Context: an optimization exercise on an open-source flow, tuned for small area. The choices shown serve that exercise and are no tape-out recipe.
RTL that was checked went through simulation tests only; none was proved equivalent to the original.
Some runs may be left out. An edit can pass the tests and still lose a function that they never use.
The RTL of runs 2 to 5 was laid out without a check of its function.

===== design/flow/design.v =====
module Debounce(
	input i_in,
	input i_clk,
	input i_rst,
	output o_debounced,
	output o_neg,
	output o_pos
);
	parameter CNT_N = 7;
	localparam CNT_BIT = $clog2(CNT_N+1);
	logic o_debounced_r, o_debounced_w;
	logic [CNT_BIT-1:0] counter_r, counter_w;
	logic neg_r, neg_w, pos_r, pos_w;
	assign o_debounced = o_debounced_r;
	assign o_pos = pos_r;
	assign o_neg = neg_r;
	always_comb begin
		pos_w = ~o_debounced_r &  o_debounced_w;
		neg_w =  o_debounced_r & ~o_debounced_w;
		if (i_in != o_debounced_r) begin
			counter_w = counter_r - 1;
		end else begin
			counter_w = CNT_N;
		end
		if (counter_r == 0) begin
			o_debounced_w = ~o_debounced_r;
		end else begin
			o_debounced_w = o_debounced_r;
		end
	end
	always_ff @(posedge i_clk) begin
		if (i_rst) begin
			o_debounced_r <= 1'b1;
			counter_r <= CNT_N;
			neg_r <= 1'b0;
			pos_r <= 1'b0;
		end else begin
			o_debounced_r <= o_debounced_w;
			counter_r <= counter_w;
			neg_r <= neg_w;
			pos_r <= pos_w;
		end
	end
endmodule
module SevenHexDecoder(
	input [6:0] i_hex,
	output logic [6:0] o_seven_hun,
	output logic [6:0] o_seven_ten,
	output logic [6:0] o_seven_one
);
	always_comb begin
		case (i_hex)
			7'd0: {o_seven_hun, o_seven_ten, o_seven_one} = 21'b1111111_1111111_1000000;
			7'd1: {o_seven_hun, o_seven_ten, o_seven_one} = 21'b1111111_1111111_1111001;
			7'd2: {o_seven_hun, o_seven_ten, o_seven_one} = 21'b1111111_1111111_0100100;
			7'd3: {o_seven_hun, o_seven_ten, o_seven_one} = 21'b1111111_1111111_0110000;
			7'd4: {o_seven_hun, o_seven_ten, o_seven_one} = 21'b1111111_1111111_0011001;
			7'd5: {o_seven_hun, o_seven_ten, o_seven_one} = 21'b1111111_1111111_0010010;
			7'd6: {o_seven_hun, o_seven_ten, o_seven_one} = 21'b1111111_1111111_0000010;
			7'd7: {o_seven_hun, o_seven_ten, o_seven_one} = 21'b1111111_1111111_1011000;
			7'd8: {o_seven_hun, o_seven_ten, o_seven_one} = 21'b1111111_1111111_0000000;
			7'd9: {o_seven_hun, o_seven_ten, o_seven_one} = 21'b1111111_1111111_0010000;
			7'd10: {o_seven_hun, o_seven_ten, o_seven_one} = 21'b1111111_1111001_1000000;
			7'd11: {o_seven_hun, o_seven_ten, o_seven_one} = 21'b1111111_1111001_1111001;
			7'd12: {o_seven_hun, o_seven_ten, o_seven_one} = 21'b1111111_1111001_0100100;
			7'd13: {o_seven_hun, o_seven_ten, o_seven_one} = 21'b1111111_1111001_0110000;
			7'd14: {o_seven_hun, o_seven_ten, o_seven_one} = 21'b1111111_1111001_0011001;
			7'd15: {o_seven_hun, o_seven_ten, o_seven_one} = 21'b1111111_1111001_0010010;
			7'd16: {o_seven_hun, o_seven_ten, o_seven_one} = 21'b1111111_1111001_0000010;
			7'd17: {o_seven_hun, o_seven_ten, o_seven_one} = 21'b1111111_1111001_1011000;
			7'd18: {o_seven_hun, o_seven_ten, o_seven_one} = 21'b1111111_1111001_0000000;
			7'd19: {o_seven_hun, o_seven_ten, o_seven_one} = 21'b1111111_1111001_0010000;
			7'd20: {o_seven_hun, o_seven_ten, o_seven_one} = 21'b1111111_0100100_1000000;
			7'd21: {o_seven_hun, o_seven_ten, o_seven_one} = 21'b1111111_0100100_1111001;
			7'd22: {o_seven_hun, o_seven_ten, o_seven_one} = 21'b1111111_0100100_0100100;
			7'd23: {o_seven_hun, o_seven_ten, o_seven_one} = 21'b1111111_0100100_0110000;
			7'd24: {o_seven_hun, o_seven_ten, o_seven_one} = 21'b1111111_0100100_0011001;
			7'd25: {o_seven_hun, o_seven_ten, o_seven_one} = 21'b1111111_0100100_0010010;
			7'd26: {o_seven_hun, o_seven_ten, o_seven_one} = 21'b1111111_0100100_0000010;
			7'd27: {o_seven_hun, o_seven_ten, o_seven_one} = 21'b1111111_0100100_1011000;
			7'd28: {o_seven_hun, o_seven_ten, o_seven_one} = 21'b1111111_0100100_0000000;
			7'd29: {o_seven_hun, o_seven_ten, o_seven_one} = 21'b1111111_0100100_0010000;
			7'd30: {o_seven_hun, o_seven_ten, o_seven_one} = 21'b1111111_0110000_1000000;
			7'd31: {o_seven_hun, o_seven_ten, o_seven_one} = 21'b1111111_0110000_1111001;
			7'd32: {o_seven_hun, o_seven_ten, o_seven_one} = 21'b1111111_0110000_0100100;
			7'd33: {o_seven_hun, o_seven_ten, o_seven_one} = 21'b1111111_0110000_0110000;
			7'd34: {o_seven_hun, o_seven_ten, o_seven_one} = 21'b1111111_0110000_0011001;
			7'd35: {o_seven_hun, o_seven_ten, o_seven_one} = 21'b1111111_0110000_0010010;
			7'd36: {o_seven_hun, o_seven_ten, o_seven_one} = 21'b1111111_0110000_0000010;
			7'd37: {o_seven_hun, o_seven_ten, o_seven_one} = 21'b1111111_0110000_1011000;
			7'd38: {o_seven_hun, o_seven_ten, o_seven_one} = 21'b1111111_0110000_0000000;
			7'd39: {o_seven_hun, o_seven_ten, o_seven_one} = 21'b1111111_0110000_0010000;
			7'd40: {o_seven_hun, o_seven_ten, o_seven_one} = 21'b1111111_0011001_1000000;
			7'd41: {o_seven_hun, o_seven_ten, o_seven_one} = 21'b1111111_0011001_1111001;
			7'd42: {o_seven_hun, o_seven_ten, o_seven_one} = 21'b1111111_0011001_0100100;
			7'd43: {o_seven_hun, o_seven_ten, o_seven_one} = 21'b1111111_0011001_0110000;
			7'd44: {o_seven_hun, o_seven_ten, o_seven_one} = 21'b1111111_0011001_0011001;
			7'd45: {o_seven_hun, o_seven_ten, o_seven_one} = 21'b1111111_0011001_0010010;
			7'd46: {o_seven_hun, o_seven_ten, o_seven_one} = 21'b1111111_0011001_0000010;
			7'd47: {o_seven_hun, o_seven_ten, o_seven_one} = 21'b1111111_0011001_1011000;
			7'd48: {o_seven_hun, o_seven_ten, o_seven_one} = 21'b1111111_0011001_0000000;
			7'd49: {o_seven_hun, o_seven_ten, o_seven_one} = 21'b1111111_0011001_0010000;
			7'd50: {o_seven_hun, o_seven_ten, o_seven_one} = 21'b1111111_0010010_1000000;
			7'd51: {o_seven_hun, o_seven_ten, o_seven_one} = 21'b1111111_0010010_1111001;
			7'd52: {o_seven_hun, o_seven_ten, o_seven_one} = 21'b1111111_0010010_0100100;
			7'd53: {o_seven_hun, o_seven_ten, o_seven_one} = 21'b1111111_0010010_0110000;
			7'd54: {o_seven_hun, o_seven_ten, o_seven_one} = 21'b1111111_0010010_0011001;
			7'd55: {o_seven_hun, o_seven_ten, o_seven_one} = 21'b1111111_0010010_0010010;
			7'd56: {o_seven_hun, o_seven_ten, o_seven_one} = 21'b1111111_0010010_0000010;
			7'd57: {o_seven_hun, o_seven_ten, o_seven_one} = 21'b1111111_0010010_1011000;
			7'd58: {o_seven_hun, o_seven_ten, o_seven_one} = 21'b1111111_0010010_0000000;
			7'd59: {o_seven_hun, o_seven_ten, o_seven_one} = 21'b1111111_0010010_0010000;
			7'd60: {o_seven_hun, o_seven_ten, o_seven_one} = 21'b1111111_0000010_1000000;
			7'd61: {o_seven_hun, o_seven_ten, o_seven_one} = 21'b1111111_0000010_1111001;
			7'd62: {o_seven_hun, o_seven_ten, o_seven_one} = 21'b1111111_0000010_0100100;
			7'd63: {o_seven_hun, o_seven_ten, o_seven_one} = 21'b1111111_0000010_0110000;
			7'd64: {o_seven_hun, o_seven_ten, o_seven_one} = 21'b1111111_0000010_0011001;
			7'd65: {o_seven_hun, o_seven_ten, o_seven_one} = 21'b1111111_0000010_0010010;
			7'd66: {o_seven_hun, o_seven_ten, o_seven_one} = 21'b1111111_0000010_0000010;
			7'd67: {o_seven_hun, o_seven_ten, o_seven_one} = 21'b1111111_0000010_1011000;
			7'd68: {o_seven_hun, o_seven_ten, o_seven_one} = 21'b1111111_0000010_0000000;
			7'd69: {o_seven_hun, o_seven_ten, o_seven_one} = 21'b1111111_0000010_0010000;
			7'd70: {o_seven_hun, o_seven_ten, o_seven_one} = 21'b1111111_1011000_1000000;
			7'd71: {o_seven_hun, o_seven_ten, o_seven_one} = 21'b1111111_1011000_1111001;
			7'd72: {o_seven_hun, o_seven_ten, o_seven_one} = 21'b1111111_1011000_0100100;
			7'd73: {o_seven_hun, o_seven_ten, o_seven_one} = 21'b1111111_1011000_0110000;
			7'd74: {o_seven_hun, o_seven_ten, o_seven_one} = 21'b1111111_1011000_0011001;
			7'd75: {o_seven_hun, o_seven_ten, o_seven_one} = 21'b1111111_1011000_0010010;
			7'd76: {o_seven_hun, o_seven_ten, o_seven_one} = 21'b1111111_1011000_0000010;
			7'd77: {o_seven_hun, o_seven_ten, o_seven_one} = 21'b1111111_1011000_1011000;
			7'd78: {o_seven_hun, o_seven_ten, o_seven_one} = 21'b1111111_1011000_0000000;
			7'd79: {o_seven_hun, o_seven_ten, o_seven_one} = 21'b1111111_1011000_0010000;
			7'd80: {o_seven_hun, o_seven_ten, o_seven_one} = 21'b1111111_0000000_1000000;
			7'd81: {o_seven_hun, o_seven_ten, o_seven_one} = 21'b1111111_0000000_1111001;
			7'd82: {o_seven_hun, o_seven_ten, o_seven_one} = 21'b1111111_0000000_0100100;
			7'd83: {o_seven_hun, o_seven_ten, o_seven_one} = 21'b1111111_0000000_0110000;
			7'd84: {o_seven_hun, o_seven_ten, o_seven_one} = 21'b1111111_0000000_0011001;
			7'd85: {o_seven_hun, o_seven_ten, o_seven_one} = 21'b1111111_0000000_0010010;
			7'd86: {o_seven_hun, o_seven_ten, o_seven_one} = 21'b1111111_0000000_0000010;
			7'd87: {o_seven_hun, o_seven_ten, o_seven_one} = 21'b1111111_0000000_1011000;
			7'd88: {o_seven_hun, o_seven_ten, o_seven_one} = 21'b1111111_0000000_0000000;
			7'd89: {o_seven_hun, o_seven_ten, o_seven_one} = 21'b1111111_0000000_0010000;
			7'd90: {o_seven_hun, o_seven_ten, o_seven_one} = 21'b1111111_0010000_1000000;
			7'd91: {o_seven_hun, o_seven_ten, o_seven_one} = 21'b1111111_0010000_1111001;
			7'd92: {o_seven_hun, o_seven_ten, o_seven_one} = 21'b1111111_0010000_0100100;
			7'd93: {o_seven_hun, o_seven_ten, o_seven_one} = 21'b1111111_0010000_0110000;
			7'd94: {o_seven_hun, o_seven_ten, o_seven_one} = 21'b1111111_0010000_0011001;
			7'd95: {o_seven_hun, o_seven_ten, o_seven_one} = 21'b1111111_0010000_0010010;
			7'd96: {o_seven_hun, o_seven_ten, o_seven_one} = 21'b1111111_0010000_0000010;
			7'd97: {o_seven_hun, o_seven_ten, o_seven_one} = 21'b1111111_0010000_1011000;
			7'd98: {o_seven_hun, o_seven_ten, o_seven_one} = 21'b1111111_0010000_0000000;
			7'd99: {o_seven_hun, o_seven_ten, o_seven_one} = 21'b1111111_0010000_0010000;
			7'd100: {o_seven_hun, o_seven_ten, o_seven_one} = 21'b1111001_1000000_1000000;
			7'd101: {o_seven_hun, o_seven_ten, o_seven_one} = 21'b1111001_1000000_1111001;
			7'd102: {o_seven_hun, o_seven_ten, o_seven_one} = 21'b1111001_1000000_0100100;
			7'd103: {o_seven_hun, o_seven_ten, o_seven_one} = 21'b1111001_1000000_0110000;
			7'd104: {o_seven_hun, o_seven_ten, o_seven_one} = 21'b1111001_1000000_0011001;
			7'd105: {o_seven_hun, o_seven_ten, o_seven_one} = 21'b1111001_1000000_0010010;
			7'd106: {o_seven_hun, o_seven_ten, o_seven_one} = 21'b1111001_1000000_0000010;
			7'd107: {o_seven_hun, o_seven_ten, o_seven_one} = 21'b1111001_1000000_1011000;
			7'd108: {o_seven_hun, o_seven_ten, o_seven_one} = 21'b1111001_1000000_0000000;
			7'd109: {o_seven_hun, o_seven_ten, o_seven_one} = 21'b1111001_1000000_0010000;
			7'd110: {o_seven_hun, o_seven_ten, o_seven_one} = 21'b1111001_1111001_1000000;
			7'd111: {o_seven_hun, o_seven_ten, o_seven_one} = 21'b1111001_1111001_1111001;
			7'd112: {o_seven_hun, o_seven_ten, o_seven_one} = 21'b1111001_1111001_0100100;
			7'd113: {o_seven_hun, o_seven_ten, o_seven_one} = 21'b1111001_1111001_0110000;
			7'd114: {o_seven_hun, o_seven_ten, o_seven_one} = 21'b1111001_1111001_0011001;
			7'd115: {o_seven_hun, o_seven_ten, o_seven_one} = 21'b1111001_1111001_0010010;
			7'd116: {o_seven_hun, o_seven_ten, o_seven_one} = 21'b1111001_1111001_0000010;
			7'd117: {o_seven_hun, o_seven_ten, o_seven_one} = 21'b1111001_1111001_1011000;
			7'd118: {o_seven_hun, o_seven_ten, o_seven_one} = 21'b1111001_1111001_0000000;
			7'd119: {o_seven_hun, o_seven_ten, o_seven_one} = 21'b1111001_1111001_0010000;
			7'd120: {o_seven_hun, o_seven_ten, o_seven_one} = 21'b1111001_0100100_1000000;
			7'd121: {o_seven_hun, o_seven_ten, o_seven_one} = 21'b1111001_0100100_1111001;
			7'd122: {o_seven_hun, o_seven_ten, o_seven_one} = 21'b1111001_0100100_0100100;
			7'd123: {o_seven_hun, o_seven_ten, o_seven_one} = 21'b1111001_0100100_0110000;
			7'd124: {o_seven_hun, o_seven_ten, o_seven_one} = 21'b1111001_0100100_0011001;
			7'd125: {o_seven_hun, o_seven_ten, o_seven_one} = 21'b1111001_0100100_0010010;
			7'd126: {o_seven_hun, o_seven_ten, o_seven_one} = 21'b1111001_0100100_0000010;
			7'd127: {o_seven_hun, o_seven_ten, o_seven_one} = 21'b1111001_0100100_1011000;
			default: {o_seven_hun, o_seven_ten, o_seven_one} = 21'h1fffff;
		endcase
	end
endmodule
module Top(
	input i_clk,
	input i_rst,
	input i_start,
	input [17:0] i_sw,
	output logic [6:0] o_random_out
);
	parameter SHOW_NUM = 15;
	parameter DELAY0 = 34;
	parameter DELAY1 = 131;
	parameter DELAY2 = 242;
	parameter DELAY3 = 297;
	parameter DELAY4 = 372;
	localparam [31:0] MUL_T = 32'd48271;      
	localparam [31:0] MUL_R = 32'd22695433;   
	function automatic [8:0] delay_of(input [3:0] n);
		if (n < 5)       delay_of = DELAY0;
		else if (n < 9)  delay_of = DELAY1;
		else if (n < 12) delay_of = DELAY2;
		else if (n < 14) delay_of = DELAY3;
		else             delay_of = DELAY4;
	endfunction
	function automatic [31:0] cdelay_rot(input [3:0] n);
		logic [31:0] c;
		if (n < 5)       c = MUL_T * DELAY0;
		else if (n < 9)  c = MUL_T * DELAY1;
		else if (n < 12) c = MUL_T * DELAY2;
		else if (n < 14) c = MUL_T * DELAY3;
		else             c = MUL_T * DELAY4;
		cdelay_rot = {c[30:0], c[31]};
	endfunction
	function automatic [31:0] add32(input [31:0] a, input [31:0] b, input ci);
		logic c;
		c = ci;
		for (int i = 0; i < 32; i++) begin
			add32[i] = a[i] ^ b[i] ^ c;
			c = (a[i] & b[i]) | (a[i] & c) | (b[i] & c);
		end
	endfunction
	logic sw;             
	logic idle;           
	logic [3:0] run_num;  
	logic [8:0] left;     
	logic [31:0] rdm;
	logic [31:0] tmul;    
	logic [31:0] prod;    
	wire done = (run_num == SHOW_NUM);
	wire draw = sw && !done && (idle || left == 0);
	wire [31:0] sum = add32(tmul, prod & {32{!idle}}, 1'b0);
	wire [31:0] rdm_new = (&sum) ? 32'd0 : sum;
	wire [4:0] idx = left[4:0];
	wire [31:0] mul_r_rot = {MUL_R[30:0], MUL_R[31]};
	wire [31:0] cdel = cdelay_rot(run_num);
	wire prod_k = mul_r_rot[idx];
	wire prod_c = cdel[idx];
	wire [31:0] prod_next = add32({prod[30:0], prod_c}, rdm & {32{prod_k}}, 1'b0);
	always_ff @(posedge i_clk) begin
		if (i_rst) begin
			sw <= 0;
			idle <= 1;
			run_num <= 0;
			rdm <= 0;
			tmul <= 0;
		end
		else begin
			tmul <= add32(tmul, MUL_T, 1'b0);
			if (i_start)
				sw <= ~sw;
			if (sw)
				idle <= 0;
			if (!sw)
				run_num <= 0;
			else if (draw)
				run_num <= run_num + 1;
			if (draw)
				rdm <= rdm_new;
		end
	end
	always_ff @(posedge i_clk) begin
		if (!sw)
			left <= DELAY0;
		else if (draw)
			left <= delay_of(run_num + 1);
		else
			left <= left - 1;
		prod <= prod_next;
	end
	wire [6:0] m = i_sw[6:0];
	logic [6:0] r [0:32];
	assign r[0] = 7'd0;
	genvar j, i;
	generate
		for (j = 0; j < 32; j++) begin : stage
			wire [7:0] t = {r[j], rdm[31-j]};
			wire [8:0] c;
			wire [7:0] d;
			assign c[0] = 1'b1;
			for (i = 0; i < 8; i++) begin : bit_
				wire mb = (i < 7) ? ~m[i] : 1'b1;
				assign d[i] = t[i] ^ mb ^ c[i];
				assign c[i+1] = (t[i] & mb) | (t[i] & c[i]) | (mb & c[i]);
			end
			wire [6:0] keep = (j >= 6) ? 7'h7f : ((7'd1 << (j + 1)) - 7'd1);
			assign r[j+1] = (c[8] ? d[6:0] : t[6:0]) & keep;
		end
	endgenerate
	always_comb begin
		if (!sw)
			o_random_out = 0;
		else if (done && i_sw[17])
			o_random_out = i_sw[16:10];
		else
			o_random_out = r[32] + 7'd1;
	end
endmodule
module Lab1(
	input CLOCK_50,
	input RST,
	input KEY0,
	input [17:0] SW,
	output [6:0] HEX0,
	output [6:0] HEX1,
	output [6:0] HEX2
);
	logic keydown;
	logic [6:0] random_value;
	Debounce deb0(
		.i_in(KEY0),
		.i_clk(CLOCK_50),
		.i_rst(RST),
		.o_neg(keydown)
	);
	Top top0(
		.i_clk(CLOCK_50),
		.i_rst(RST),
		.i_start(keydown),
		.i_sw(SW),
		.o_random_out(random_value)
	);
	SevenHexDecoder seven_dec0(
		.i_hex(random_value),
		.o_seven_hun(HEX2),
		.o_seven_ten(HEX1),
		.o_seven_one(HEX0)
	);
endmodule

===== design/flow/run.sh =====
#!/bin/bash
# synth_recipe.tcl (not shown) runs the flow's synth.tcl, then flattens the netlist and writes it again
# the make line also repeats each setting of config.mk as NAME=value (left out here)
make -C /OpenROAD-flow-scripts/flow DESIGN_CONFIG=/design/flow/config.mk WORK_HOME=/design/flow/orfs CLKGATE_MAP_FILE= SYNTH_SCRIPT=/design/flow/synth_recipe.tcl finish

===== design/flow/config.mk =====
export PLATFORM = sky130hd
export DESIGN_NAME = Lab1
export DESIGN_NICKNAME = Lab1
export VERILOG_FILES = /design/flow/design.v
export SDC_FILE = /design/flow/constraint.sdc
export NUM_CORES = 4
export LEC_CHECK = 0
export CAP_MARGIN = 20
export CORE_MARGIN = 2
export CORE_UTILIZATION = 40
export SLEW_MARGIN = 20

===== design/flow/constraint.sdc =====
create_clock -name core_clock -period 160.0 [get_ports {CLOCK_50}]
set_input_delay 32.0000 -clock core_clock [delete_from_list [all_inputs] [get_ports {CLOCK_50}]]
set_output_delay 32.0000 -clock core_clock [all_outputs]
set_load 0.01 [all_outputs]

Figure 1. Finished layout with every layer on (run 1).
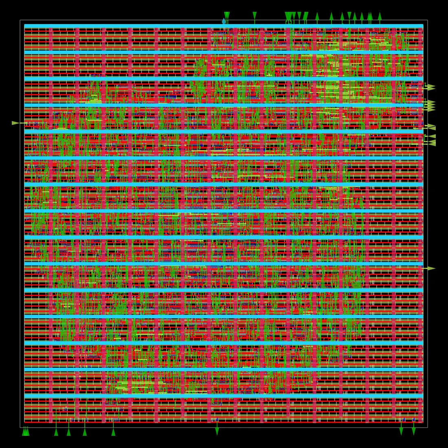
Final Util: 43.7%
die area: 44,000 sq um
chip width: 210 microns
Post-Route WL: 39,600 microns
I/O pins: 42

Figure 2. PDN straps and rails (run 1).
(2 px per micron) Pins as bars on the die edge.
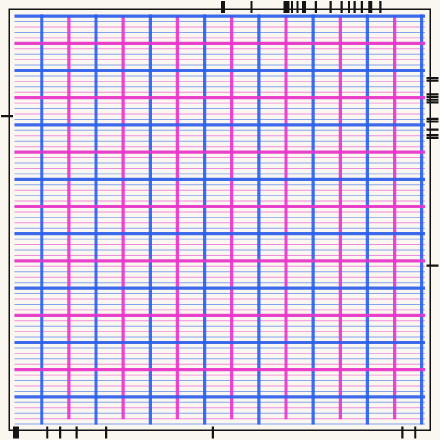
[blue] VSS
[magenta] VDD
signal pins: 42
met4 straps: 15
rows: 75
Die Ht: 210 microns

Figure 3. Worst path highlighted (run 1).
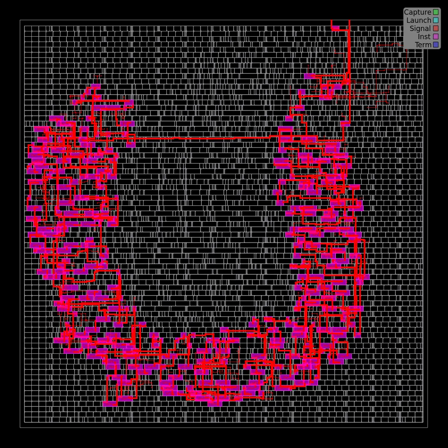
Setup WS post-layout: 5840 ps
Period minus WS final: 154,160 ps
final cell count without fillers: 2,489
Setup TNS: 0 ps

Figure 4. Met2 routing (run 1).
(2 px per micron)
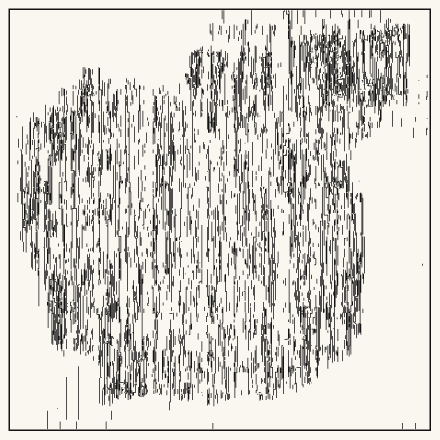
wire length on this layer: 19,100 microns
share of all routed wire: 48%
longest straight run: 62.9 microns
main direction: vertical
vias: 14,000
GR Util met2: 31.1%

==> run_results.csv, run 1 <==
group,metric,value,unit
status,status,"complete, no violations",
place,port_buffers,33,
final_layout,clock_area_share,3.63,%
cts,cts.sinks,116,
cts,cts_root_buf,"clkbuf_16",
global_routing,grt_use_met1,25.7,%
global_routing,antenna_found_initial,1,
final_layout,clockBufferCount,18,
final_layout,final_cell_mix,"nor2_1 (260), fa_1 (201), inv_1 (165)",
min_path,hp-start,"deb0.counter_r[0]",
min_path,hold_depth,1,
final_layout,top_regs,"top0.prod (32), top0.rdm (32), top0.tmul (32)",
synthesis,synth_async_sr_flop_share,0,%
synthesis,seq_area_frac_synth,13.7,%
worst_setup_path,crit_family,"adder cells",
synthesis,synth_xor_area_share,2.79,%
cts,cts-resized-gates,0,
final_layout,area_growth_syn_to_layout,8.01,%
final_layout,multi_input_cells,1581,
final_layout,seqCellArea,2320,sq um
timing,tightest_slew,930,ps
global_routing,use_met3,1.30,%
place,gp_congestion,0.913,
floorplanning,core_area,41900,sq um
min_path,whs_endpoint,"deb0.counter_r[0]",
timing,max_freq,0.00649,GHz
global_routing,grt_max_degree,78,
global_routing,gr-total-overflow,0,
place,place_inst,2456,
cts,h-tree-depth,4,
cts,ctsHoldBuffers,0,
final_layout,largest_class,"multi-input combinational cells",
worst_setup_path,worst-path-stages,360,
worst_setup_path,reg2reg_from,"top0.idle",
global_routing,grt_pass1_vias,13800,
worst_setup_path,critPathArrivalTime,122160,ps
synthesis,syn-cell-area,16900,sq um
floorplanning,rows,75,
worst_setup_path,startpoint_type,"input pin",
cts,post-cts-setup-buffers,0,
final_layout,buf_share,2.50,%
==> run 1 -> run 2 <==
--- a/design/flow/design.v
+++ b/design/flow/design.v
@@ -269,33 +269,68 @@
 			left <= left - 1;
 		prod <= prod_next;
 	end
-	wire [6:0] m = i_sw[6:0];
-	logic [6:0] r [0:32];
+	wire [6:0] rem_inc;    
+	RemInc rem0(.i_rdm(rdm), .i_m(i_sw[6:0]), .o_rem_inc(rem_inc));
+	always_comb begin
+		if (!sw)
+			o_random_out = 0;
+		else if (done && i_sw[17])
+			o_random_out = i_sw[16:10];
+		else
+			o_random_out = rem_inc;
+	end
+endmodule
+module NrCell(input t, input b, input ci, output s, output co);
+	assign s = t ^ b ^ ci;
+	assign co = (t & b) | (t & ci) | (b & ci);
+endmodule
+module RemInc(input [31:0] i_rdm, input [6:0] i_m, output [6:0] o_rem_inc);
+	wire [31:0] rdm = i_rdm;
+	wire [6:0] m = i_m;
+	wire [6:0] o;
+	assign o_rem_inc = o;
+	logic [6:0] r [0:7];
 	assign r[0] = 7'd0;
+	wire [6:0] nm = ~m;
 	genvar j, i;
 	generate
-		for (j = 0; j < 32; j++) begin : stage
+		for (j = 0; j < 7; j++) begin : rs
 			wire [7:0] t = {r[j], rdm[31-j]};
 			wire [8:0] c;
 			wire [7:0] d;
 			assign c[0] = 1'b1;
 			for (i = 0; i < 8; i++) begin : bit_
-				wire mb = (i < 7) ? ~m[i] : 1'b1;
+				wire mb = (i < 7) ? nm[i] : 1'b1;
 				assign d[i] = t[i] ^ mb ^ c[i];
 				assign c[i+1] = (t[i] & mb) | (t[i] & c[i]) | (mb & c[i]);
 			end
-			wire [6:0] keep = (j >= 6) ? 7'h7f : ((7'd1 << (j + 1)) - 7'd1);
+			wire [6:0] keep = (7'd1 << (j + 1)) - 7'd1;
 			assign r[j+1] = (c[8] ? d[6:0] : t[6:0]) & keep;
 		end
 	endgenerate
-	always_comb begin
-		if (!sw)
-			o_random_out = 0;
-		else if (done && i_sw[17])
-			o_random_out = i_sw[16:10];
-		else
-			o_random_out = r[32] + 7'd1;
-	end
+	logic [7:0] q [7:32];
+	assign q[7] = {1'b0, r[7]};
+	generate
+		for (j = 7; j < 32; j++) begin : ns
+			wire sub = ~q[j][7];
+			wire [7:0] t = {q[j][6:0], rdm[31-j]};
+			wire [8:0] c;
+			assign c[0] = sub;
+			for (i = 0; i < 8; i++) begin : bit_
+				NrCell u(.t(t[i]), .b(i < 7 ? m[i] ^ sub : sub), .ci(c[i]), .s(q[j+1][i]), .co(c[i+1]));
+			end
+		end
+	endgenerate
+	wire neg = q[32][7];
+	wire [7:0] cc;
+	assign cc[0] = 1'b1;
+	generate
+		for (i = 0; i < 7; i++) begin : fin
+			wire a = m[i] & neg;
+			assign o[i] = q[32][i] ^ a ^ cc[i];
+			assign cc[i+1] = (q[32][i] & a) | (q[32][i] & cc[i]) | (a & cc[i]);
+		end
+	endgenerate
 endmodule
 module Lab1(
 	input CLOCK_50,
--- a/design/flow/config.mk
+++ b/design/flow/config.mk
@@ -9,3 +9,5 @@
 export CORE_MARGIN = 2
 export CORE_UTILIZATION = 40
 export SLEW_MARGIN = 20
+export SYNTH_HIERARCHICAL = 1
+export SYNTH_MINIMUM_KEEP_SIZE = 0
==> run 2 against run 1 <==
Worst setup slack lost 4900 ps. Count of clock-buffer cells in the layout is the same. Via count shrank 25%. Maximum frequency shrank 3.1%. Critical path type unchanged.
==> run_results.csv, run 2 <==
group,metric,value,unit
status,status,"complete, no violations",
place,port_buffers,33,
min_path,whs_endpoint,"deb0.counter_r[0]",
worst_setup_path,reg2reg_from,"top0.left[0]",
timing,max_freq,0.00629,GHz
cts,post-cts-setup-buffers,20,
global_routing,grt_pass1_vias,11400,
worst_setup_path,crit_path_start,"SW[5]",
route,drc,0,
route,vias,10600,
final_layout,buf_share,10.8,%
timing,fin_setup_tns,0,ps
cts,cts_root_buf,"clkbuf_16",
synthesis,syn-cell-area,15200,sq um
global_routing,grt_pass1_wl,56600,microns
floorplanning,ios,42,
global_routing,grt_max_degree,45,
global_routing,antenna_found_initial,0,
global_routing,gr-total-overflow,0,
final_layout,clockBufferCount,18,
worst_setup_path,required,128000,ps
timing,rsz0062_at_grt,"yes",
min_path,hp-start,"deb0.counter_r[0]",
route,first_pass_iters,5,
synthesis,syn_avg_cell_area,10.6,sq um
min_path,hold_depth,1,
floorplanning,rows,71,
timing,tightest_slew,893,ps
cts,h-tree-depth,4,
route,vias_per_cell,4.93,
worst_setup_path,startpoint_type,"input pin",
place,gp_congestion,0.876,
final_layout,top_regs,"top0.prod (32), top0.rdm (32), top0.tmul (32)",
timing,final_max_slew_viol_count,0,
floorplanning,dieArea,39700,sq um
global_routing,use_met3,1.30,%
worst_setup_path,crit_family,"adder cells",
global_routing,grt_use_met1,23.8,%
final_layout,clock_area_share,3.15,%
final_layout,area_growth_syn_to_layout,26.1,%
cts,ctsHoldBuffers,0,
route,ant_nets,0,
worst_setup_path,worst-path-stages,290,
final_layout,multi_input_cells,1109,
worst_setup_path,critPathArrivalTime,127050,ps
cts,cts.sinks,116,
place,place_inst,2052,
route,wl_per_cell,15.4,microns
final_layout,largest_class,"multi-input combinational cells",
Figure 5. Finished layout with every layer on (run 2).
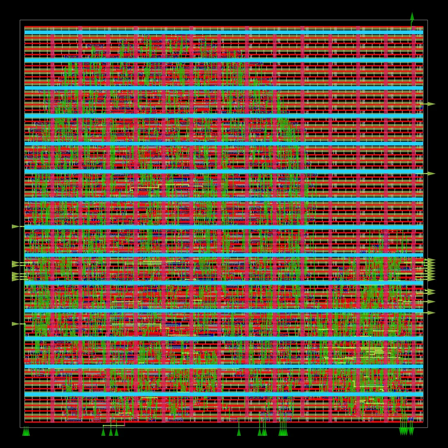
Post-Route WL: 32,900 microns
chip width: 199 microns
final cell count without fillers: 2,140
fin area: 19,200 sq um

Figure 6. Worst path highlighted (run 2).
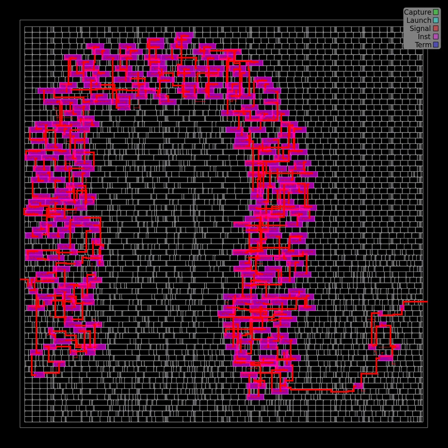
Setup WS post-layout: 948 ps
Final Util: 51.1%
Period minus WS final: 159,050 ps

Figure 7. Sequential cells coloured by netlist name (run 2).
(2 px per micron) Other sequential cells in the stronger grey, the rest of the logic in the fainter grey.
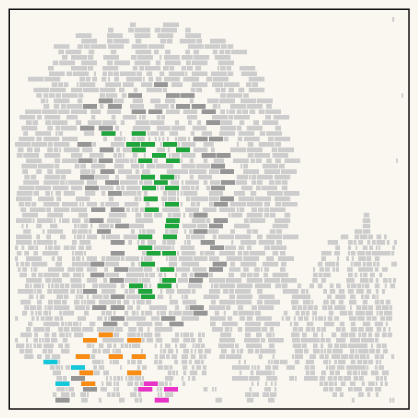
[cyan] `deb0.counter_r` | flops: 3
[orange] `top0.left` | flops: 9 | where: bottom left
[green] `top0.tmul` | flops: 32
[magenta] `top0.run_num` | flops: 4
Seq area share: 12.1%
FF+latch area: 2320 sq um

Figure 8. PDN straps and rails (run 2).
(2 px per micron) Pins as bars on the die edge.
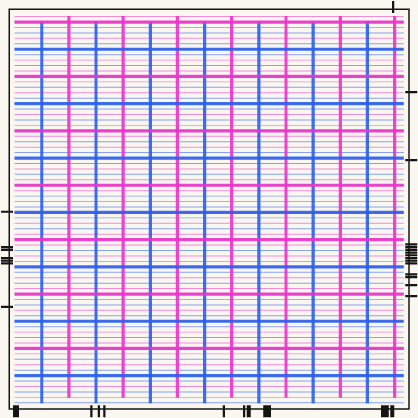
[magenta] VDD
[blue] VSS
signal pins: 42
rows: 71
met4 straps: 14
met5 straps: 14
Die Ht: 199 microns
core area: 37,600 sq um

--- run 3 (changed files replaced; the others as in run 2) ---
==> design/flow/design.v <==
module Debounce(
	input i_in,
	input i_clk,
	input i_rst,
	output o_debounced,
	output o_neg,
	output o_pos
);
	parameter CNT_N = 7;
	localparam CNT_BIT = $clog2(CNT_N+1);
	logic o_debounced_r, o_debounced_w;
	logic [CNT_BIT-1:0] counter_r, counter_w;
	logic neg_r, neg_w, pos_r, pos_w;
	assign o_debounced = o_debounced_r;
	assign o_pos = pos_r;
	assign o_neg = neg_r;
	always_comb begin
		pos_w = ~o_debounced_r &  o_debounced_w;
		neg_w =  o_debounced_r & ~o_debounced_w;
		if (i_in != o_debounced_r) begin
			counter_w = counter_r - 1;
		end else begin
			counter_w = CNT_N;
		end
		if (counter_r == 0) begin
			o_debounced_w = ~o_debounced_r;
		end else begin
			o_debounced_w = o_debounced_r;
		end
	end
	always_ff @(posedge i_clk) begin
		if (i_rst) begin
			o_debounced_r <= 1'b1;
			counter_r <= CNT_N;
			neg_r <= 1'b0;
			pos_r <= 1'b0;
		end else begin
			o_debounced_r <= o_debounced_w;
			counter_r <= counter_w;
			neg_r <= neg_w;
			pos_r <= pos_w;
		end
	end
endmodule
module SevenHexDecoder(
	input [6:0] i_hex,
	output logic [6:0] o_seven_hun,
	output logic [6:0] o_seven_ten,
	output logic [6:0] o_seven_one
);
	function automatic [6:0] seg(input [3:0] d);
		case (d)
			0: seg = 7'b1000000; 1: seg = 7'b1111001; 2: seg = 7'b0100100; 3: seg = 7'b0110000;
			4: seg = 7'b0011001; 5: seg = 7'b0010010; 6: seg = 7'b0000010; 7: seg = 7'b1011000;
			8: seg = 7'b0000000; 9: seg = 7'b0010000; default: seg = 7'b1111111;
		endcase
	endfunction
	wire [3:0] q = i_hex / 10;
	wire [3:0] ones = i_hex % 10;
	wire hun = q >= 10;
	wire [3:0] tens = hun ? q - 4'd10 : q;
	assign o_seven_hun = hun ? 7'b1111001 : 7'b1111111;
	assign o_seven_ten = (q != 0) ? seg(tens) : 7'b1111111;
	assign o_seven_one = seg(ones);
endmodule
module Top(
	input i_clk,
	input i_rst,
	input i_start,
	input [17:0] i_sw,
	output logic [6:0] o_random_out
);
	parameter SHOW_NUM = 15;
	parameter DELAY0 = 34;
	parameter DELAY1 = 131;
	parameter DELAY2 = 242;
	parameter DELAY3 = 297;
	parameter DELAY4 = 372;
	localparam [31:0] MUL_T = 32'd48271;      
	localparam [31:0] MUL_R = 32'd22695433;   
	function automatic [8:0] delay_of(input [3:0] n);
		if (n < 5)       delay_of = DELAY0;
		else if (n < 9)  delay_of = DELAY1;
		else if (n < 12) delay_of = DELAY2;
		else if (n < 14) delay_of = DELAY3;
		else             delay_of = DELAY4;
	endfunction
	function automatic [31:0] cdelay_rot(input [3:0] n);
		logic [31:0] c;
		if (n < 5)       c = MUL_T * DELAY0;
		else if (n < 9)  c = MUL_T * DELAY1;
		else if (n < 12) c = MUL_T * DELAY2;
		else if (n < 14) c = MUL_T * DELAY3;
		else             c = MUL_T * DELAY4;
		cdelay_rot = {c[30:0], c[31]};
	endfunction
	logic sw;             
	logic idle;           
	logic [3:0] run_num;  
	logic [8:0] left;     
	logic [31:0] rdm;
	logic [31:0] tmul;    
	logic [31:0] prod;    
	wire done = (run_num == SHOW_NUM);
	wire draw = sw && !done && (idle || left == 0);
	wire [31:0] prod_g = prod & {32{!idle}};
	wire [31:0] sum;
	wire [32:0] sum_c;
	assign sum_c[0] = 1'b0;
	genvar i;
	generate
		for (i = 0; i < 32; i++) begin : sum_add
			FullAdd u(.a(tmul[i]), .b(prod_g[i]), .ci(sum_c[i]), .s(sum[i]), .co(sum_c[i+1]));
		end
	endgenerate
	wire [31:0] rdm_new = (&sum) ? 32'd0 : sum;
	wire [4:0] idx = left[4:0];
	wire [31:0] mul_r_rot = {MUL_R[30:0], MUL_R[31]};
	wire [31:0] cdel = cdelay_rot(run_num);
	wire prod_k = mul_r_rot[idx];
	wire prod_c = cdel[idx];
	wire [31:0] pp = rdm & {32{prod_k}};
	wire [31:0] prod_next;
	wire [31:0] prod_cy;
	assign prod_next[0] = prod_c ^ pp[0];
	assign prod_cy[0] = prod_c & pp[0];
	generate
		for (i = 1; i < 31; i++) begin : prod_add
			FullAdd u(.a(prod[i-1]), .b(pp[i]), .ci(prod_cy[i-1]), .s(prod_next[i]), .co(prod_cy[i]));
		end
	endgenerate
	assign prod_next[31] = prod[30] ^ pp[31] ^ prod_cy[30];
	logic [31:0] tmul_next;
	always_comb begin
		logic c;
		c = 1'b0;
		for (int k = 0; k < 32; k++) begin
			tmul_next[k] = tmul[k] ^ MUL_T[k] ^ c;
			c = (tmul[k] & MUL_T[k]) | (tmul[k] & c) | (MUL_T[k] & c);
		end
	end
	always_ff @(posedge i_clk) begin
		if (i_rst) begin
			sw <= 0;
			idle <= 1;
			run_num <= 0;
			rdm <= 0;
			tmul <= 0;
		end
		else begin
			tmul <= tmul_next;
			if (i_start)
				sw <= ~sw;
			if (sw)
				idle <= 0;
			if (!sw)
				run_num <= 0;
			else if (draw)
				run_num <= run_num + 1;
			if (draw)
				rdm <= rdm_new;
		end
	end
	always_ff @(posedge i_clk) begin
		if (!sw)
			left <= DELAY0;
		else if (draw)
			left <= delay_of(run_num + 1);
		else
			left <= left - 1;
		prod <= prod_next;
	end
	wire [6:0] rem_inc;    
	RemInc rem0(.i_rdm(rdm), .i_m(i_sw[6:0]), .o_rem_inc(rem_inc));
	always_comb begin
		if (!sw)
			o_random_out = 0;
		else if (done && i_sw[17])
			o_random_out = i_sw[16:10];
		else
			o_random_out = rem_inc;
	end
endmodule
module RemInc(input [31:0] i_rdm, input [6:0] i_m, output [6:0] o_rem_inc);
	wire [31:0] rdm = i_rdm;
	wire [6:0] m = i_m;
	wire [6:0] nm = ~m;
	genvar j, i;
	logic [6:0] r [0:7];
	assign r[0] = 7'd0;
	generate
		for (j = 0; j < 7; j++) begin : rs
			wire [7:0] t = {r[j], rdm[31-j]};
			wire [8:0] c;
			wire [7:0] d;
			assign c[0] = 1'b1;
			for (i = 0; i < 8; i++) begin : bit_
				wire mb = (i < 7) ? nm[i] : 1'b1;
				assign d[i] = t[i] ^ mb ^ c[i];
				assign c[i+1] = (t[i] & mb) | (t[i] & c[i]) | (mb & c[i]);
			end
			wire [6:0] keep = (7'd1 << (j + 1)) - 7'd1;
			assign r[j+1] = (c[8] ? d[6:0] : t[6:0]) & keep;
		end
	endgenerate
	logic [7:0] q [7:32];
	assign q[7] = {1'b0, r[7]};
	generate
		for (j = 7; j < 32; j++) begin : ns
			wire sub = ~q[j][7];
			wire [7:0] t = {q[j][6:0], rdm[31-j]};
			wire [8:0] c;
			assign c[0] = sub;
			for (i = 0; i < 8; i++) begin : bit_
				FullAdd u(.a(t[i]), .b(i < 7 ? m[i] ^ sub : sub), .ci(c[i]), .s(q[j+1][i]), .co(c[i+1]));
			end
		end
	endgenerate
	wire neg = q[32][7];
	wire [7:0] cc;
	assign cc[0] = 1'b1;
	generate
		for (i = 0; i < 7; i++) begin : fin
			wire a = m[i] & neg;
			assign o_rem_inc[i] = q[32][i] ^ a ^ cc[i];
			assign cc[i+1] = (q[32][i] & a) | (q[32][i] & cc[i]) | (a & cc[i]);
		end
	endgenerate
endmodule
module FullAdd(input a, input b, input ci, output s, output co);
	assign s = a ^ b ^ ci;
	assign co = (a & b) | (a & ci) | (b & ci);
endmodule
module Lab1(
	input CLOCK_50,
	input RST,
	input KEY0,
	input [17:0] SW,
	output [6:0] HEX0,
	output [6:0] HEX1,
	output [6:0] HEX2
);
	logic keydown;
	logic [6:0] random_value;
	Debounce deb0(
		.i_in(KEY0),
		.i_clk(CLOCK_50),
		.i_rst(RST),
		.o_neg(keydown)
	);
	Top top0(
		.i_clk(CLOCK_50),
		.i_rst(RST),
		.i_start(keydown),
		.i_sw(SW),
		.o_random_out(random_value)
	);
	SevenHexDecoder seven_dec0(
		.i_hex(random_value),
		.o_seven_hun(HEX2),
		.o_seven_ten(HEX1),
		.o_seven_one(HEX0)
	);
endmodule
==> run 3 against run 2 <==
Still clean. Design area down 3.3%. Wire length down 3.1%. Area after synthesis down 0.77%. Worst hold slack better by 0.60 ps. Clock skew about the same. Utilization down 1.5 points. Count of clock-buffer cells in the layout up 2. Non-clock buffer count down 37. Die area down 0.76%. Critical path type unchanged. Critical endpoint unchanged. Largest cell class unchanged.
==> run_results.csv, run 3 <==
group,metric,value,unit
global_routing,use_met3,1.25,%
route,drc,0,
min_path,whs_endpoint,"deb0.counter_r[0]",
timing,tightest_slew,1040,ps
worst_setup_path,crit_path_start,"SW[0]",
route,wl_per_cell,14.9,microns
synthesis,syn_avg_cell_area,10.3,sq um
timing,rsz0062_at_grt,"yes",
cts,cts.sinks,116,
place,port_buffers,33,
route,ant_nets,0,
floorplanning,ios,42,
cts,ctsHoldBuffers,0,
worst_setup_path,worst-path-stages,297,
synthesis,syn-cell-area,15100,sq um
timing,max_freq,0.00633,GHz
global_routing,grt_max_degree,73,
place,place_inst,2070,
worst_setup_path,startpoint_type,"input pin",
final_layout,buf_share,9.23,%
global_routing,antenna_found_initial,0,
final_layout,clock_area_share,3.37,%
final_layout,clockBufferCount,20,
place,gp_congestion,0.795,
final_layout,seqCellArea,2320,sq um
worst_setup_path,required,128000,ps
final_layout,top_regs,"top0.prod (32), top0.rdm (32), top0.tmul (32)",
status,status,"complete, no violations",
Figure 9. Worst path highlighted (run 3).
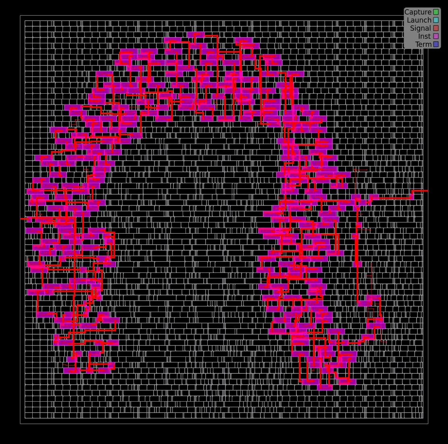
Setup WS post-layout: 2110 ps
Period minus WS final: 157,890 ps
final cell count without fillers: 2,134

Figure 10. PDN straps and rails (run 3).
(2 px per micron) Pins as bars on the die edge.
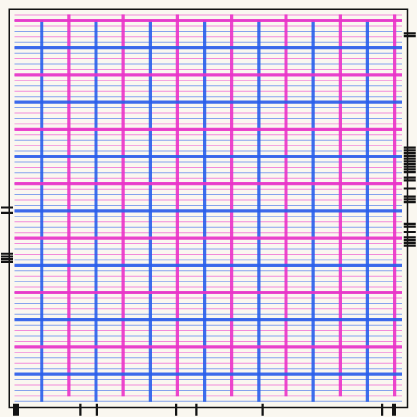
[blue] VSS
[magenta] VDD
signal pins: 42
met1 rails: 72
met5 straps: 14
met4 straps: 14
core area: 37,400 sq um
chip width: 198 microns

Figure 11. Met2 routing (run 3).
(2 px per micron)
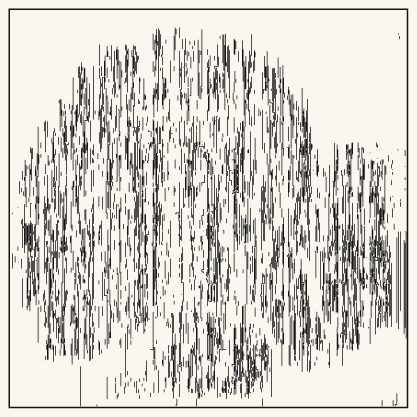
vias: 10,400
GR Util met2: 32.0%
Post-Route WL: 31,900 microns

Figure 12. Finished layout with every layer on (run 3).
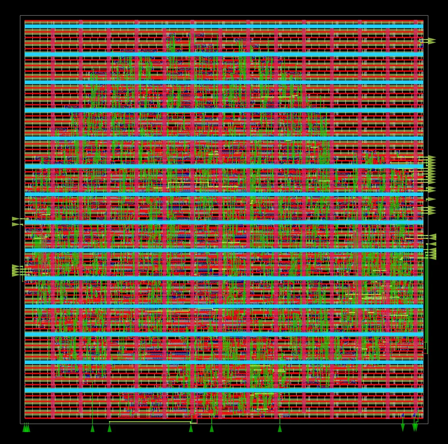
fin area: 18,600 sq um
die area: 39,400 sq um
Final Util: 49.6%
Die Ht: 198 microns
# rows: 71

==> run 3 -> run 4 <==
--- a/design/flow/design.v
+++ b/design/flow/design.v
@@ -210,10 +210,13 @@
 			wire sub = ~q[j][7];
 			wire [7:0] t = {q[j][6:0], rdm[31-j]};
 			wire [8:0] c;
-			assign c[0] = sub;
-			for (i = 0; i < 8; i++) begin : bit_
-				FullAdd u(.a(t[i]), .b(i < 7 ? m[i] ^ sub : sub), .ci(c[i]), .s(q[j+1][i]), .co(c[i+1]));
+			assign q[j+1][0] = t[0] ^ m[0];
+			assign c[1] = sub ? (t[0] | nm[0]) : (t[0] & m[0]);
+			for (i = 1; i < 7; i++) begin : bit_
+				FullAdd u(.a(t[i]), .b(m[i] ^ sub), .ci(c[i]), .s(q[j+1][i]), .co(c[i+1]));
 			end
+			wire t7s = t[7] ^ sub;
+			assign q[j+1][7] = t7s ^ c[7];
 		end
 	endgenerate
 	wire neg = q[32][7];
==> run 4 against run 3 <==
First-iteration DRC count up 44%. Count of clock-buffer cells in the layout down 2. Register-to-register slack worse by 540 ps. Final cell count down 0.52%. Maximum frequency up 0.40%. Critical endpoint is now HEX0[5]. Critical path type unchanged. Synthesized cell count up 3.6%. Design area up 0.41%.
==> run_results.csv, run 4 <==
group,metric,value,unit
timing,final_max_slew_viol_count,0,
min_path,whs_endpoint,"deb0.counter_r[0]",
route,routed.top_layer,"met4",
final_layout,clockBufferCount,18,
synthesis,syn_avg_cell_area,10.2,sq um
place,port_buffers,33,
cts,ctsHoldBuffers,0,
place,place_inst,2055,
floorplanning,rows,71,
worst_setup_path,crit_path_start,"SW[3]",
final_layout,top_regs,"top0.prod (32), top0.rdm (32), top0.tmul (32)",
timing,fin_crit,157250,ps
route,ant_nets,0,
floorplanning,ios,42,
timing,finalWorstSetupSlack,2750,ps
global_routing,grt_max_degree,76,
worst_setup_path,worst-path-stages,336,
status,status,"complete, no violations",
global_routing,grt_pass1_wl,58500,microns
final_layout,seqCellArea,2320,sq um
global_routing,antenna_found_initial,0,
cts,cts.sinks,116,
final_layout,buf_share,6.57,%
timing,max_freq,0.00636,GHz
worst_setup_path,required,128000,ps
synthesis,syn-cell-area,15400,sq um
worst_setup_path,startpoint_type,"input pin",
global_routing,use_met3,1.89,%
place,gp_congestion,0.861,
Figure 13. PDN straps and rails (run 4).
(2 px per micron) Pins as bars on the die edge.
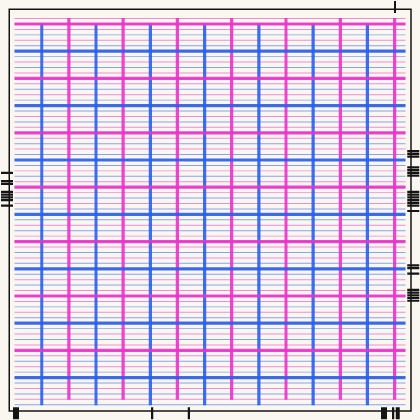
core area: 37,800 sq um
chip width: 200 microns
Die Ht: 200 microns

Figure 14. Met2 routing (run 4).
(2 px per micron)
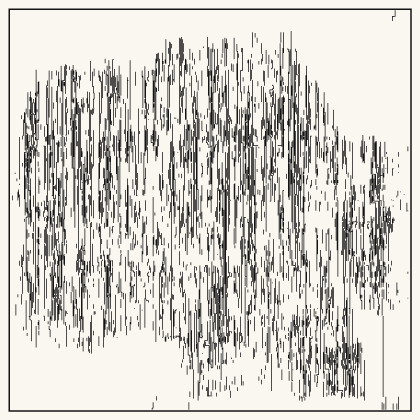
share of all routed wire: 51%
main direction: vertical
nets with wire on the layer: 1,657
wire length on this layer: 18,200 microns
GR Util met2: 32.4%
vias: 10,800
Post-Route WL: 35,600 microns

Figure 15. Finished layout with every layer on (run 4).
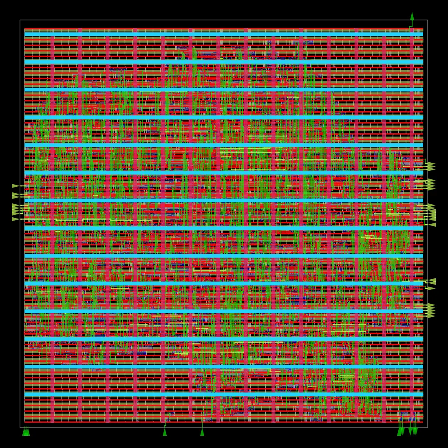
die area: 40,000 sq um
final cell count without fillers: 2,123
Final Util: 49.4%
fin area: 18,600 sq um

Figure 16. Wire density map (run 4).
(2 px per micron) The die is cut into 20 by 20 equal tiles; black is low, pale yellow is high, scaled to the fullest tile. Values are wire area over tile area, all layers added.
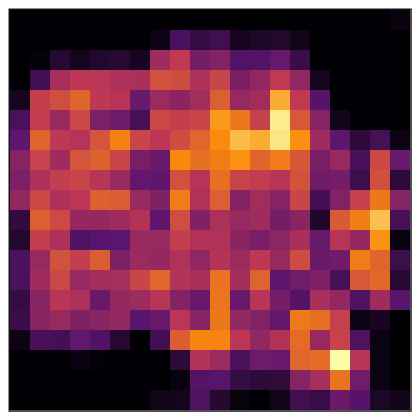
tiles over half the peak: 24%
fullest tile: 0.42
emptiest ninth of the die: top right
mean over tiles: 0.14
nearly empty tiles: 20%
GRT Overall Usage: 18.1%
WL/cell: 16.7 microns

==> run 4 -> run 5 <==
--- a/design/flow/design.v
+++ b/design/flow/design.v
@@ -203,23 +203,16 @@
 			assign r[j+1] = (c[8] ? d[6:0] : t[6:0]) & keep;
 		end
 	endgenerate
-	logic [7:0] q [7:32];
-	assign q[7] = {1'b0, r[7]};
+	logic [6:0] q [7:32];
+	logic sub [7:32];
+	assign q[7] = r[7];
+	assign sub[7] = 1'b1;
 	generate
 		for (j = 7; j < 32; j++) begin : ns
-			wire sub = ~q[j][7];
-			wire [7:0] t = {q[j][6:0], rdm[31-j]};
-			wire [8:0] c;
-			assign q[j+1][0] = t[0] ^ m[0];
-			assign c[1] = sub ? (t[0] | nm[0]) : (t[0] & m[0]);
-			for (i = 1; i < 7; i++) begin : bit_
-				FullAdd u(.a(t[i]), .b(m[i] ^ sub), .ci(c[i]), .s(q[j+1][i]), .co(c[i+1]));
-			end
-			wire t7s = t[7] ^ sub;
-			assign q[j+1][7] = t7s ^ c[7];
-		end
-	endgenerate
-	wire neg = q[32][7];
+			NrStage st(.i_r(q[j]), .i_sub(sub[j]), .i_b(rdm[31-j]), .i_m(m), .o_r(q[j+1]), .o_sub(sub[j+1]));
+		end
+	endgenerate
+	wire neg = ~sub[32];
 	wire [7:0] cc;
 	assign cc[0] = 1'b1;
 	generate
@@ -229,6 +222,19 @@
 			assign cc[i+1] = (q[32][i] & a) | (q[32][i] & cc[i]) | (a & cc[i]);
 		end
 	endgenerate
+endmodule
+module NrStage(input [6:0] i_r, input i_sub, input i_b, input [6:0] i_m, output [6:0] o_r, output o_sub);
+	wire [7:0] t = {i_r, i_b};
+	wire [7:0] c;
+	assign o_r[0] = i_b ^ i_m[0];
+	assign c[1] = i_sub ? (i_b | ~i_m[0]) : (i_b & i_m[0]);
+	genvar i;
+	generate
+		for (i = 1; i < 7; i++) begin : bit_
+			FullAdd u(.a(t[i]), .b(i_m[i] ^ i_sub), .ci(c[i]), .s(o_r[i]), .co(c[i+1]));
+		end
+	endgenerate
+	assign o_sub = ~(t[7] ^ i_sub ^ c[7]);
 endmodule
 module FullAdd(input a, input b, input ci, output s, output co);
 	assign s = a ^ b ^ ci;
==> run 5 against run 4 <==
Maximum frequency grew 0.39%. Design area shrank 12%. Critical endpoint unchanged. Final cell count shrank 9.9%. Clock skew shrank 5.2 ps. Area after synthesis shrank 3.6%. Register-to-register slack gained 580 ps. Critical path depth shrank 66. Critical path type unchanged. Non-clock buffer count shrank 42.
==> run_results.csv, run 5 <==
group,metric,value,unit
floorplanning,initial_core_util,40.6,%
global_routing,grt_max_degree,73,
global_routing,antenna_found_initial,0,
cts,cts.sinks,116,
final_layout,buf_share,5.15,%
route,ant_nets,0,
floorplanning,rows,70,
place,gp_congestion,0.808,
final_layout,instances_no_fill,1912,
worst_setup_path,crit_path_start,"SW[6]",
place,port_buffers,33,
timing,fin_crit,156650,ps
worst_setup_path,required,128000,ps
min_path,whs_endpoint,"deb0.counter_r[0]",
timing,finalHoldViolCount,0,
global_routing,use_met3,1.66,%
worst_setup_path,worst-path-stages,270,
timing,final_max_slew_viol_count,0,
place,place_inst,1822,
route,routed.top_layer,"met4",
status,status,"complete, no violations",
final_layout,final_util,44.7,%
final_layout,clockBufferCount,19,
floorplanning,ios,42,
timing,finalWorstSetupSlack,3350,ps
synthesis,syn_avg_cell_area,10.7,sq um
worst_setup_path,startpoint_type,"input pin",
final_layout,top_regs,"top0.prod (32), top0.rdm (32), top0.tmul (32)",
final_layout,seqCellArea,2320,sq um
timing,max_freq,0.00638,GHz
Figure 17. Finished layout with every layer on (run 5).
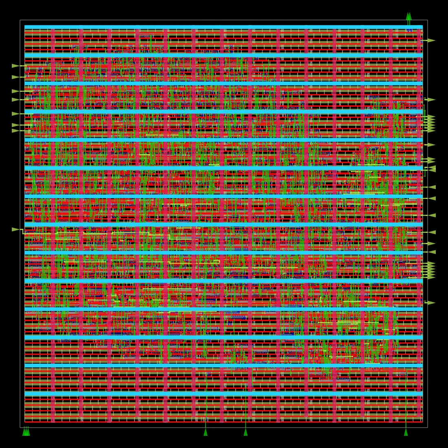
die area: 38,600 sq um
Die Ht: 197 microns
fin area: 16,300 sq um

Figure 18. Met2 routing (run 5).
(2 px per micron)
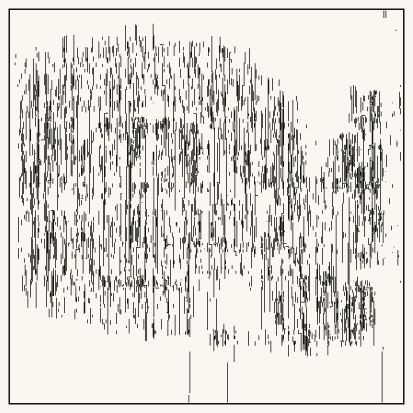
nets with wire on the layer: 1,473
wire length on this layer: 13,900 microns
main direction: vertical
vias: 9,642
GR Util met2: 26.0%
Post-Route WL: 28,400 microns

Figure 19. Wire density map (run 5).
(2 px per micron) The die is cut into 39 by 39 equal tiles; black is low, pale yellow is high, scaled to the fullest tile. Values are wire area over tile area, all layers added.
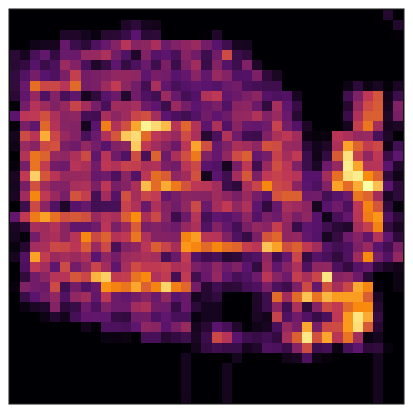
GRT Overall Usage: 15.4%
WL/cell: 14.9 microns

Figure 20. PDN straps and rails (run 5).
(2 px per micron) Pins as bars on the die edge.
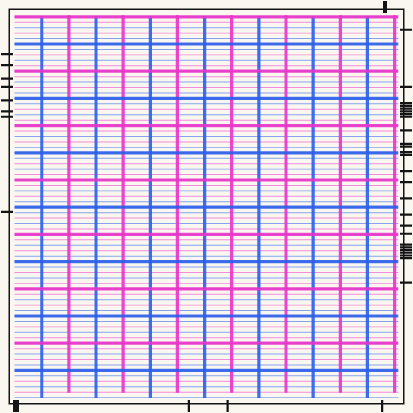
chip width: 197 microns
core area: 36,500 sq um

==> run 5 -> run 6 <==
--- a/design/flow/design.v
+++ b/design/flow/design.v
@@ -55,12 +55,24 @@
 			8: seg = 7'b0000000; 9: seg = 7'b0010000; default: seg = 7'b1111111;
 		endcase
 	endfunction
-	wire [3:0] q = i_hex / 10;
-	wire [3:0] ones = i_hex % 10;
-	wire hun = q >= 10;
-	wire [3:0] tens = hun ? q - 4'd10 : q;
+	function automatic [3:0] add3(input [3:0] d);
+		case (d)
+			5: add3 = 8; 6: add3 = 9; 7: add3 = 10; 8: add3 = 11; 9: add3 = 12;
+			default: add3 = d;
+		endcase
+	endfunction
+	wire [3:0] a1 = add3({1'b0, i_hex[6:4]});
+	wire [3:0] a2 = add3({a1[2:0], i_hex[3]});
+	wire [3:0] a3 = add3({a2[2:0], i_hex[2]});
+	wire [3:0] a4 = add3({a3[2:0], i_hex[1]});
+	wire [3:0] ones = {a4[2:0], i_hex[0]};
+	wire [3:0] b1 = add3({1'b0, a1[3], a2[3], a3[3]});
+	wire [4:0] tens_h = {b1, a4[3]};    
+	wire hun = tens_h[4];
+	wire [3:0] tens = tens_h[3:0];
+	wire blank_ten = ~hun & (tens == 0);
 	assign o_seven_hun = hun ? 7'b1111001 : 7'b1111111;
-	assign o_seven_ten = (q != 0) ? seg(tens) : 7'b1111111;
+	assign o_seven_ten = blank_ten ? 7'b1111111 : seg(tens);
 	assign o_seven_one = seg(ones);
 endmodule
 module Top(
--- a/design/flow/config.mk
+++ b/design/flow/config.mk
@@ -8,6 +8,7 @@
 export CAP_MARGIN = 20
 export CORE_MARGIN = 2
 export CORE_UTILIZATION = 40
+export CTS_BUF_LIST = sky130_fd_sc_hd__clkbuf_4
 export SLEW_MARGIN = 20
 export SYNTH_HIERARCHICAL = 1
 export SYNTH_MINIMUM_KEEP_SIZE = 0
==> run 6 against run 5 <==
Worst setup slack worse by 37 ps. First-iteration DRC count up 35%. Synthesized cell count fell by 1.2%. Wire length decreased by 2.4%. Critical path type unchanged.
==> run_results.csv, run 6 <==
group,metric,value,unit
worst_setup_path,reg2regPathDepth,39,
global_routing,antenna_found_initial,1,
global_routing,grtUsageMet2,26.0,%
worst_setup_path,worst-path-stages,273,
worst_setup_path,required,128000,ps
min_path,whs_endpoint,"deb0.counter_r[0]",
route,routed.top_layer,"met4",
place,port_buffers,33,
final_layout,postLayoutCellArea,15600,sq um
timing,finalSetupViolCount,0,
floorplanning,ios,42,
final_layout,clockBufferCount,21,
place,gp_congestion,0.835,
global_routing,grt_use_met1,21.7,%
place,place_inst,1793,
global_routing,use_met3,2.15,%
timing,final_max_slew_viol_count,0,
final_layout,seqCellArea,2320,sq um
synthesis,syn_avg_cell_area,10.6,sq um
status,status,"complete, no violations",
floorplanning,die_width,195,microns
worst_setup_path,cp_max_fo,11,
place,pre_cts_slack,606,ps
global_routing,grt_max_degree,73,
floorplanning,dieArea,37900,sq um
floorplanning,core_area,35700,sq um
synthesis,syn-cell-area,14600,sq um
timing,finalHoldViolCount,0,
worst_setup_path,startpoint_type,"input pin",
cts,cts.sinks,116,
synthesis,synth-warning-count,16,
worst_setup_path,crit_path_start,"SW[6]",
cts,post-cts-setup-buffers,0,
route,wirelength_met1,13400,microns
final_layout,top_regs,"top0.prod (32), top0.rdm (32), top0.tmul (32)",
route,ant_nets,0,
global_routing,grt_pass1_vias,9718,
timing,max_freq,0.00638,GHz
min_path,hold_depth,1,
floorplanning,initial_core_util,40.7,%
Figure 21. Sequential cells coloured by netlist name (run 6).
(2 px per micron) Other sequential cells in the stronger grey, the rest of the logic in the fainter grey.
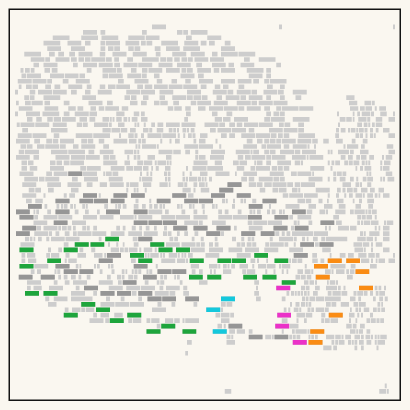
Seq area share: 14.9%
Final Util: 43.6%

Figure 22. Wire density map (run 6).
(2 px per micron) The die is cut into 39 by 39 equal tiles; black is low, pale yellow is high, scaled to the fullest tile. Values are wire area over tile area, all layers added.
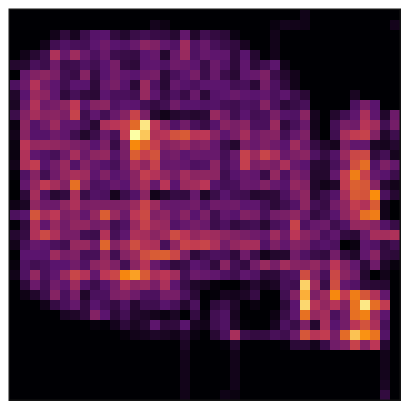
mean over tiles: 0.11
tiles over half the peak: 6.0%
fullest tile: 0.57
nearly empty tiles: 29%
vias: 9,390
GRT Overall Usage: 15.4%
Post-Route WL: 27,700 microns
WL/cell: 14.9 microns

Figure 23. Worst path highlighted (run 6).
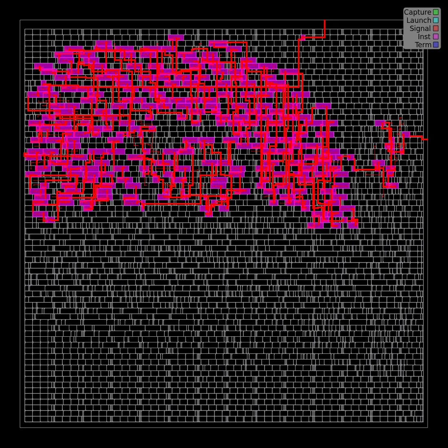
Setup WS post-layout: 3320 ps
final cell count without fillers: 1,863
Period minus WS final: 156,680 ps

Figure 24. Finished layout with every layer on (run 6).
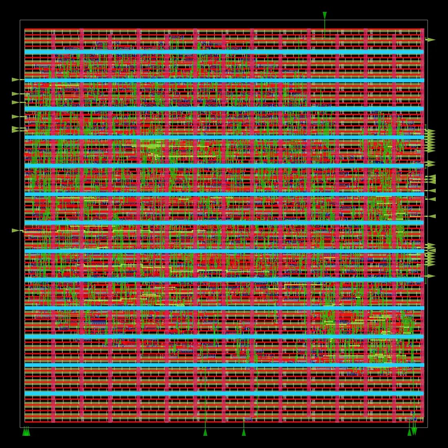
Die Ht: 195 microns
# rows: 69

==> run 6 -> run 7 <==
--- a/design/flow/config.mk
+++ b/design/flow/config.mk
@@ -7,7 +7,7 @@
 export LEC_CHECK = 0
 export CAP_MARGIN = 20
 export CORE_MARGIN = 2
-export CORE_UTILIZATION = 40
+export CORE_UTILIZATION = 70
 export CTS_BUF_LIST = sky130_fd_sc_hd__clkbuf_4
 export SLEW_MARGIN = 20
 export SYNTH_HIERARCHICAL = 1
==> run 7 against run 6 <==
Non-clock buffer count increased by 1. Via count increased by 2.0%. Critical path depth decreased by 1. Clock skew increased by 2.0 ps. Register-to-register slack improved by 110 ps. Worst setup slack got worse by 150 ps. Worst hold slack improved by 13 ps.
==> run_results.csv, run 7 <==
group,metric,value,unit
timing,final_max_slew_viol_count,0,
place,port_buffers,33,
route,ant_nets,0,
synthesis,syn_avg_cell_area,10.6,sq um
final_layout,clockBufferCount,19,
global_routing,grt_pass1_vias,9986,
timing,max_freq,0.00638,GHz
synthesis,syn-cell-area,14600,sq um
timing,fin_crit,156830,ps
min_path,hold_depth,1,
worst_setup_path,startpoint_type,"input pin",
route,wirelength_met1,12300,microns
min_path,whs_endpoint,"deb0.counter_r[0]",
timing,finalSetupViolCount,0,
global_routing,grt_use_met1,38.0,%
worst_setup_path,required,128000,ps
final_layout,postLayoutCellArea,15400,sq um
worst_setup_path,reg2regPathDepth,40,
timing,finalHoldViolCount,0,
route,routed.top_layer,"met4",
floorplanning,dieArea,22000,sq um
final_layout,seqCellArea,2320,sq um
worst_setup_path,worst-path-stages,272,
floorplanning,initial_core_util,71.7,%
timing,finalWorstSetupSlack,3170,ps
status,status,"complete, no violations",
cts,cts.sinks,116,
Figure 25. Finished layout with every layer on (run 7).
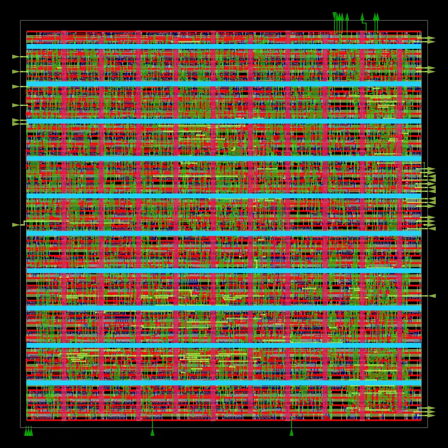
# rows: 52
chip width: 148 microns

Figure 26. Sequential cells coloured by netlist name (run 7).
(2 px per micron) Other sequential cells in the stronger grey, the rest of the logic in the fainter grey.
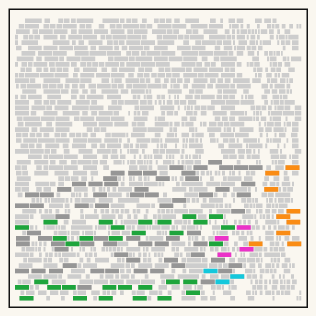
[magenta] `top0.run_num` | flops: 4 | where: bottom right
[green] `top0.tmul` | flops: 32
[orange] `top0.left` | flops: 9
[cyan] `deb0.counter_r` | flops: 3
not coloured: 68
Seq area share: 15.1%

Figure 27. Met2 routing (run 7).
(2 px per micron)
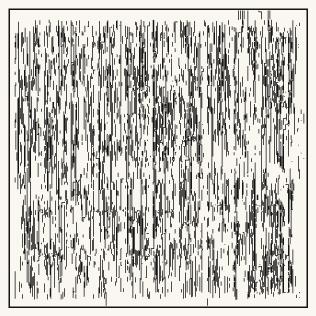
GR Util met2: 47.6%
Post-Route WL: 28,000 microns
vias: 9,578

Figure 28. Wire density map (run 7).
(2 px per micron) The die is cut into 30 by 30 equal tiles; black is low, pale yellow is high, scaled to the fullest tile. Values are wire area over tile area, all layers added.
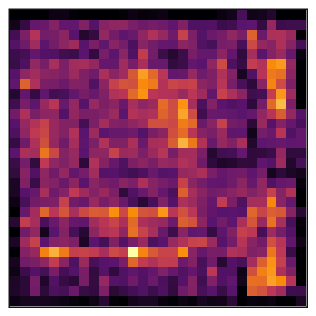
tiles over half the peak: 14%
mean over tiles: 0.20
nearly empty tiles: 5.2%
densest ninth of the die: middle
GRT Overall Usage: 27.4%
WL/cell: 16.8 microns

==> run 7 -> run 8 <==
--- a/design/flow/config.mk
+++ b/design/flow/config.mk
@@ -7,8 +7,7 @@
 export LEC_CHECK = 0
 export CAP_MARGIN = 20
 export CORE_MARGIN = 2
-export CORE_UTILIZATION = 70
-export CTS_BUF_LIST = sky130_fd_sc_hd__clkbuf_4
+export CORE_UTILIZATION = 40
 export SLEW_MARGIN = 20
 export SYNTH_HIERARCHICAL = 1
 export SYNTH_MINIMUM_KEEP_SIZE = 0
==> run 8 against run 7 <==
Die area grew 73%. Area after synthesis is the same. Design area grew 3.3%. Critical path type unchanged. Via count shrank 1.3%. Wire length grew 0.28%. Global-route usage shrank 12 points. Critical endpoint unchanged. Worst setup slack gained 150 ps. Non-clock buffer count shrank 1. Maximum frequency is essentially flat. Worst hold slack lost 25 ps. First-iteration DRC count shrank 14%.
==> run_results.csv, run 8 <==
group,metric,value,unit
global_routing,grtUsageMet2,26.4,%
timing,max_freq,0.00638,GHz
min_path,hold_depth,1,
timing,final_max_slew_viol_count,0,
route,ant_nets,0,
synthesis,syn_avg_cell_area,10.6,sq um
min_path,whs_endpoint,"deb0.counter_r[0]",
route,wirelength_met1,13400,microns
floorplanning,dieArea,37900,sq um
global_routing,gr-total-overflow,0,
final_layout,clockBufferCount,24,
place,port_buffers,33,
worst_setup_path,endpoint,"HEX1[4]",
synthesis,syn-cell-area,14600,sq um
final_layout,seqCellArea,2320,sq um
global_routing,grt_pass1_vias,9771,
timing,finalSetupViolCount,0,
status,status,"complete, no violations",
global_routing,track_usage,15.7,%
global_routing,grt_pass1_wl,49200,microns
final_layout,instances_no_fill,1863,
global_routing,grt_use_met1,21.9,%
floorplanning,rows,69,
cts,cts.sinks,116,
route,routed.top_layer,"met4",
floorplanning,initial_core_util,40.7,%
worst_setup_path,cp_max_fo,11,
worst_setup_path,required,128000,ps
timing,finalHoldViolCount,0,
worst_setup_path,worst-path-stages,271,
worst_setup_path,reg2regPathDepth,39,
Figure 29. PDN straps and rails (run 8).
(2 px per micron) Pins as bars on the die edge.
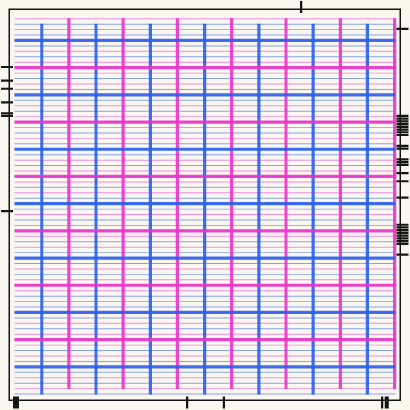
chip width: 195 microns
core area: 35,700 sq um

Figure 30. Finished layout with every layer on (run 8).
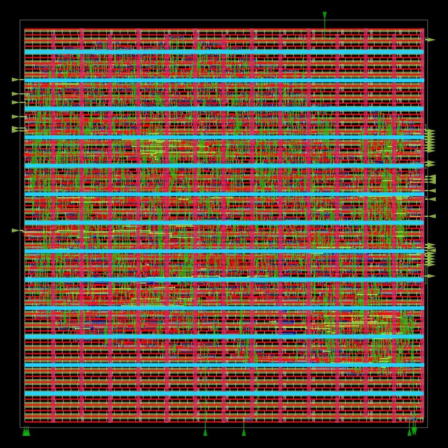
Post-Route WL: 28,100 microns
Final Util: 44.5%

Figure 31. Worst path highlighted (run 8).
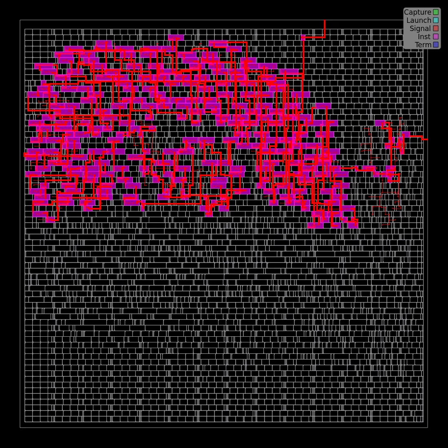
Setup WS post-layout: 3320 ps
Period minus WS final: 156,680 ps

Figure 32. Sequential cells coloured by netlist name (run 8).
(2 px per micron) Other sequential cells in the stronger grey, the rest of the logic in the fainter grey.
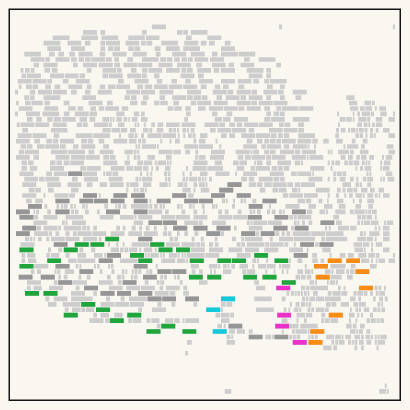
Seq area share: 14.6%

==> run 8 -> run 9 <==
--- a/design/flow/config.mk
+++ b/design/flow/config.mk
@@ -8,6 +8,8 @@
 export CAP_MARGIN = 20
 export CORE_MARGIN = 2
 export CORE_UTILIZATION = 40
+export CTS_BUF_LIST = sky130_fd_sc_hd__clkbuf_2 sky130_fd_sc_hd__clkbuf_4
+export CTS_CLUSTER_SIZE = 30
 export SLEW_MARGIN = 20
 export SYNTH_HIERARCHICAL = 1
 export SYNTH_MINIMUM_KEEP_SIZE = 0
==> run 9 against run 8 <==
Design area shrank 2.0%. Area after synthesis is the same.
==> run_results.csv, run 9 <==
group,metric,value,unit
floorplanning,core_area,35700,sq um
final_layout,clock_area_share,1.88,%
synthesis,syn_avg_cell_area,10.6,sq um
status,status,"complete, no violations",
final_layout,antenna_cells,0,
global_routing,grt_pass1_vias,9718,
cts,cts_tree,"yes",
global_routing,grt_pass1_wl,48600,microns
min_path,hold_depth,1,
place,port_buffers,33,
synthesis,syn-cell-area,14600,sq um
cts,cts.sinks,116,
worst_setup_path,worst-path-stages,273,
min_path,whs_endpoint,"deb0.counter_r[0]",
route,wl_per_cell,14.9,microns
floorplanning,dieArea,37900,sq um
timing,tightest_slew,971,ps
timing,finalSetupViolCount,0,
global_routing,gr-total-overflow,0,
floorplanning,initial_core_util,40.7,%
timing,fin_crit,156680,ps
floorplanning,die_width,195,microns
timing,max_freq,0.00638,GHz
floorplanning,rows,69,
place,gp_congestion,0.835,
final_layout,final_util,43.6,%
worst_setup_path,required,128000,ps
global_routing,grt_use_met1,21.7,%
final_layout,clockBufferCount,21,
timing,finalHoldViolCount,0,
worst_setup_path,reg2regPathDepth,39,
cts,cts_root_buf,"clkbuf_4",
route,wirelength_met1,13400,microns
timing,final_max_slew_viol_count,0,
route,routed.top_layer,"met4",
final_layout,seq_share,14.9,%
Figure 33. Met2 routing (run 9).
(2 px per micron)
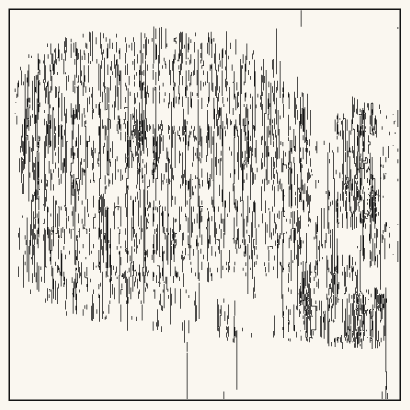
wire length on this layer: 13,200 microns
share of all routed wire: 48%
nets with wire on the layer: 1,442
vias: 9,390
Post-Route WL: 27,700 microns
GR Util met2: 26.0%

==> run 9 -> run 10 <==
==> design/flow/flow/run.sh (new file) <==
#!/bin/bash
# Standard layout with two changes:
# 1. port buffers are buf_1 instead of the default buffer cell;
# 2. clock tree from clkbuf_4/clkbuf_8 buffers, without dummy loads.
set -euo pipefail
W=$PWD
R=$W/orfs/results/$FLOW_PLATFORM/Lab1/base
LIB=$FLOW_HOME/platforms/$FLOW_PLATFORM/lib/sky130_fd_sc_hd__tt_025C_1v80.lib
YOSYS=$FLOW_HOME/../tools/install/yosys/bin/yosys

bash standard.sh \
  "BUFFER_PORTS_ARGS=-buffer_cell sky130_fd_sc_hd__buf_1" \
  "CTS_ARGS=-sink_clustering_enable -repair_clock_nets -dont_use_dummy_load -buf_list {sky130_fd_sc_hd__clkbuf_4 sky130_fd_sc_hd__clkbuf_8}" \
  finish > $W/flow_layout.log 2>&1
==> design/flow/standard.sh (new file) <==
#!/bin/bash
# synth_recipe.tcl (not shown) runs the flow's synth.tcl, then flattens the netlist and writes it again
# the make line also repeats each setting of config.mk as NAME=value (left out here)
make -C /OpenROAD-flow-scripts/flow DESIGN_CONFIG=/design/flow/config.mk WORK_HOME=/design/flow/orfs CLKGATE_MAP_FILE= SYNTH_SCRIPT=/design/flow/synth_recipe.tcl "${@:-finish}"
--- a/design/flow/config.mk
+++ b/design/flow/config.mk
@@ -8,8 +8,6 @@
 export CAP_MARGIN = 20
 export CORE_MARGIN = 2
 export CORE_UTILIZATION = 40
-export CTS_BUF_LIST = sky130_fd_sc_hd__clkbuf_2 sky130_fd_sc_hd__clkbuf_4
-export CTS_CLUSTER_SIZE = 30
 export SLEW_MARGIN = 20
 export SYNTH_HIERARCHICAL = 1
 export SYNTH_MINIMUM_KEEP_SIZE = 0
removed: design/flow/run.sh
==> run 10 against run 9 <==
Global-route usage about the same. Clock skew increased by 6.9 ps. Die area unchanged. Sequential share of layout area increased by 0.24 points. Final cell count decreased by 0.91%. Maximum frequency about the same. Utilization decreased by 0.69 points. Synthesized cell count unchanged.
==> run_results.csv, run 10 <==
group,metric,value,unit
final_layout,clockBufferCount,17,
worst_setup_path,reg2regPathDepth,39,
worst_setup_path,reg2reg_to,"top0.rdm[21]",
status,status,"complete, no violations",
floorplanning,die_width,195,microns
route,vias,9295,
floorplanning,core_area,35700,sq um
synthesis,syn_avg_cell_area,10.6,sq um
floorplanning,nWellTaps,461,
final_layout,clock_area_share,1.53,%
global_routing,grt_use_met1,21.6,%
cts,clk_pin_slew,60,ps
final_layout,seqCellArea,2320,sq um
global_routing,gr-total-overflow,0,
place,port_buffers,33,
route,routed.top_layer,"met4",
place,gp_congestion,0.829,
timing,finalSetupViolCount,0,
cts,cts_tree,"yes",
route,wirelength_met1,13300,microns
route,wl_met3,642,microns
worst_setup_path,worst-path-stages,274,
floorplanning,rows,69,
timing,final_max_slew_viol_count,0,
timing,finalHoldViolCount,0,
final_layout,antenna_cells,0,
cts,cts.sinks,116,
worst_setup_path,required,128000,ps
global_routing,antenna_found_initial,1,
route,vias_per_cell,5.04,
Figure 34. Sequential cells coloured by netlist name (run 10).
(2 px per micron) Other sequential cells in the stronger grey, the rest of the logic in the fainter grey.
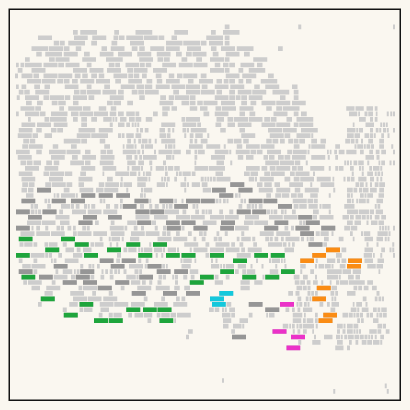
Final Util: 42.9%
Seq area share: 15.1%

Figure 35. Worst path highlighted (run 10).
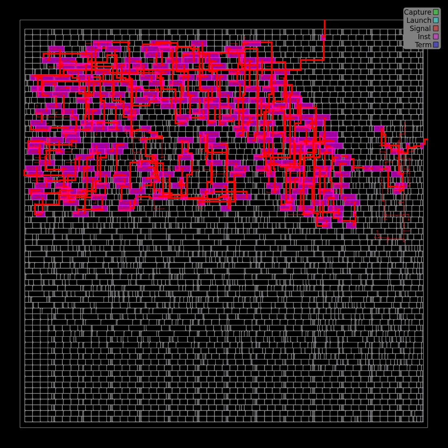
Setup WS post-layout: 3410 ps
final cell count without fillers: 1,846
Period minus WS final: 156,590 ps

Figure 36. Finished layout with every layer on (run 10).
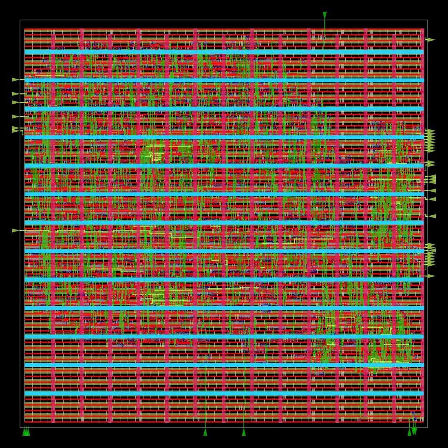
fin area: 15,300 sq um
Post-Route WL: 27,800 microns
die area: 37,900 sq um

Figure 37. Wire density map (run 10).
(2 px per micron) The die is cut into 39 by 39 equal tiles; black is low, pale yellow is high, scaled to the fullest tile. Values are wire area over tile area, all layers added.
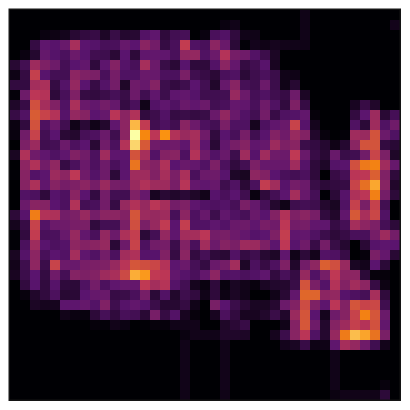
tiles over half the peak: 5.0%
fullest tile: 0.61
nearly empty tiles: 30%
mean over tiles: 0.11
GRT Overall Usage: 15.5%
WL/cell: 15.1 microns

==> run 10 -> run 11 <==
==> design/flow/flow/run.sh (replaced) <==
#!/bin/bash
# Standard layout, with the glue logic of the standard synthesis remapped for area:
# 1. the standard synthesis (standard.sh), unchanged;
# 2. yosys re-reads its netlist, keeps every flip-flop, full adder, half adder and tie cell as it
#    is, turns the other cells back into logic and maps that logic again with an area-oriented
#    ABC script, and writes the netlist back in place of the synthesis result;
# 3. the rest of the standard layout (standard.sh finish) on that netlist.
set -euo pipefail
W=$PWD
R=$W/orfs/results/$FLOW_PLATFORM/Lab1/base
LIB=$FLOW_HOME/platforms/$FLOW_PLATFORM/lib/sky130_fd_sc_hd__tt_025C_1v80.lib
YOSYS=$FLOW_HOME/../tools/install/yosys/bin/yosys

bash standard.sh "$R/1_2_yosys.v" > $W/flow_synth.log 2>&1
cp "$R/1_2_yosys.v" $W/std_1_2_yosys.v

python3 $W/flow/comb_lib.py "$LIB" $W/comb.lib > $W/comb_lib.log 2>&1
$YOSYS -p "read_liberty -lib $LIB; read_liberty -overwrite $W/comb.lib; read_verilog $W/std_1_2_yosys.v; \
hierarchy -check -top $FLOW_TOP; flatten; opt_clean -purge; \
abc -liberty $LIB -dont_use *lpflow* -dont_use *probe* -script $W/flow/remap.abc; opt_clean -purge; \
write_verilog -noattr $W/remap_raw.v" > $W/flow_remap.log 2>&1
$YOSYS -p "read_liberty -lib $LIB; read_verilog $W/remap_raw.v; hierarchy -check -top $FLOW_TOP; \
hilomap -singleton -hicell sky130_fd_sc_hd__conb_1 HI -locell sky130_fd_sc_hd__conb_1 LO; \
insbuf -buf sky130_fd_sc_hd__buf_1 A X; splitnets; opt_clean -purge; check -assert; \
stat -liberty $LIB; write_verilog -noattr -noexpr -nohex -nodec $W/remap.v" > $W/flow_remap2.log 2>&1
cp $W/remap.v "$R/1_2_yosys.v"

bash standard.sh > $W/flow_layout.log 2>&1
cmp -s $W/remap.v "$R/1_2_yosys.v" || { echo "synthesis result was rebuilt" >&2; exit 1; }
==> design/flow/flow/comb_lib.py (new file) <==
# Writes the platform library's combinational cells (no flip-flops, latches, full or half
# adders, tie, tap, fill or low-power cells) to a liberty file, for remapping the glue logic.
import re, sys
src = open(sys.argv[1]).read()
m = re.search(r'\n\s*cell\s*\(', src)
header = src[:m.start()]
cell_re = re.compile(r'\n\s*cell\s*\(\s*"?(\w+)"?\s*\)\s*\{')
pos = m.start()
out = []
skip = ['__df', '__edf', '__sdf', '__dl', '__fa_', '__ha_', '__conb', '__tap', '__fill', '__decap',
        '__diode', '__probe', '__lpflow', '__macro', '__sdl', '__einv', '__ebuf']
while True:
    m = cell_re.search(src, pos)
    if not m:
        break
    depth = 0
    j = m.end() - 1
    while True:
        c = src[j]
        if c == '{':
            depth += 1
        elif c == '}':
            depth -= 1
            if depth == 0:
                break
        j += 1
    if not any(k in m.group(1) for k in skip):
        out.append(src[m.start():j + 1])
    pos = j + 1
open(sys.argv[2], 'w').write(header + ''.join(out) + '\n}\n')
==> design/flow/flow/remap.abc (new file) <==
strash
dch
map -a
topo
==> run 11 against run 10 <==
Utilization increased by 5.6 points. Still clean on timing, DRC and antenna. Worst hold slack got worse by 20 ps. Register-to-register slack improved by 370 ps. Die area decreased by 8.0%. Critical path depth increased by 63. Count of clock-buffer cells in the layout increased by 2. Via count increased by 7.1%. Global-route usage increased by 2.3 points.
==> run_results.csv, run 11 <==
group,metric,value,unit
status,status,"complete, no violations",
cts,clk_pin_slew,50,ps
final_layout,clock_area_share,3.95,%
floorplanning,dieArea,34900,sq um
cts,cts.sinks,116,
worst_setup_path,reg2regPathDepth,41,
worst_setup_path,worst-path-stages,337,
final_layout,postLayoutCellArea,15900,sq um
final_layout,seq_share,14.7,%
global_routing,antenna_found_initial,1,
route,wl_per_cell,14.3,microns
place,port_buffers,33,
synthesis,syn_avg_cell_area,9.22,sq um
worst_setup_path,reg2reg_to,"top0.prod[31]",
place,gp_congestion,0.846,
cts,cts_tree,"yes",
worst_setup_path,required,128000,ps
final_layout,seqCellArea,2320,sq um
route,vias_per_cell,4.91,
route,routed.top_layer,"met4",
final_layout,antenna_cells,0,
route,wirelength_met1,12400,microns
final_layout,clockBufferCount,19,
timing,finalSetupViolCount,0,
global_routing,grt_use_met1,22.5,%
route,wl_met3,981,microns
floorplanning,rows,66,
floorplanning,nWellTaps,442,
Figure 38. Finished layout with every layer on (run 11).
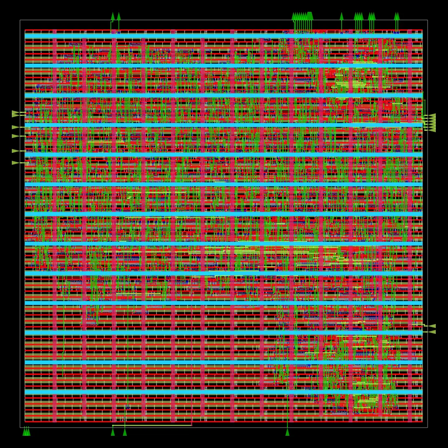
Final Util: 48.5%
final cell count without fillers: 2,027

Figure 39. Worst path highlighted (run 11).
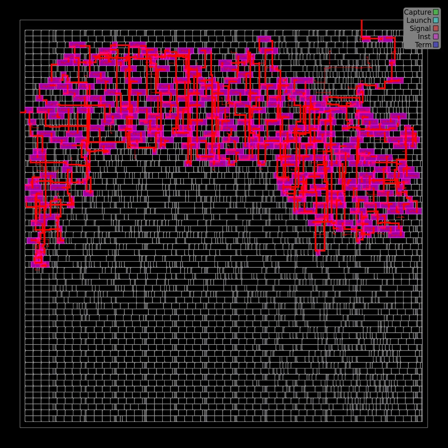
Period minus WS final: 155,670 ps
Setup WS post-layout: 4330 ps

Figure 40. Met2 routing (run 11).
(2 px per micron)
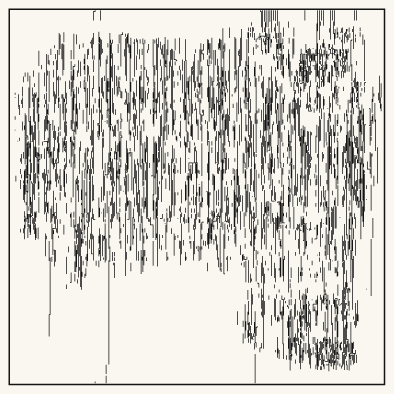
main direction: vertical
nets with wire on the layer: 1,618
longest straight run: 78.3 microns
wire length on this layer: 15,200 microns
Post-Route WL: 29,000 microns
vias: 9,953
GR Util met2: 32.4%

Figure 41. PDN straps and rails (run 11).
(2 px per micron) Pins as bars on the die edge.
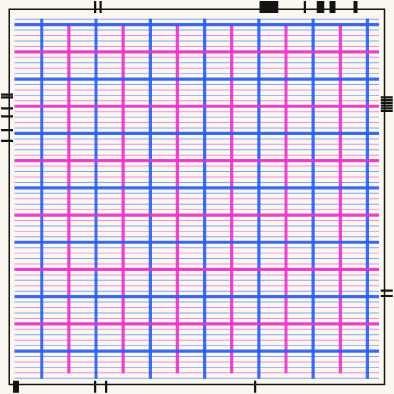
Die Ht: 187 microns
core area: 32,700 sq um

==> run 11 -> run 12 <==
--- a/design/flow/config.mk
+++ b/design/flow/config.mk
@@ -8,6 +8,8 @@
 export CAP_MARGIN = 20
 export CORE_MARGIN = 2
 export CORE_UTILIZATION = 40
+export CTS_BUF_LIST = sky130_fd_sc_hd__clkbuf_4
+export GPL_TIMING_DRIVEN = 0
 export SLEW_MARGIN = 20
 export SYNTH_HIERARCHICAL = 1
 export SYNTH_MINIMUM_KEEP_SIZE = 0
==> run 12 against run 11 <==
Area after synthesis did not move. Final cell count rose by 0.20%. Maximum frequency fell by 0.45%. Count of clock-buffer cells in the layout rose by 2. Register-to-register slack got worse by 110 ps. Largest cell class unchanged.
==> run_results.csv, run 12 <==
group,metric,value,unit
route,met2_length,15200,microns
cts,cts_tree,"yes",
worst_setup_path,worst-path-stages,330,
timing,fin_crit,156380,ps
route,wl_met3,710,microns
cts,cts.sinks,116,
timing,tightest_slew,836,ps
floorplanning,rows,66,
cts,clk_pin_slew,100,ps
final_layout,clock_area_share,1.70,%
route,routed.top_layer,"met4",
worst_setup_path,critPathArrivalTime,124380,ps
final_layout,postLayoutCellArea,15700,sq um
timing,maxSlewHeadroom,44.0,%
final_layout,clockBufferCount,21,
worst_setup_path,reg2regPathDepth,40,
floorplanning,die_h,187,microns
floorplanning,nWellTaps,442,
floorplanning,core_area,32700,sq um
timing,final_max_slew_viol_count,0,
route,drtIter0Drc,515,
final_layout,final_cell_mix,"nor2_1 (226), fa_1 (201), clkinv_1 (188)",
global_routing,grt_use_met1,22.3,%
final_layout,layout_commonest_cell,"nor2_1",
worst_setup_path,reg2reg_to,"top0.prod[31]",
worst_setup_path,max_stage_delay,530,ps
global_routing,antenna_found_initial,1,
place,place_inst,1939,
worst_setup_path,required,128000,ps
place,gp_congestion,0.838,
cts,cts_max_path_buffers,2,
final_layout,n_fill_cell,3175,
final_layout,multiInputGateArea,11000,sq um
cts,cts-resized-gates,77,
timing,max_freq,0.00639,GHz
route,wirelength_met1,12600,microns
synthesis,syn_avg_cell_area,9.22,sq um
synthesis,syn_inst,1451,
status,status,"complete, no violations",
final_layout,antenna_cells,1,
place,port_buffers,33,
floorplanning,dieArea,34900,sq um
final_layout,top_regs,"top0.prod (32), top0.rdm (32), top0.tmul (32)",
cts,post-cts-setup-buffers,15,
place,dpl.hpwl,22400,microns
cts,cts_buffers,17,
final_layout,largest_class,"multi-input combinational cells",
route,vias_per_cell,4.91,
timing,finalSetupViolCount,0,
Figure 42. Worst path highlighted (run 12).
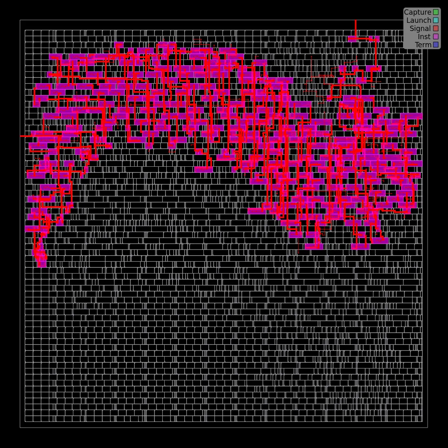
Final Util: 48.1%
final cell count without fillers: 2,031
Setup WS post-layout: 3620 ps

Figure 43. Sequential cells coloured by netlist name (run 12).
(2 px per micron) Other sequential cells in the stronger grey, the rest of the logic in the fainter grey.
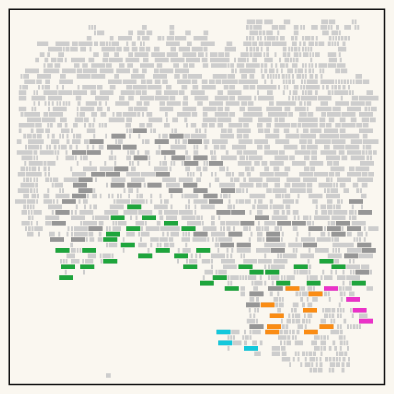
FF+latch area: 2320 sq um
Seq area share: 14.8%

Figure 44. Wire density map (run 12).
(2 px per micron) The die is cut into 37 by 37 equal tiles; black is low, pale yellow is high, scaled to the fullest tile. Values are wire area over tile area, all layers added.
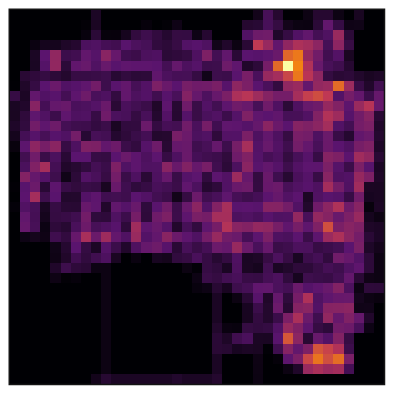
tiles over half the peak: 1.5%
fullest tile: 0.78
emptiest ninth of the die: bottom left
nearly empty tiles: 26%
WL/cell: 14.3 microns
Post-Route WL: 29,000 microns
GRT Overall Usage: 17.3%
vias: 9,980

Figure 45. Met2 routing (run 12).
(2 px per micron)
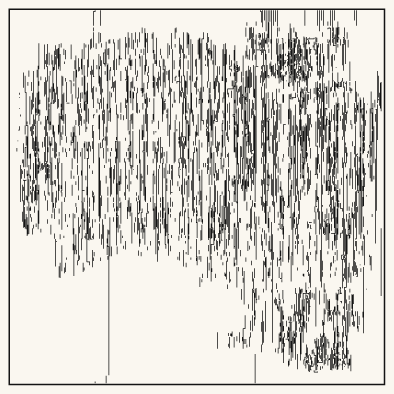
GR Util met2: 31.3%

==> run 12 -> run 13 <==
==> design/flow/flow/run.sh (replaced) <==
#!/bin/bash
# Standard layout with three changes:
# 1. after the standard synthesis (standard.sh, unchanged), the logic that does not feed the
#    HEX outputs (the generator's next-state logic) is remapped for area: yosys turns those cells
#    back into logic and maps it again with an area-oriented ABC script; every flip-flop, full
#    adder, half adder and tie cell, and all logic feeding the outputs, stay as synthesized;
# 2. port buffers are buf_1 instead of the default buffer cell;
# 3. clock tree from clkbuf_4/clkbuf_8 buffers, without dummy loads.
set -euo pipefail
W=$PWD
R=$W/orfs/results/$FLOW_PLATFORM/Lab1/base
LIB=$FLOW_HOME/platforms/$FLOW_PLATFORM/lib/sky130_fd_sc_hd__tt_025C_1v80.lib
YOSYS=$FLOW_HOME/../tools/install/yosys/bin/yosys

bash standard.sh "$R/1_2_yosys.v" > $W/flow_synth.log 2>&1
cp "$R/1_2_yosys.v" $W/std_1_2_yosys.v

python3 $W/flow/comb_lib.py "$LIB" $W/comb.lib > $W/comb_lib.log 2>&1
cat > $W/remap.ys <<EOF
read_liberty -lib $LIB
read_verilog $W/std_1_2_yosys.v
hierarchy -check -top $FLOW_TOP
select -set outcone o:* %ci*:-sky130_fd_sc_hd__dfxtp_1[D,CLK]
select -set keep t:sky130_fd_sc_hd__dfxtp_1 t:sky130_fd_sc_hd__fa_1 t:sky130_fd_sc_hd__ha_1 t:sky130_fd_sc_hd__conb_1
select -set gen t:* @outcone %d @keep %d
submod -name genlogic @gen
read_liberty -overwrite $W/comb.lib
flatten genlogic
opt_clean -purge genlogic
abc -liberty $LIB -dont_use *lpflow* -dont_use *probe* -script $W/flow/remap.abc genlogic
opt_clean -purge genlogic
read_liberty -lib -overwrite $LIB
flatten
opt_clean -purge
write_verilog -noattr $W/remap_raw.v
EOF
$YOSYS -s $W/remap.ys > $W/flow_remap.log 2>&1
$YOSYS -p "read_liberty -lib $LIB; read_verilog $W/remap_raw.v; hierarchy -check -top $FLOW_TOP; \
hilomap -singleton -hicell sky130_fd_sc_hd__conb_1 HI -locell sky130_fd_sc_hd__conb_1 LO; \
insbuf -buf sky130_fd_sc_hd__buf_1 A X; splitnets; opt_clean -purge; check -assert; \
stat -liberty $LIB; write_verilog -noattr -noexpr -nohex -nodec $W/remap.v" > $W/flow_remap2.log 2>&1
cp $W/remap.v "$R/1_2_yosys.v"

bash standard.sh \
  "BUFFER_PORTS_ARGS=-buffer_cell sky130_fd_sc_hd__buf_1" \
  "CTS_ARGS=-sink_clustering_enable -repair_clock_nets -dont_use_dummy_load -buf_list {sky130_fd_sc_hd__clkbuf_4 sky130_fd_sc_hd__clkbuf_8}" \
  finish > $W/flow_layout.log 2>&1
cmp -s $W/remap.v "$R/1_2_yosys.v" || { echo "synthesis result was rebuilt" >&2; exit 1; }
--- a/design/flow/config.mk
+++ b/design/flow/config.mk
@@ -8,8 +8,6 @@
 export CAP_MARGIN = 20
 export CORE_MARGIN = 2
 export CORE_UTILIZATION = 40
-export CTS_BUF_LIST = sky130_fd_sc_hd__clkbuf_4
-export GPL_TIMING_DRIVEN = 0
 export SLEW_MARGIN = 20
 export SYNTH_HIERARCHICAL = 1
 export SYNTH_MINIMUM_KEEP_SIZE = 0
==> run 13 against run 12 <==
First-iteration DRC count decreased by 32%. Highest routed layer unchanged. Final cell count fell by 5.2%. Design area shrank 3.1%. Via count shrank 4.1%. Maximum frequency is 0.10% lower. Clock skew increased by 12 ps. Sequential share of layout area up 0.46 points. Synthesized cell count down 2.2%. Global-route usage shrank 1.0 points.
==> run_results.csv, run 13 <==
group,metric,value,unit
route,wl_met3,847,microns
place,place_inst,1884,
final_layout,final_cell_mix,"fa_1 (232), nor2_1 (208), xor2_1 (185)",
worst_setup_path,required,128000,ps
floorplanning,dieArea,37300,sq um
place,port_buffers,33,
route,wirelength_met1,13600,microns
route,vias_per_cell,4.97,
timing,final_max_slew_viol_count,0,
final_layout,layout_commonest_cell,"fa_1",
cts,cts_tree,"yes",
final_layout,clockBufferCount,17,
place,placed_cell_area,14700,sq um
cts,cts-resized-gates,0,
worst_setup_path,reg2regPathDepth,40,
status,status,"complete, no violations",
global_routing,grt_max_degree,69,
cts,cts_root_buf,"clkbuf_8",
route,routed.top_layer,"met4",
final_layout,largest_class,"multi-input combinational cells",
cts,post-cts-setup-buffers,0,
cts,cts_max_path_buffers,2,
final_layout,n_fill_cell,3511,
place,dpl.hpwl,21700,microns
cts,cts_buffers,17,
final_layout,top_regs,"top0.prod (32), top0.rdm (32), top0.tmul (32)",
final_layout,multiInputGateArea,11000,sq um
timing,tightest_slew,991,ps
global_routing,grt_most_used_layer,"met2",
floorplanning,nWellTaps,461,
cts,clk_pin_slew,50,ps
route,drtIter0Drc,352,
place,gp_congestion,0.832,
worst_setup_path,worst-path-stages,273,
final_layout,clock_area_share,1.54,%
worst_setup_path,reg2reg_to,"top0.rdm[0]",
final_layout,seq_share,15.2,%
cts,cts.sinks,116,
timing,max_freq,0.00639,GHz
worst_setup_path,critPathArrivalTime,124530,ps
final_layout,postLayoutCellArea,15200,sq um
global_routing,antenna_found_initial,0,
route,met2_length,13600,microns
timing,maxSlewHeadroom,33.9,%
floorplanning,rows,69,
worst_setup_path,max_stage_delay,510,ps
worst_setup_path,cp_max_fo,33,
synthesis,syn_avg_cell_area,10.1,sq um
floorplanning,initial_core_util,40.4,%
synthesis,syn_inst,1419,
final_layout,antenna_cells,0,
timing,finalSetupViolCount,0,
Figure 46. Wire density map (run 13).
(2 px per micron) The die is cut into 39 by 39 equal tiles; black is low, pale yellow is high, scaled to the fullest tile. Values are wire area over tile area, all layers added.
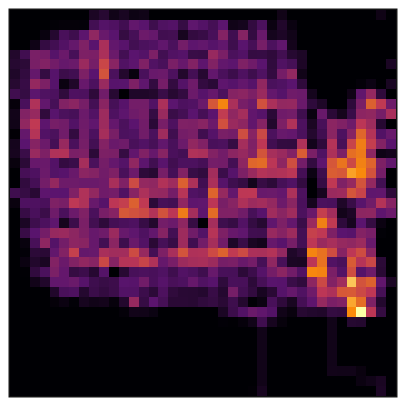
Post-Route WL: 28,200 microns
WL/cell: 14.6 microns
vias: 9,573
GRT Overall Usage: 16.3%

Figure 47. PDN straps and rails (run 13).
(2 px per micron) Pins as bars on the die edge.
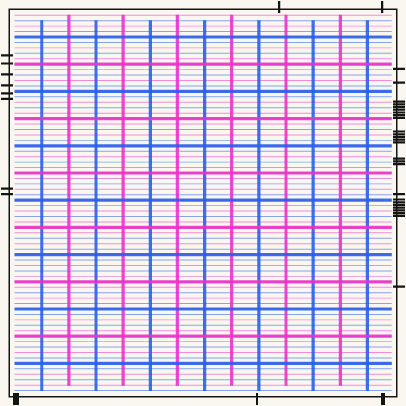
[blue] VSS
[magenta] VDD
met1 rails: 70
met5 straps: 13
core area: 35,400 sq um
Die Ht: 193 microns

Figure 48. Worst path highlighted (run 13).
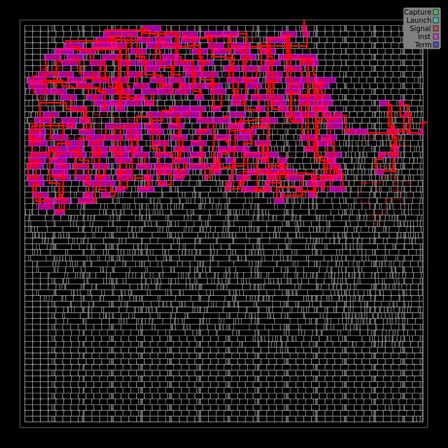
Period minus WS final: 156,530 ps
Final Util: 43.0%
Setup WS post-layout: 3470 ps
final cell count without fillers: 1,925

Figure 49. Met2 routing (run 13).
(2 px per micron)
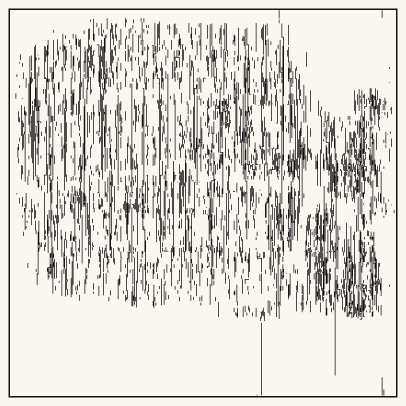
share of all routed wire: 48%
main direction: vertical
GR Util met2: 27.4%

==> run 13 -> run 14 <==
--- a/design/flow/design.v
+++ b/design/flow/design.v
@@ -49,17 +49,19 @@
 	output logic [6:0] o_seven_one
 );
 	function automatic [6:0] seg(input [3:0] d);
-		case (d)
-			0: seg = 7'b1000000; 1: seg = 7'b1111001; 2: seg = 7'b0100100; 3: seg = 7'b0110000;
-			4: seg = 7'b0011001; 5: seg = 7'b0010010; 6: seg = 7'b0000010; 7: seg = 7'b1011000;
-			8: seg = 7'b0000000; 9: seg = 7'b0010000; default: seg = 7'b1111111;
-		endcase
+		seg[0] = ~((~d[2] & ~d[0]) | d[1] | (d[2] & d[0]) | d[3]);
+		seg[1] = ~(~d[2] | (~d[1] & ~d[0]) | (d[1] & d[0]));
+		seg[2] = ~d[2] & d[1] & ~d[0];
+		seg[3] = (~d[3] & ~d[2] & ~d[1] & d[0]) | (d[2] & ~d[1] & ~d[0]) | (d[2] & d[1] & d[0]);
+		seg[4] = d[0] | (d[2] & ~d[1]);
+		seg[5] = ~((~d[1] & ~d[0]) | d[2] | d[3]);
+		seg[6] = (~d[3] & ~d[2] & ~d[1]) | (d[2] & d[1] & d[0]);
 	endfunction
 	function automatic [3:0] add3(input [3:0] d);
-		case (d)
-			5: add3 = 8; 6: add3 = 9; 7: add3 = 10; 8: add3 = 11; 9: add3 = 12;
-			default: add3 = d;
-		endcase
+		add3[0] = (d[3] & ~d[0]) | (~d[3] & ~d[2] & d[0]) | (d[2] & d[1] & ~d[0]);
+		add3[1] = (d[3] & ~d[0]) | (~d[2] & d[1]) | (d[1] & d[0]);
+		add3[2] = (d[3] & d[0]) | (d[2] & ~d[1] & ~d[0]);
+		add3[3] = (d[2] & d[0]) | (d[2] & d[1]) | d[3];
 	endfunction
 	wire [3:0] a1 = add3({1'b0, i_hex[6:4]});
 	wire [3:0] a2 = add3({a1[2:0], i_hex[3]});
@@ -67,12 +69,11 @@
 	wire [3:0] a4 = add3({a3[2:0], i_hex[1]});
 	wire [3:0] ones = {a4[2:0], i_hex[0]};
 	wire [3:0] b1 = add3({1'b0, a1[3], a2[3], a3[3]});
-	wire [4:0] tens_h = {b1, a4[3]};    
-	wire hun = tens_h[4];
-	wire [3:0] tens = tens_h[3:0];
-	wire blank_ten = ~hun & (tens == 0);
-	assign o_seven_hun = hun ? 7'b1111001 : 7'b1111111;
-	assign o_seven_ten = blank_ten ? 7'b1111111 : seg(tens);
+	wire hun = b1[3];
+	wire [3:0] tens = {b1[2:0], a4[3]};
+	wire blank_ten = ~hun & (tens == 4'd0);
+	assign o_seven_hun = {4'b1111, ~hun, ~hun, 1'b1};
+	assign o_seven_ten = seg(tens) | {7{blank_ten}};
 	assign o_seven_one = seg(ones);
 endmodule
 module Top(
==> run 14 against run 13 <==
Wire length rose by 0.86%. Flip-flop and latch count stayed put. Utilization fell by 0.46 points. Maximum frequency about the same. Still clean on timing, DRC and antenna. First-iteration DRC count rose by 14%. Count of clock-buffer cells in the layout stayed put.
==> run_results.csv, run 14 <==
group,metric,value,unit
place,port_buffers,33,
final_layout,clockBufferCount,17,
worst_setup_path,cp_max_fo,33,
final_layout,largest_class,"multi-input combinational cells",
worst_setup_path,reg2regPathDepth,40,
route,drtIter0Drc,400,
worst_setup_path,critPathArrivalTime,124410,ps
floorplanning,nWellTaps,461,
status,status,"complete, no violations",
final_layout,layout_commonest_cell,"fa_1",
route,wirelength_met1,13300,microns
final_layout,multiInputGateArea,10900,sq um
worst_setup_path,worst-path-stages,269,
final_layout,seq_share,15.4,%
synthesis,syn_avg_cell_area,10.0,sq um
global_routing,grt_max_degree,57,
place,dpl.hpwl,22200,microns
cts,cts.sinks,116,
place,placed_cell_area,14700,sq um
cts,cts_max_path_buffers,2,
worst_setup_path,required,128000,ps
cts,post-cts-setup-buffers,0,
floorplanning,initial_core_util,40.4,%
final_layout,antenna_cells,0,
timing,final_max_slew_viol_count,0,
timing,tightest_slew,784,ps
timing,maxSlewHeadroom,47.7,%
place,gp_congestion,0.844,
final_layout,final_cell_mix,"fa_1 (232), nor2_1 (197), xor2_1 (184)",
cts,cts_root_buf,"clkbuf_8",
final_layout,n_fill_cell,3461,
place,place_inst,1884,
route,met2_length,13900,microns
synthesis,syn_inst,1421,
cts,clk_pin_slew,70,ps
route,wl_met3,947,microns
route,routed.top_layer,"met4",
worst_setup_path,max_stage_delay,550,ps
cts,cts_buffers,17,
timing,finalSetupViolCount,0,
cts,cts_tree,"yes",
route,wl_per_cell,14.9,microns
Figure 50. PDN straps and rails (run 14).
(2 px per micron) Pins as bars on the die edge.
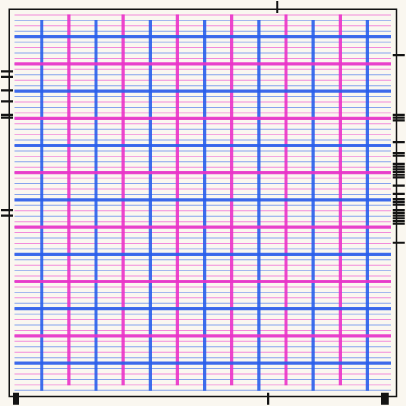
[magenta] VDD
[blue] VSS
met1 rails: 70
met5 straps: 13
signal pins: 42
chip width: 193 microns
core area: 35,300 sq um

Figure 51. Finished layout with every layer on (run 14).
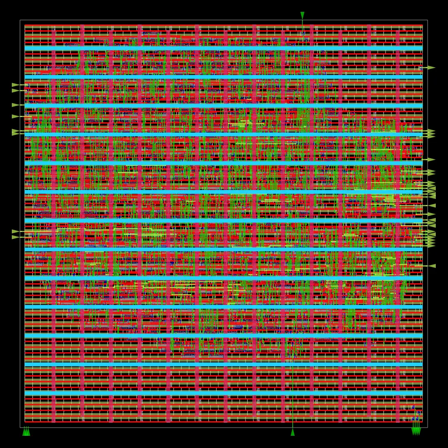
fin area: 15,000 sq um
Post-Route WL: 28,400 microns
final cell count without fillers: 1,906
Final Util: 42.6%
# rows: 69

Figure 52. Worst path highlighted (run 14).
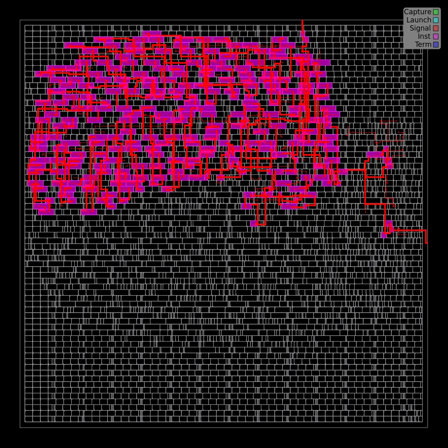
Setup WS post-layout: 3590 ps
Period minus WS final: 156,410 ps

Figure 53. Wire density map (run 14).
(2 px per micron) The die is cut into 39 by 39 equal tiles; black is low, pale yellow is high, scaled to the fullest tile. Values are wire area over tile area, all layers added.
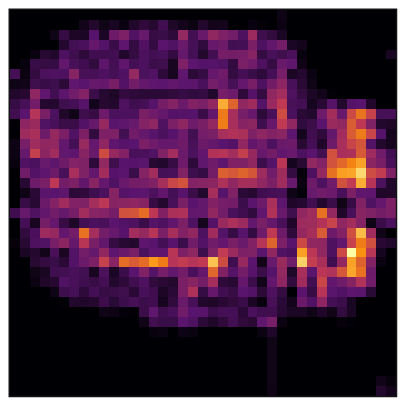
vias: 9,546
GRT Overall Usage: 16.4%

==> run 14 -> run 15 <==
--- a/design/flow/flow/run.sh
+++ b/design/flow/flow/run.sh
@@ -1,9 +1,11 @@
 #!/bin/bash
 # Standard layout with three changes:
 # 1. after the standard synthesis (standard.sh, unchanged), the logic that does not feed the
-#    HEX outputs (the generator's next-state logic) is remapped for area: yosys turns those cells
-#    back into logic and maps it again with an area-oriented ABC script; every flip-flop, full
-#    adder, half adder and tie cell, and all logic feeding the outputs, stay as synthesized;
+#    HEX outputs (the generator's next-state logic), and the last few levels of logic before the
+#    outputs (the seven-segment decoder), are remapped for area: yosys turns those cells back into
+#    logic and maps it again with an area-oriented ABC script; every flip-flop, full adder, half
+#    adder and tie cell, and the rest of the logic feeding the outputs (the divider), stay as
+#    synthesized;
 # 2. port buffers are buf_1 instead of the default buffer cell;
 # 3. clock tree from clkbuf_4/clkbuf_8 buffers, without dummy loads.
 set -euo pipefail
@@ -21,8 +23,9 @@
 read_verilog $W/std_1_2_yosys.v
 hierarchy -check -top $FLOW_TOP
 select -set outcone o:* %ci*:-sky130_fd_sc_hd__dfxtp_1[D,CLK]
+select -set near o:* %ci40
 select -set keep t:sky130_fd_sc_hd__dfxtp_1 t:sky130_fd_sc_hd__fa_1 t:sky130_fd_sc_hd__ha_1 t:sky130_fd_sc_hd__conb_1
-select -set gen t:* @outcone %d @keep %d
+select -set gen t:* @outcone %d @near %u @keep %d
 submod -name genlogic @gen
 read_liberty -overwrite $W/comb.lib
 flatten genlogic
==> run 15 against run 14 <==
Still clean. Non-clock buffer count grew 44. Global-route usage up 0.56 points. Via count rose by 1.4%. Final cell count increased by 3.5%. Register-to-register slack gained 130 ps. Worst setup slack better by 37 ps. Critical path depth grew 22. First-iteration DRC count is 5.3% lower. Die area fell by 3.3%. Clock skew hardly changed. Maximum frequency hardly changed. Critical path type unchanged.
==> run_results.csv, run 15 <==
group,metric,value,unit
status,status,"complete, no violations",
route,routed.top_layer,"met4",
cts,cts.sinks,116,
place,gp_congestion,0.845,
worst_setup_path,max_stage_delay,480,ps
final_layout,clockBufferCount,17,
global_routing,track_usage,17.0,%
cts,cts_root_buf,"clkbuf_8",
final_layout,postLayoutCellArea,15100,sq um
final_layout,multiInputGateArea,10600,sq um
cts,cts_tree,"yes",
cts,clk_pin_slew,50,ps
cts,cts_max_path_buffers,2,
final_layout,final_cell_mix,"fa_1 (231), nor2_1 (228), xor2_1 (187)",
floorplanning,nWellTaps,448,
timing,final_max_slew_viol_count,0,
route,wirelength_met1,13100,microns
timing,finalSetupViolCount,0,
final_layout,layout_commonest_cell,"fa_1",
final_layout,antenna_cells,0,
cts,cts_buffers,17,
route,wl_met3,962,microns
worst_setup_path,required,128000,ps
place,place_inst,1913,
place,dpl.hpwl,22400,microns
synthesis,syn_inst,1439,
worst_setup_path,reg2regPathDepth,40,
Figure 54. Sequential cells coloured by netlist name (run 15).
(2 px per micron) Other sequential cells in the stronger grey, the rest of the logic in the fainter grey.
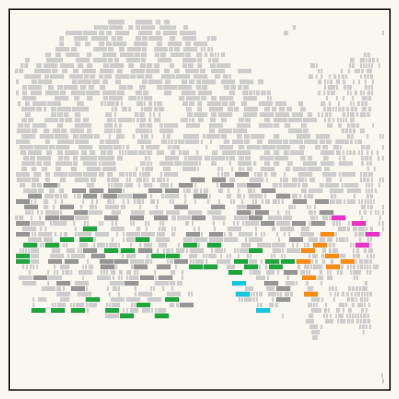
Seq area share: 15.4%
Final Util: 44.8%
FF+latch area: 2320 sq um

Figure 55. PDN straps and rails (run 15).
(2 px per micron) Pins as bars on the die edge.
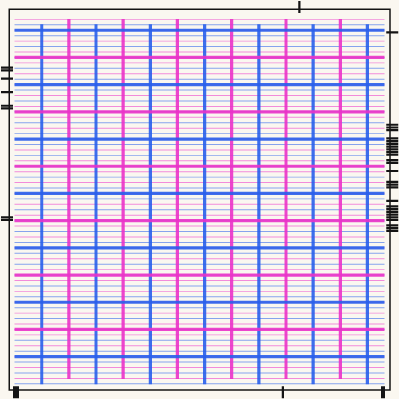
[magenta] VDD
[blue] VSS
met4 straps: 13
rows: 67
signal pins: 42
met5 straps: 13
met1 rails: 68
Die Ht: 190 microns
chip width: 190 microns
core area: 33,700 sq um

Figure 56. Met2 routing (run 15).
(2 px per micron)
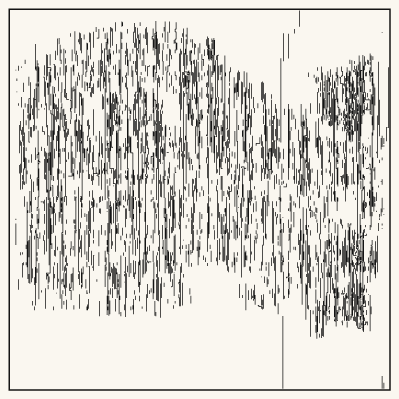
wire length on this layer: 14,600 microns
nets with wire on the layer: 1,520
GR Util met2: 29.8%
vias: 9,683

Figure 57. Worst path highlighted (run 15).
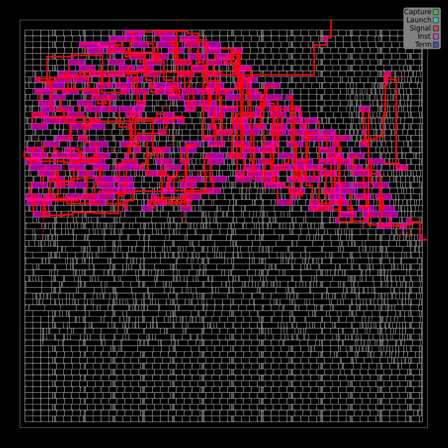
Period minus WS final: 156,370 ps
final cell count without fillers: 1,973
Setup WS post-layout: 3630 ps


==> screenshots <==
Sequential cells coloured by netlist name.
(2 px per micron) Other sequential cells in the stronger grey, the rest of the logic in the fainter grey.
shot_01.png
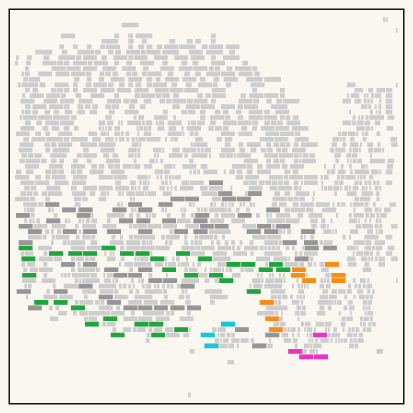
shot_02.png
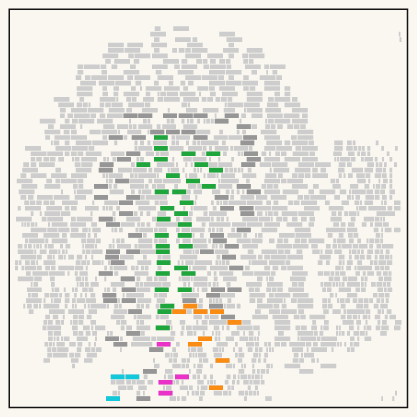
shot_03.png
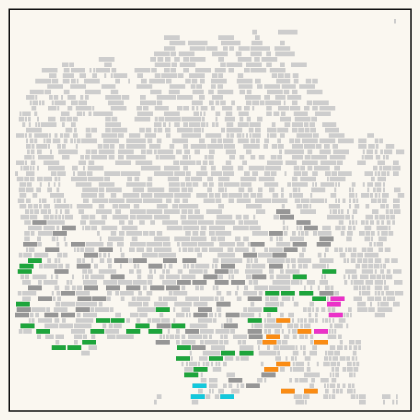
shot_04.png
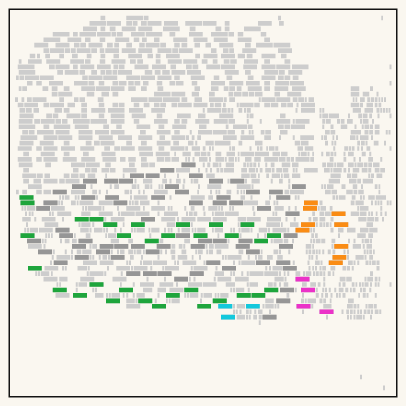
shot_05.png
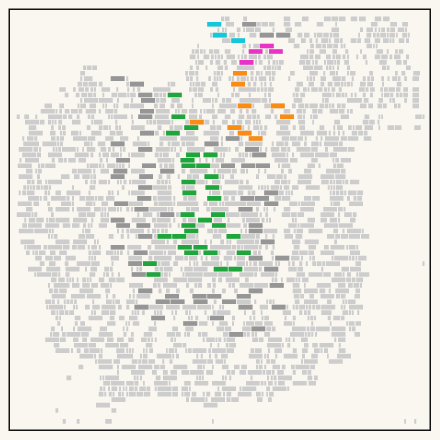
shot_06.png
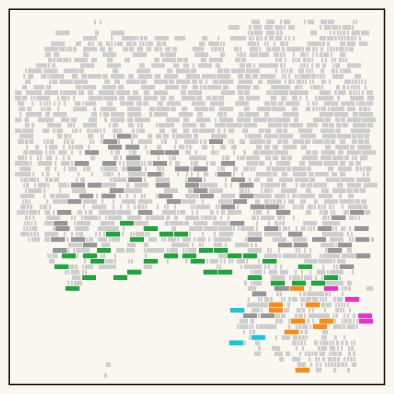
shot_04.png comes from run 13.
shot_01.png comes from run 5.
shot_02.png comes from run 3.
shot_03.png comes from run 4.
shot_05.png comes from run 1.
shot_06.png comes from run 11.

Key to shot_06.png:
[green] `top0.tmul` | flops: 32
[magenta] `top0.run_num` | flops: 4 | where: bottom right
[orange] `top0.left` | flops: 9 | where: bottom right
[cyan] `deb0.counter_r` | flops: 3
not coloured: 68

-- re-timing with driven ports --
How much do the figures lean on ideal ports? The routed layouts below were timed once more, with nothing changed but the port constraints.
Step 1: set_driving_cell puts a clkbuf_16 on CLOCK_50 and a buf_2 on each other input, an assumption about the parent block.
Step 2 times the ports against the registers' clock, not the clock port: input delays grow and output delays shrink by t, the midpoint of the rising clock arrivals with the driver on.
a / b / c = ideal / step 1 / step 2; a / b = the first two.
run | t, ns | slack for setup (ns) | hold WS [ns] | worst register clock-pin slew, ns | cell pins on the clock port's net
run 1 | 0.457 | 5.839 / 5.783 / 5.783 | 0.383 / 0.383 / 0.383 | 0.06 / 0.06 | 1
run 2 | 0.448 | 0.948 / 0.928 / 0.928 | 0.411 / 0.411 / 0.411 | 0.06 / 0.06 | 1
run 3 | 0.444 | 2.113 / 2.095 / 2.095 | 0.411 / 0.411 / 0.411 | 0.06 / 0.06 | 1
run 4 | 0.455 | 2.746 / 2.724 / 2.724 | 0.412 / 0.412 / 0.412 | 0.06 / 0.06 | 1
run 5 | 0.442 | 3.355 / 3.336 / 3.336 | 0.419 / 0.419 / 0.419 | 0.06 / 0.06 | 1
run 6 | 0.538 | 3.318 / 3.293 / 3.293 | 0.424 / 0.425 / 0.425 | 0.11 / 0.11 | 1
run 7 | 0.523 | 3.171 / 3.147 / 3.147 | 0.438 / 0.438 / 0.438 | 0.11 / 0.11 | 1
run 8 | 0.453 | 3.319 / 3.294 / 3.294 | 0.413 / 0.413 / 0.413 | 0.06 / 0.06 | 1
run 9 | 0.538 | 3.318 / 3.293 / 3.293 | 0.424 / 0.425 / 0.425 | 0.11 / 0.11 | 1
run 10 | 0.454 | 3.408 / 3.386 / 3.386 | 0.415 / 0.415 / 0.415 | 0.07 / 0.07 | 1
run 11 | 0.458 | 4.326 / 4.306 / 4.306 | 0.395 / 0.395 / 0.395 | 0.06 / 0.06 | 1
run 12 | 0.546 | 3.623 / 3.597 / 3.597 | 0.405 / 0.405 / 0.405 | 0.11 / 0.11 | 1
run 13 | 0.449 | 3.466 / 3.446 / 3.446 | 0.394 / 0.394 / 0.394 | 0.08 / 0.08 | 1
run 14 | 0.438 | 3.593 / 3.572 / 3.572 | 0.397 / 0.397 / 0.397 | 0.07 / 0.07 | 1
run 15 | 0.459 | 3.630 / 3.606 / 3.606 | 0.409 / 0.409 / 0.409 | 0.07 / 0.07 | 1
After both steps every run listed still meets setup and hold. For run 1, which loses most, drivers alone change the setup slack by -0.056 ns; drivers and shift together by -0.056 ns.
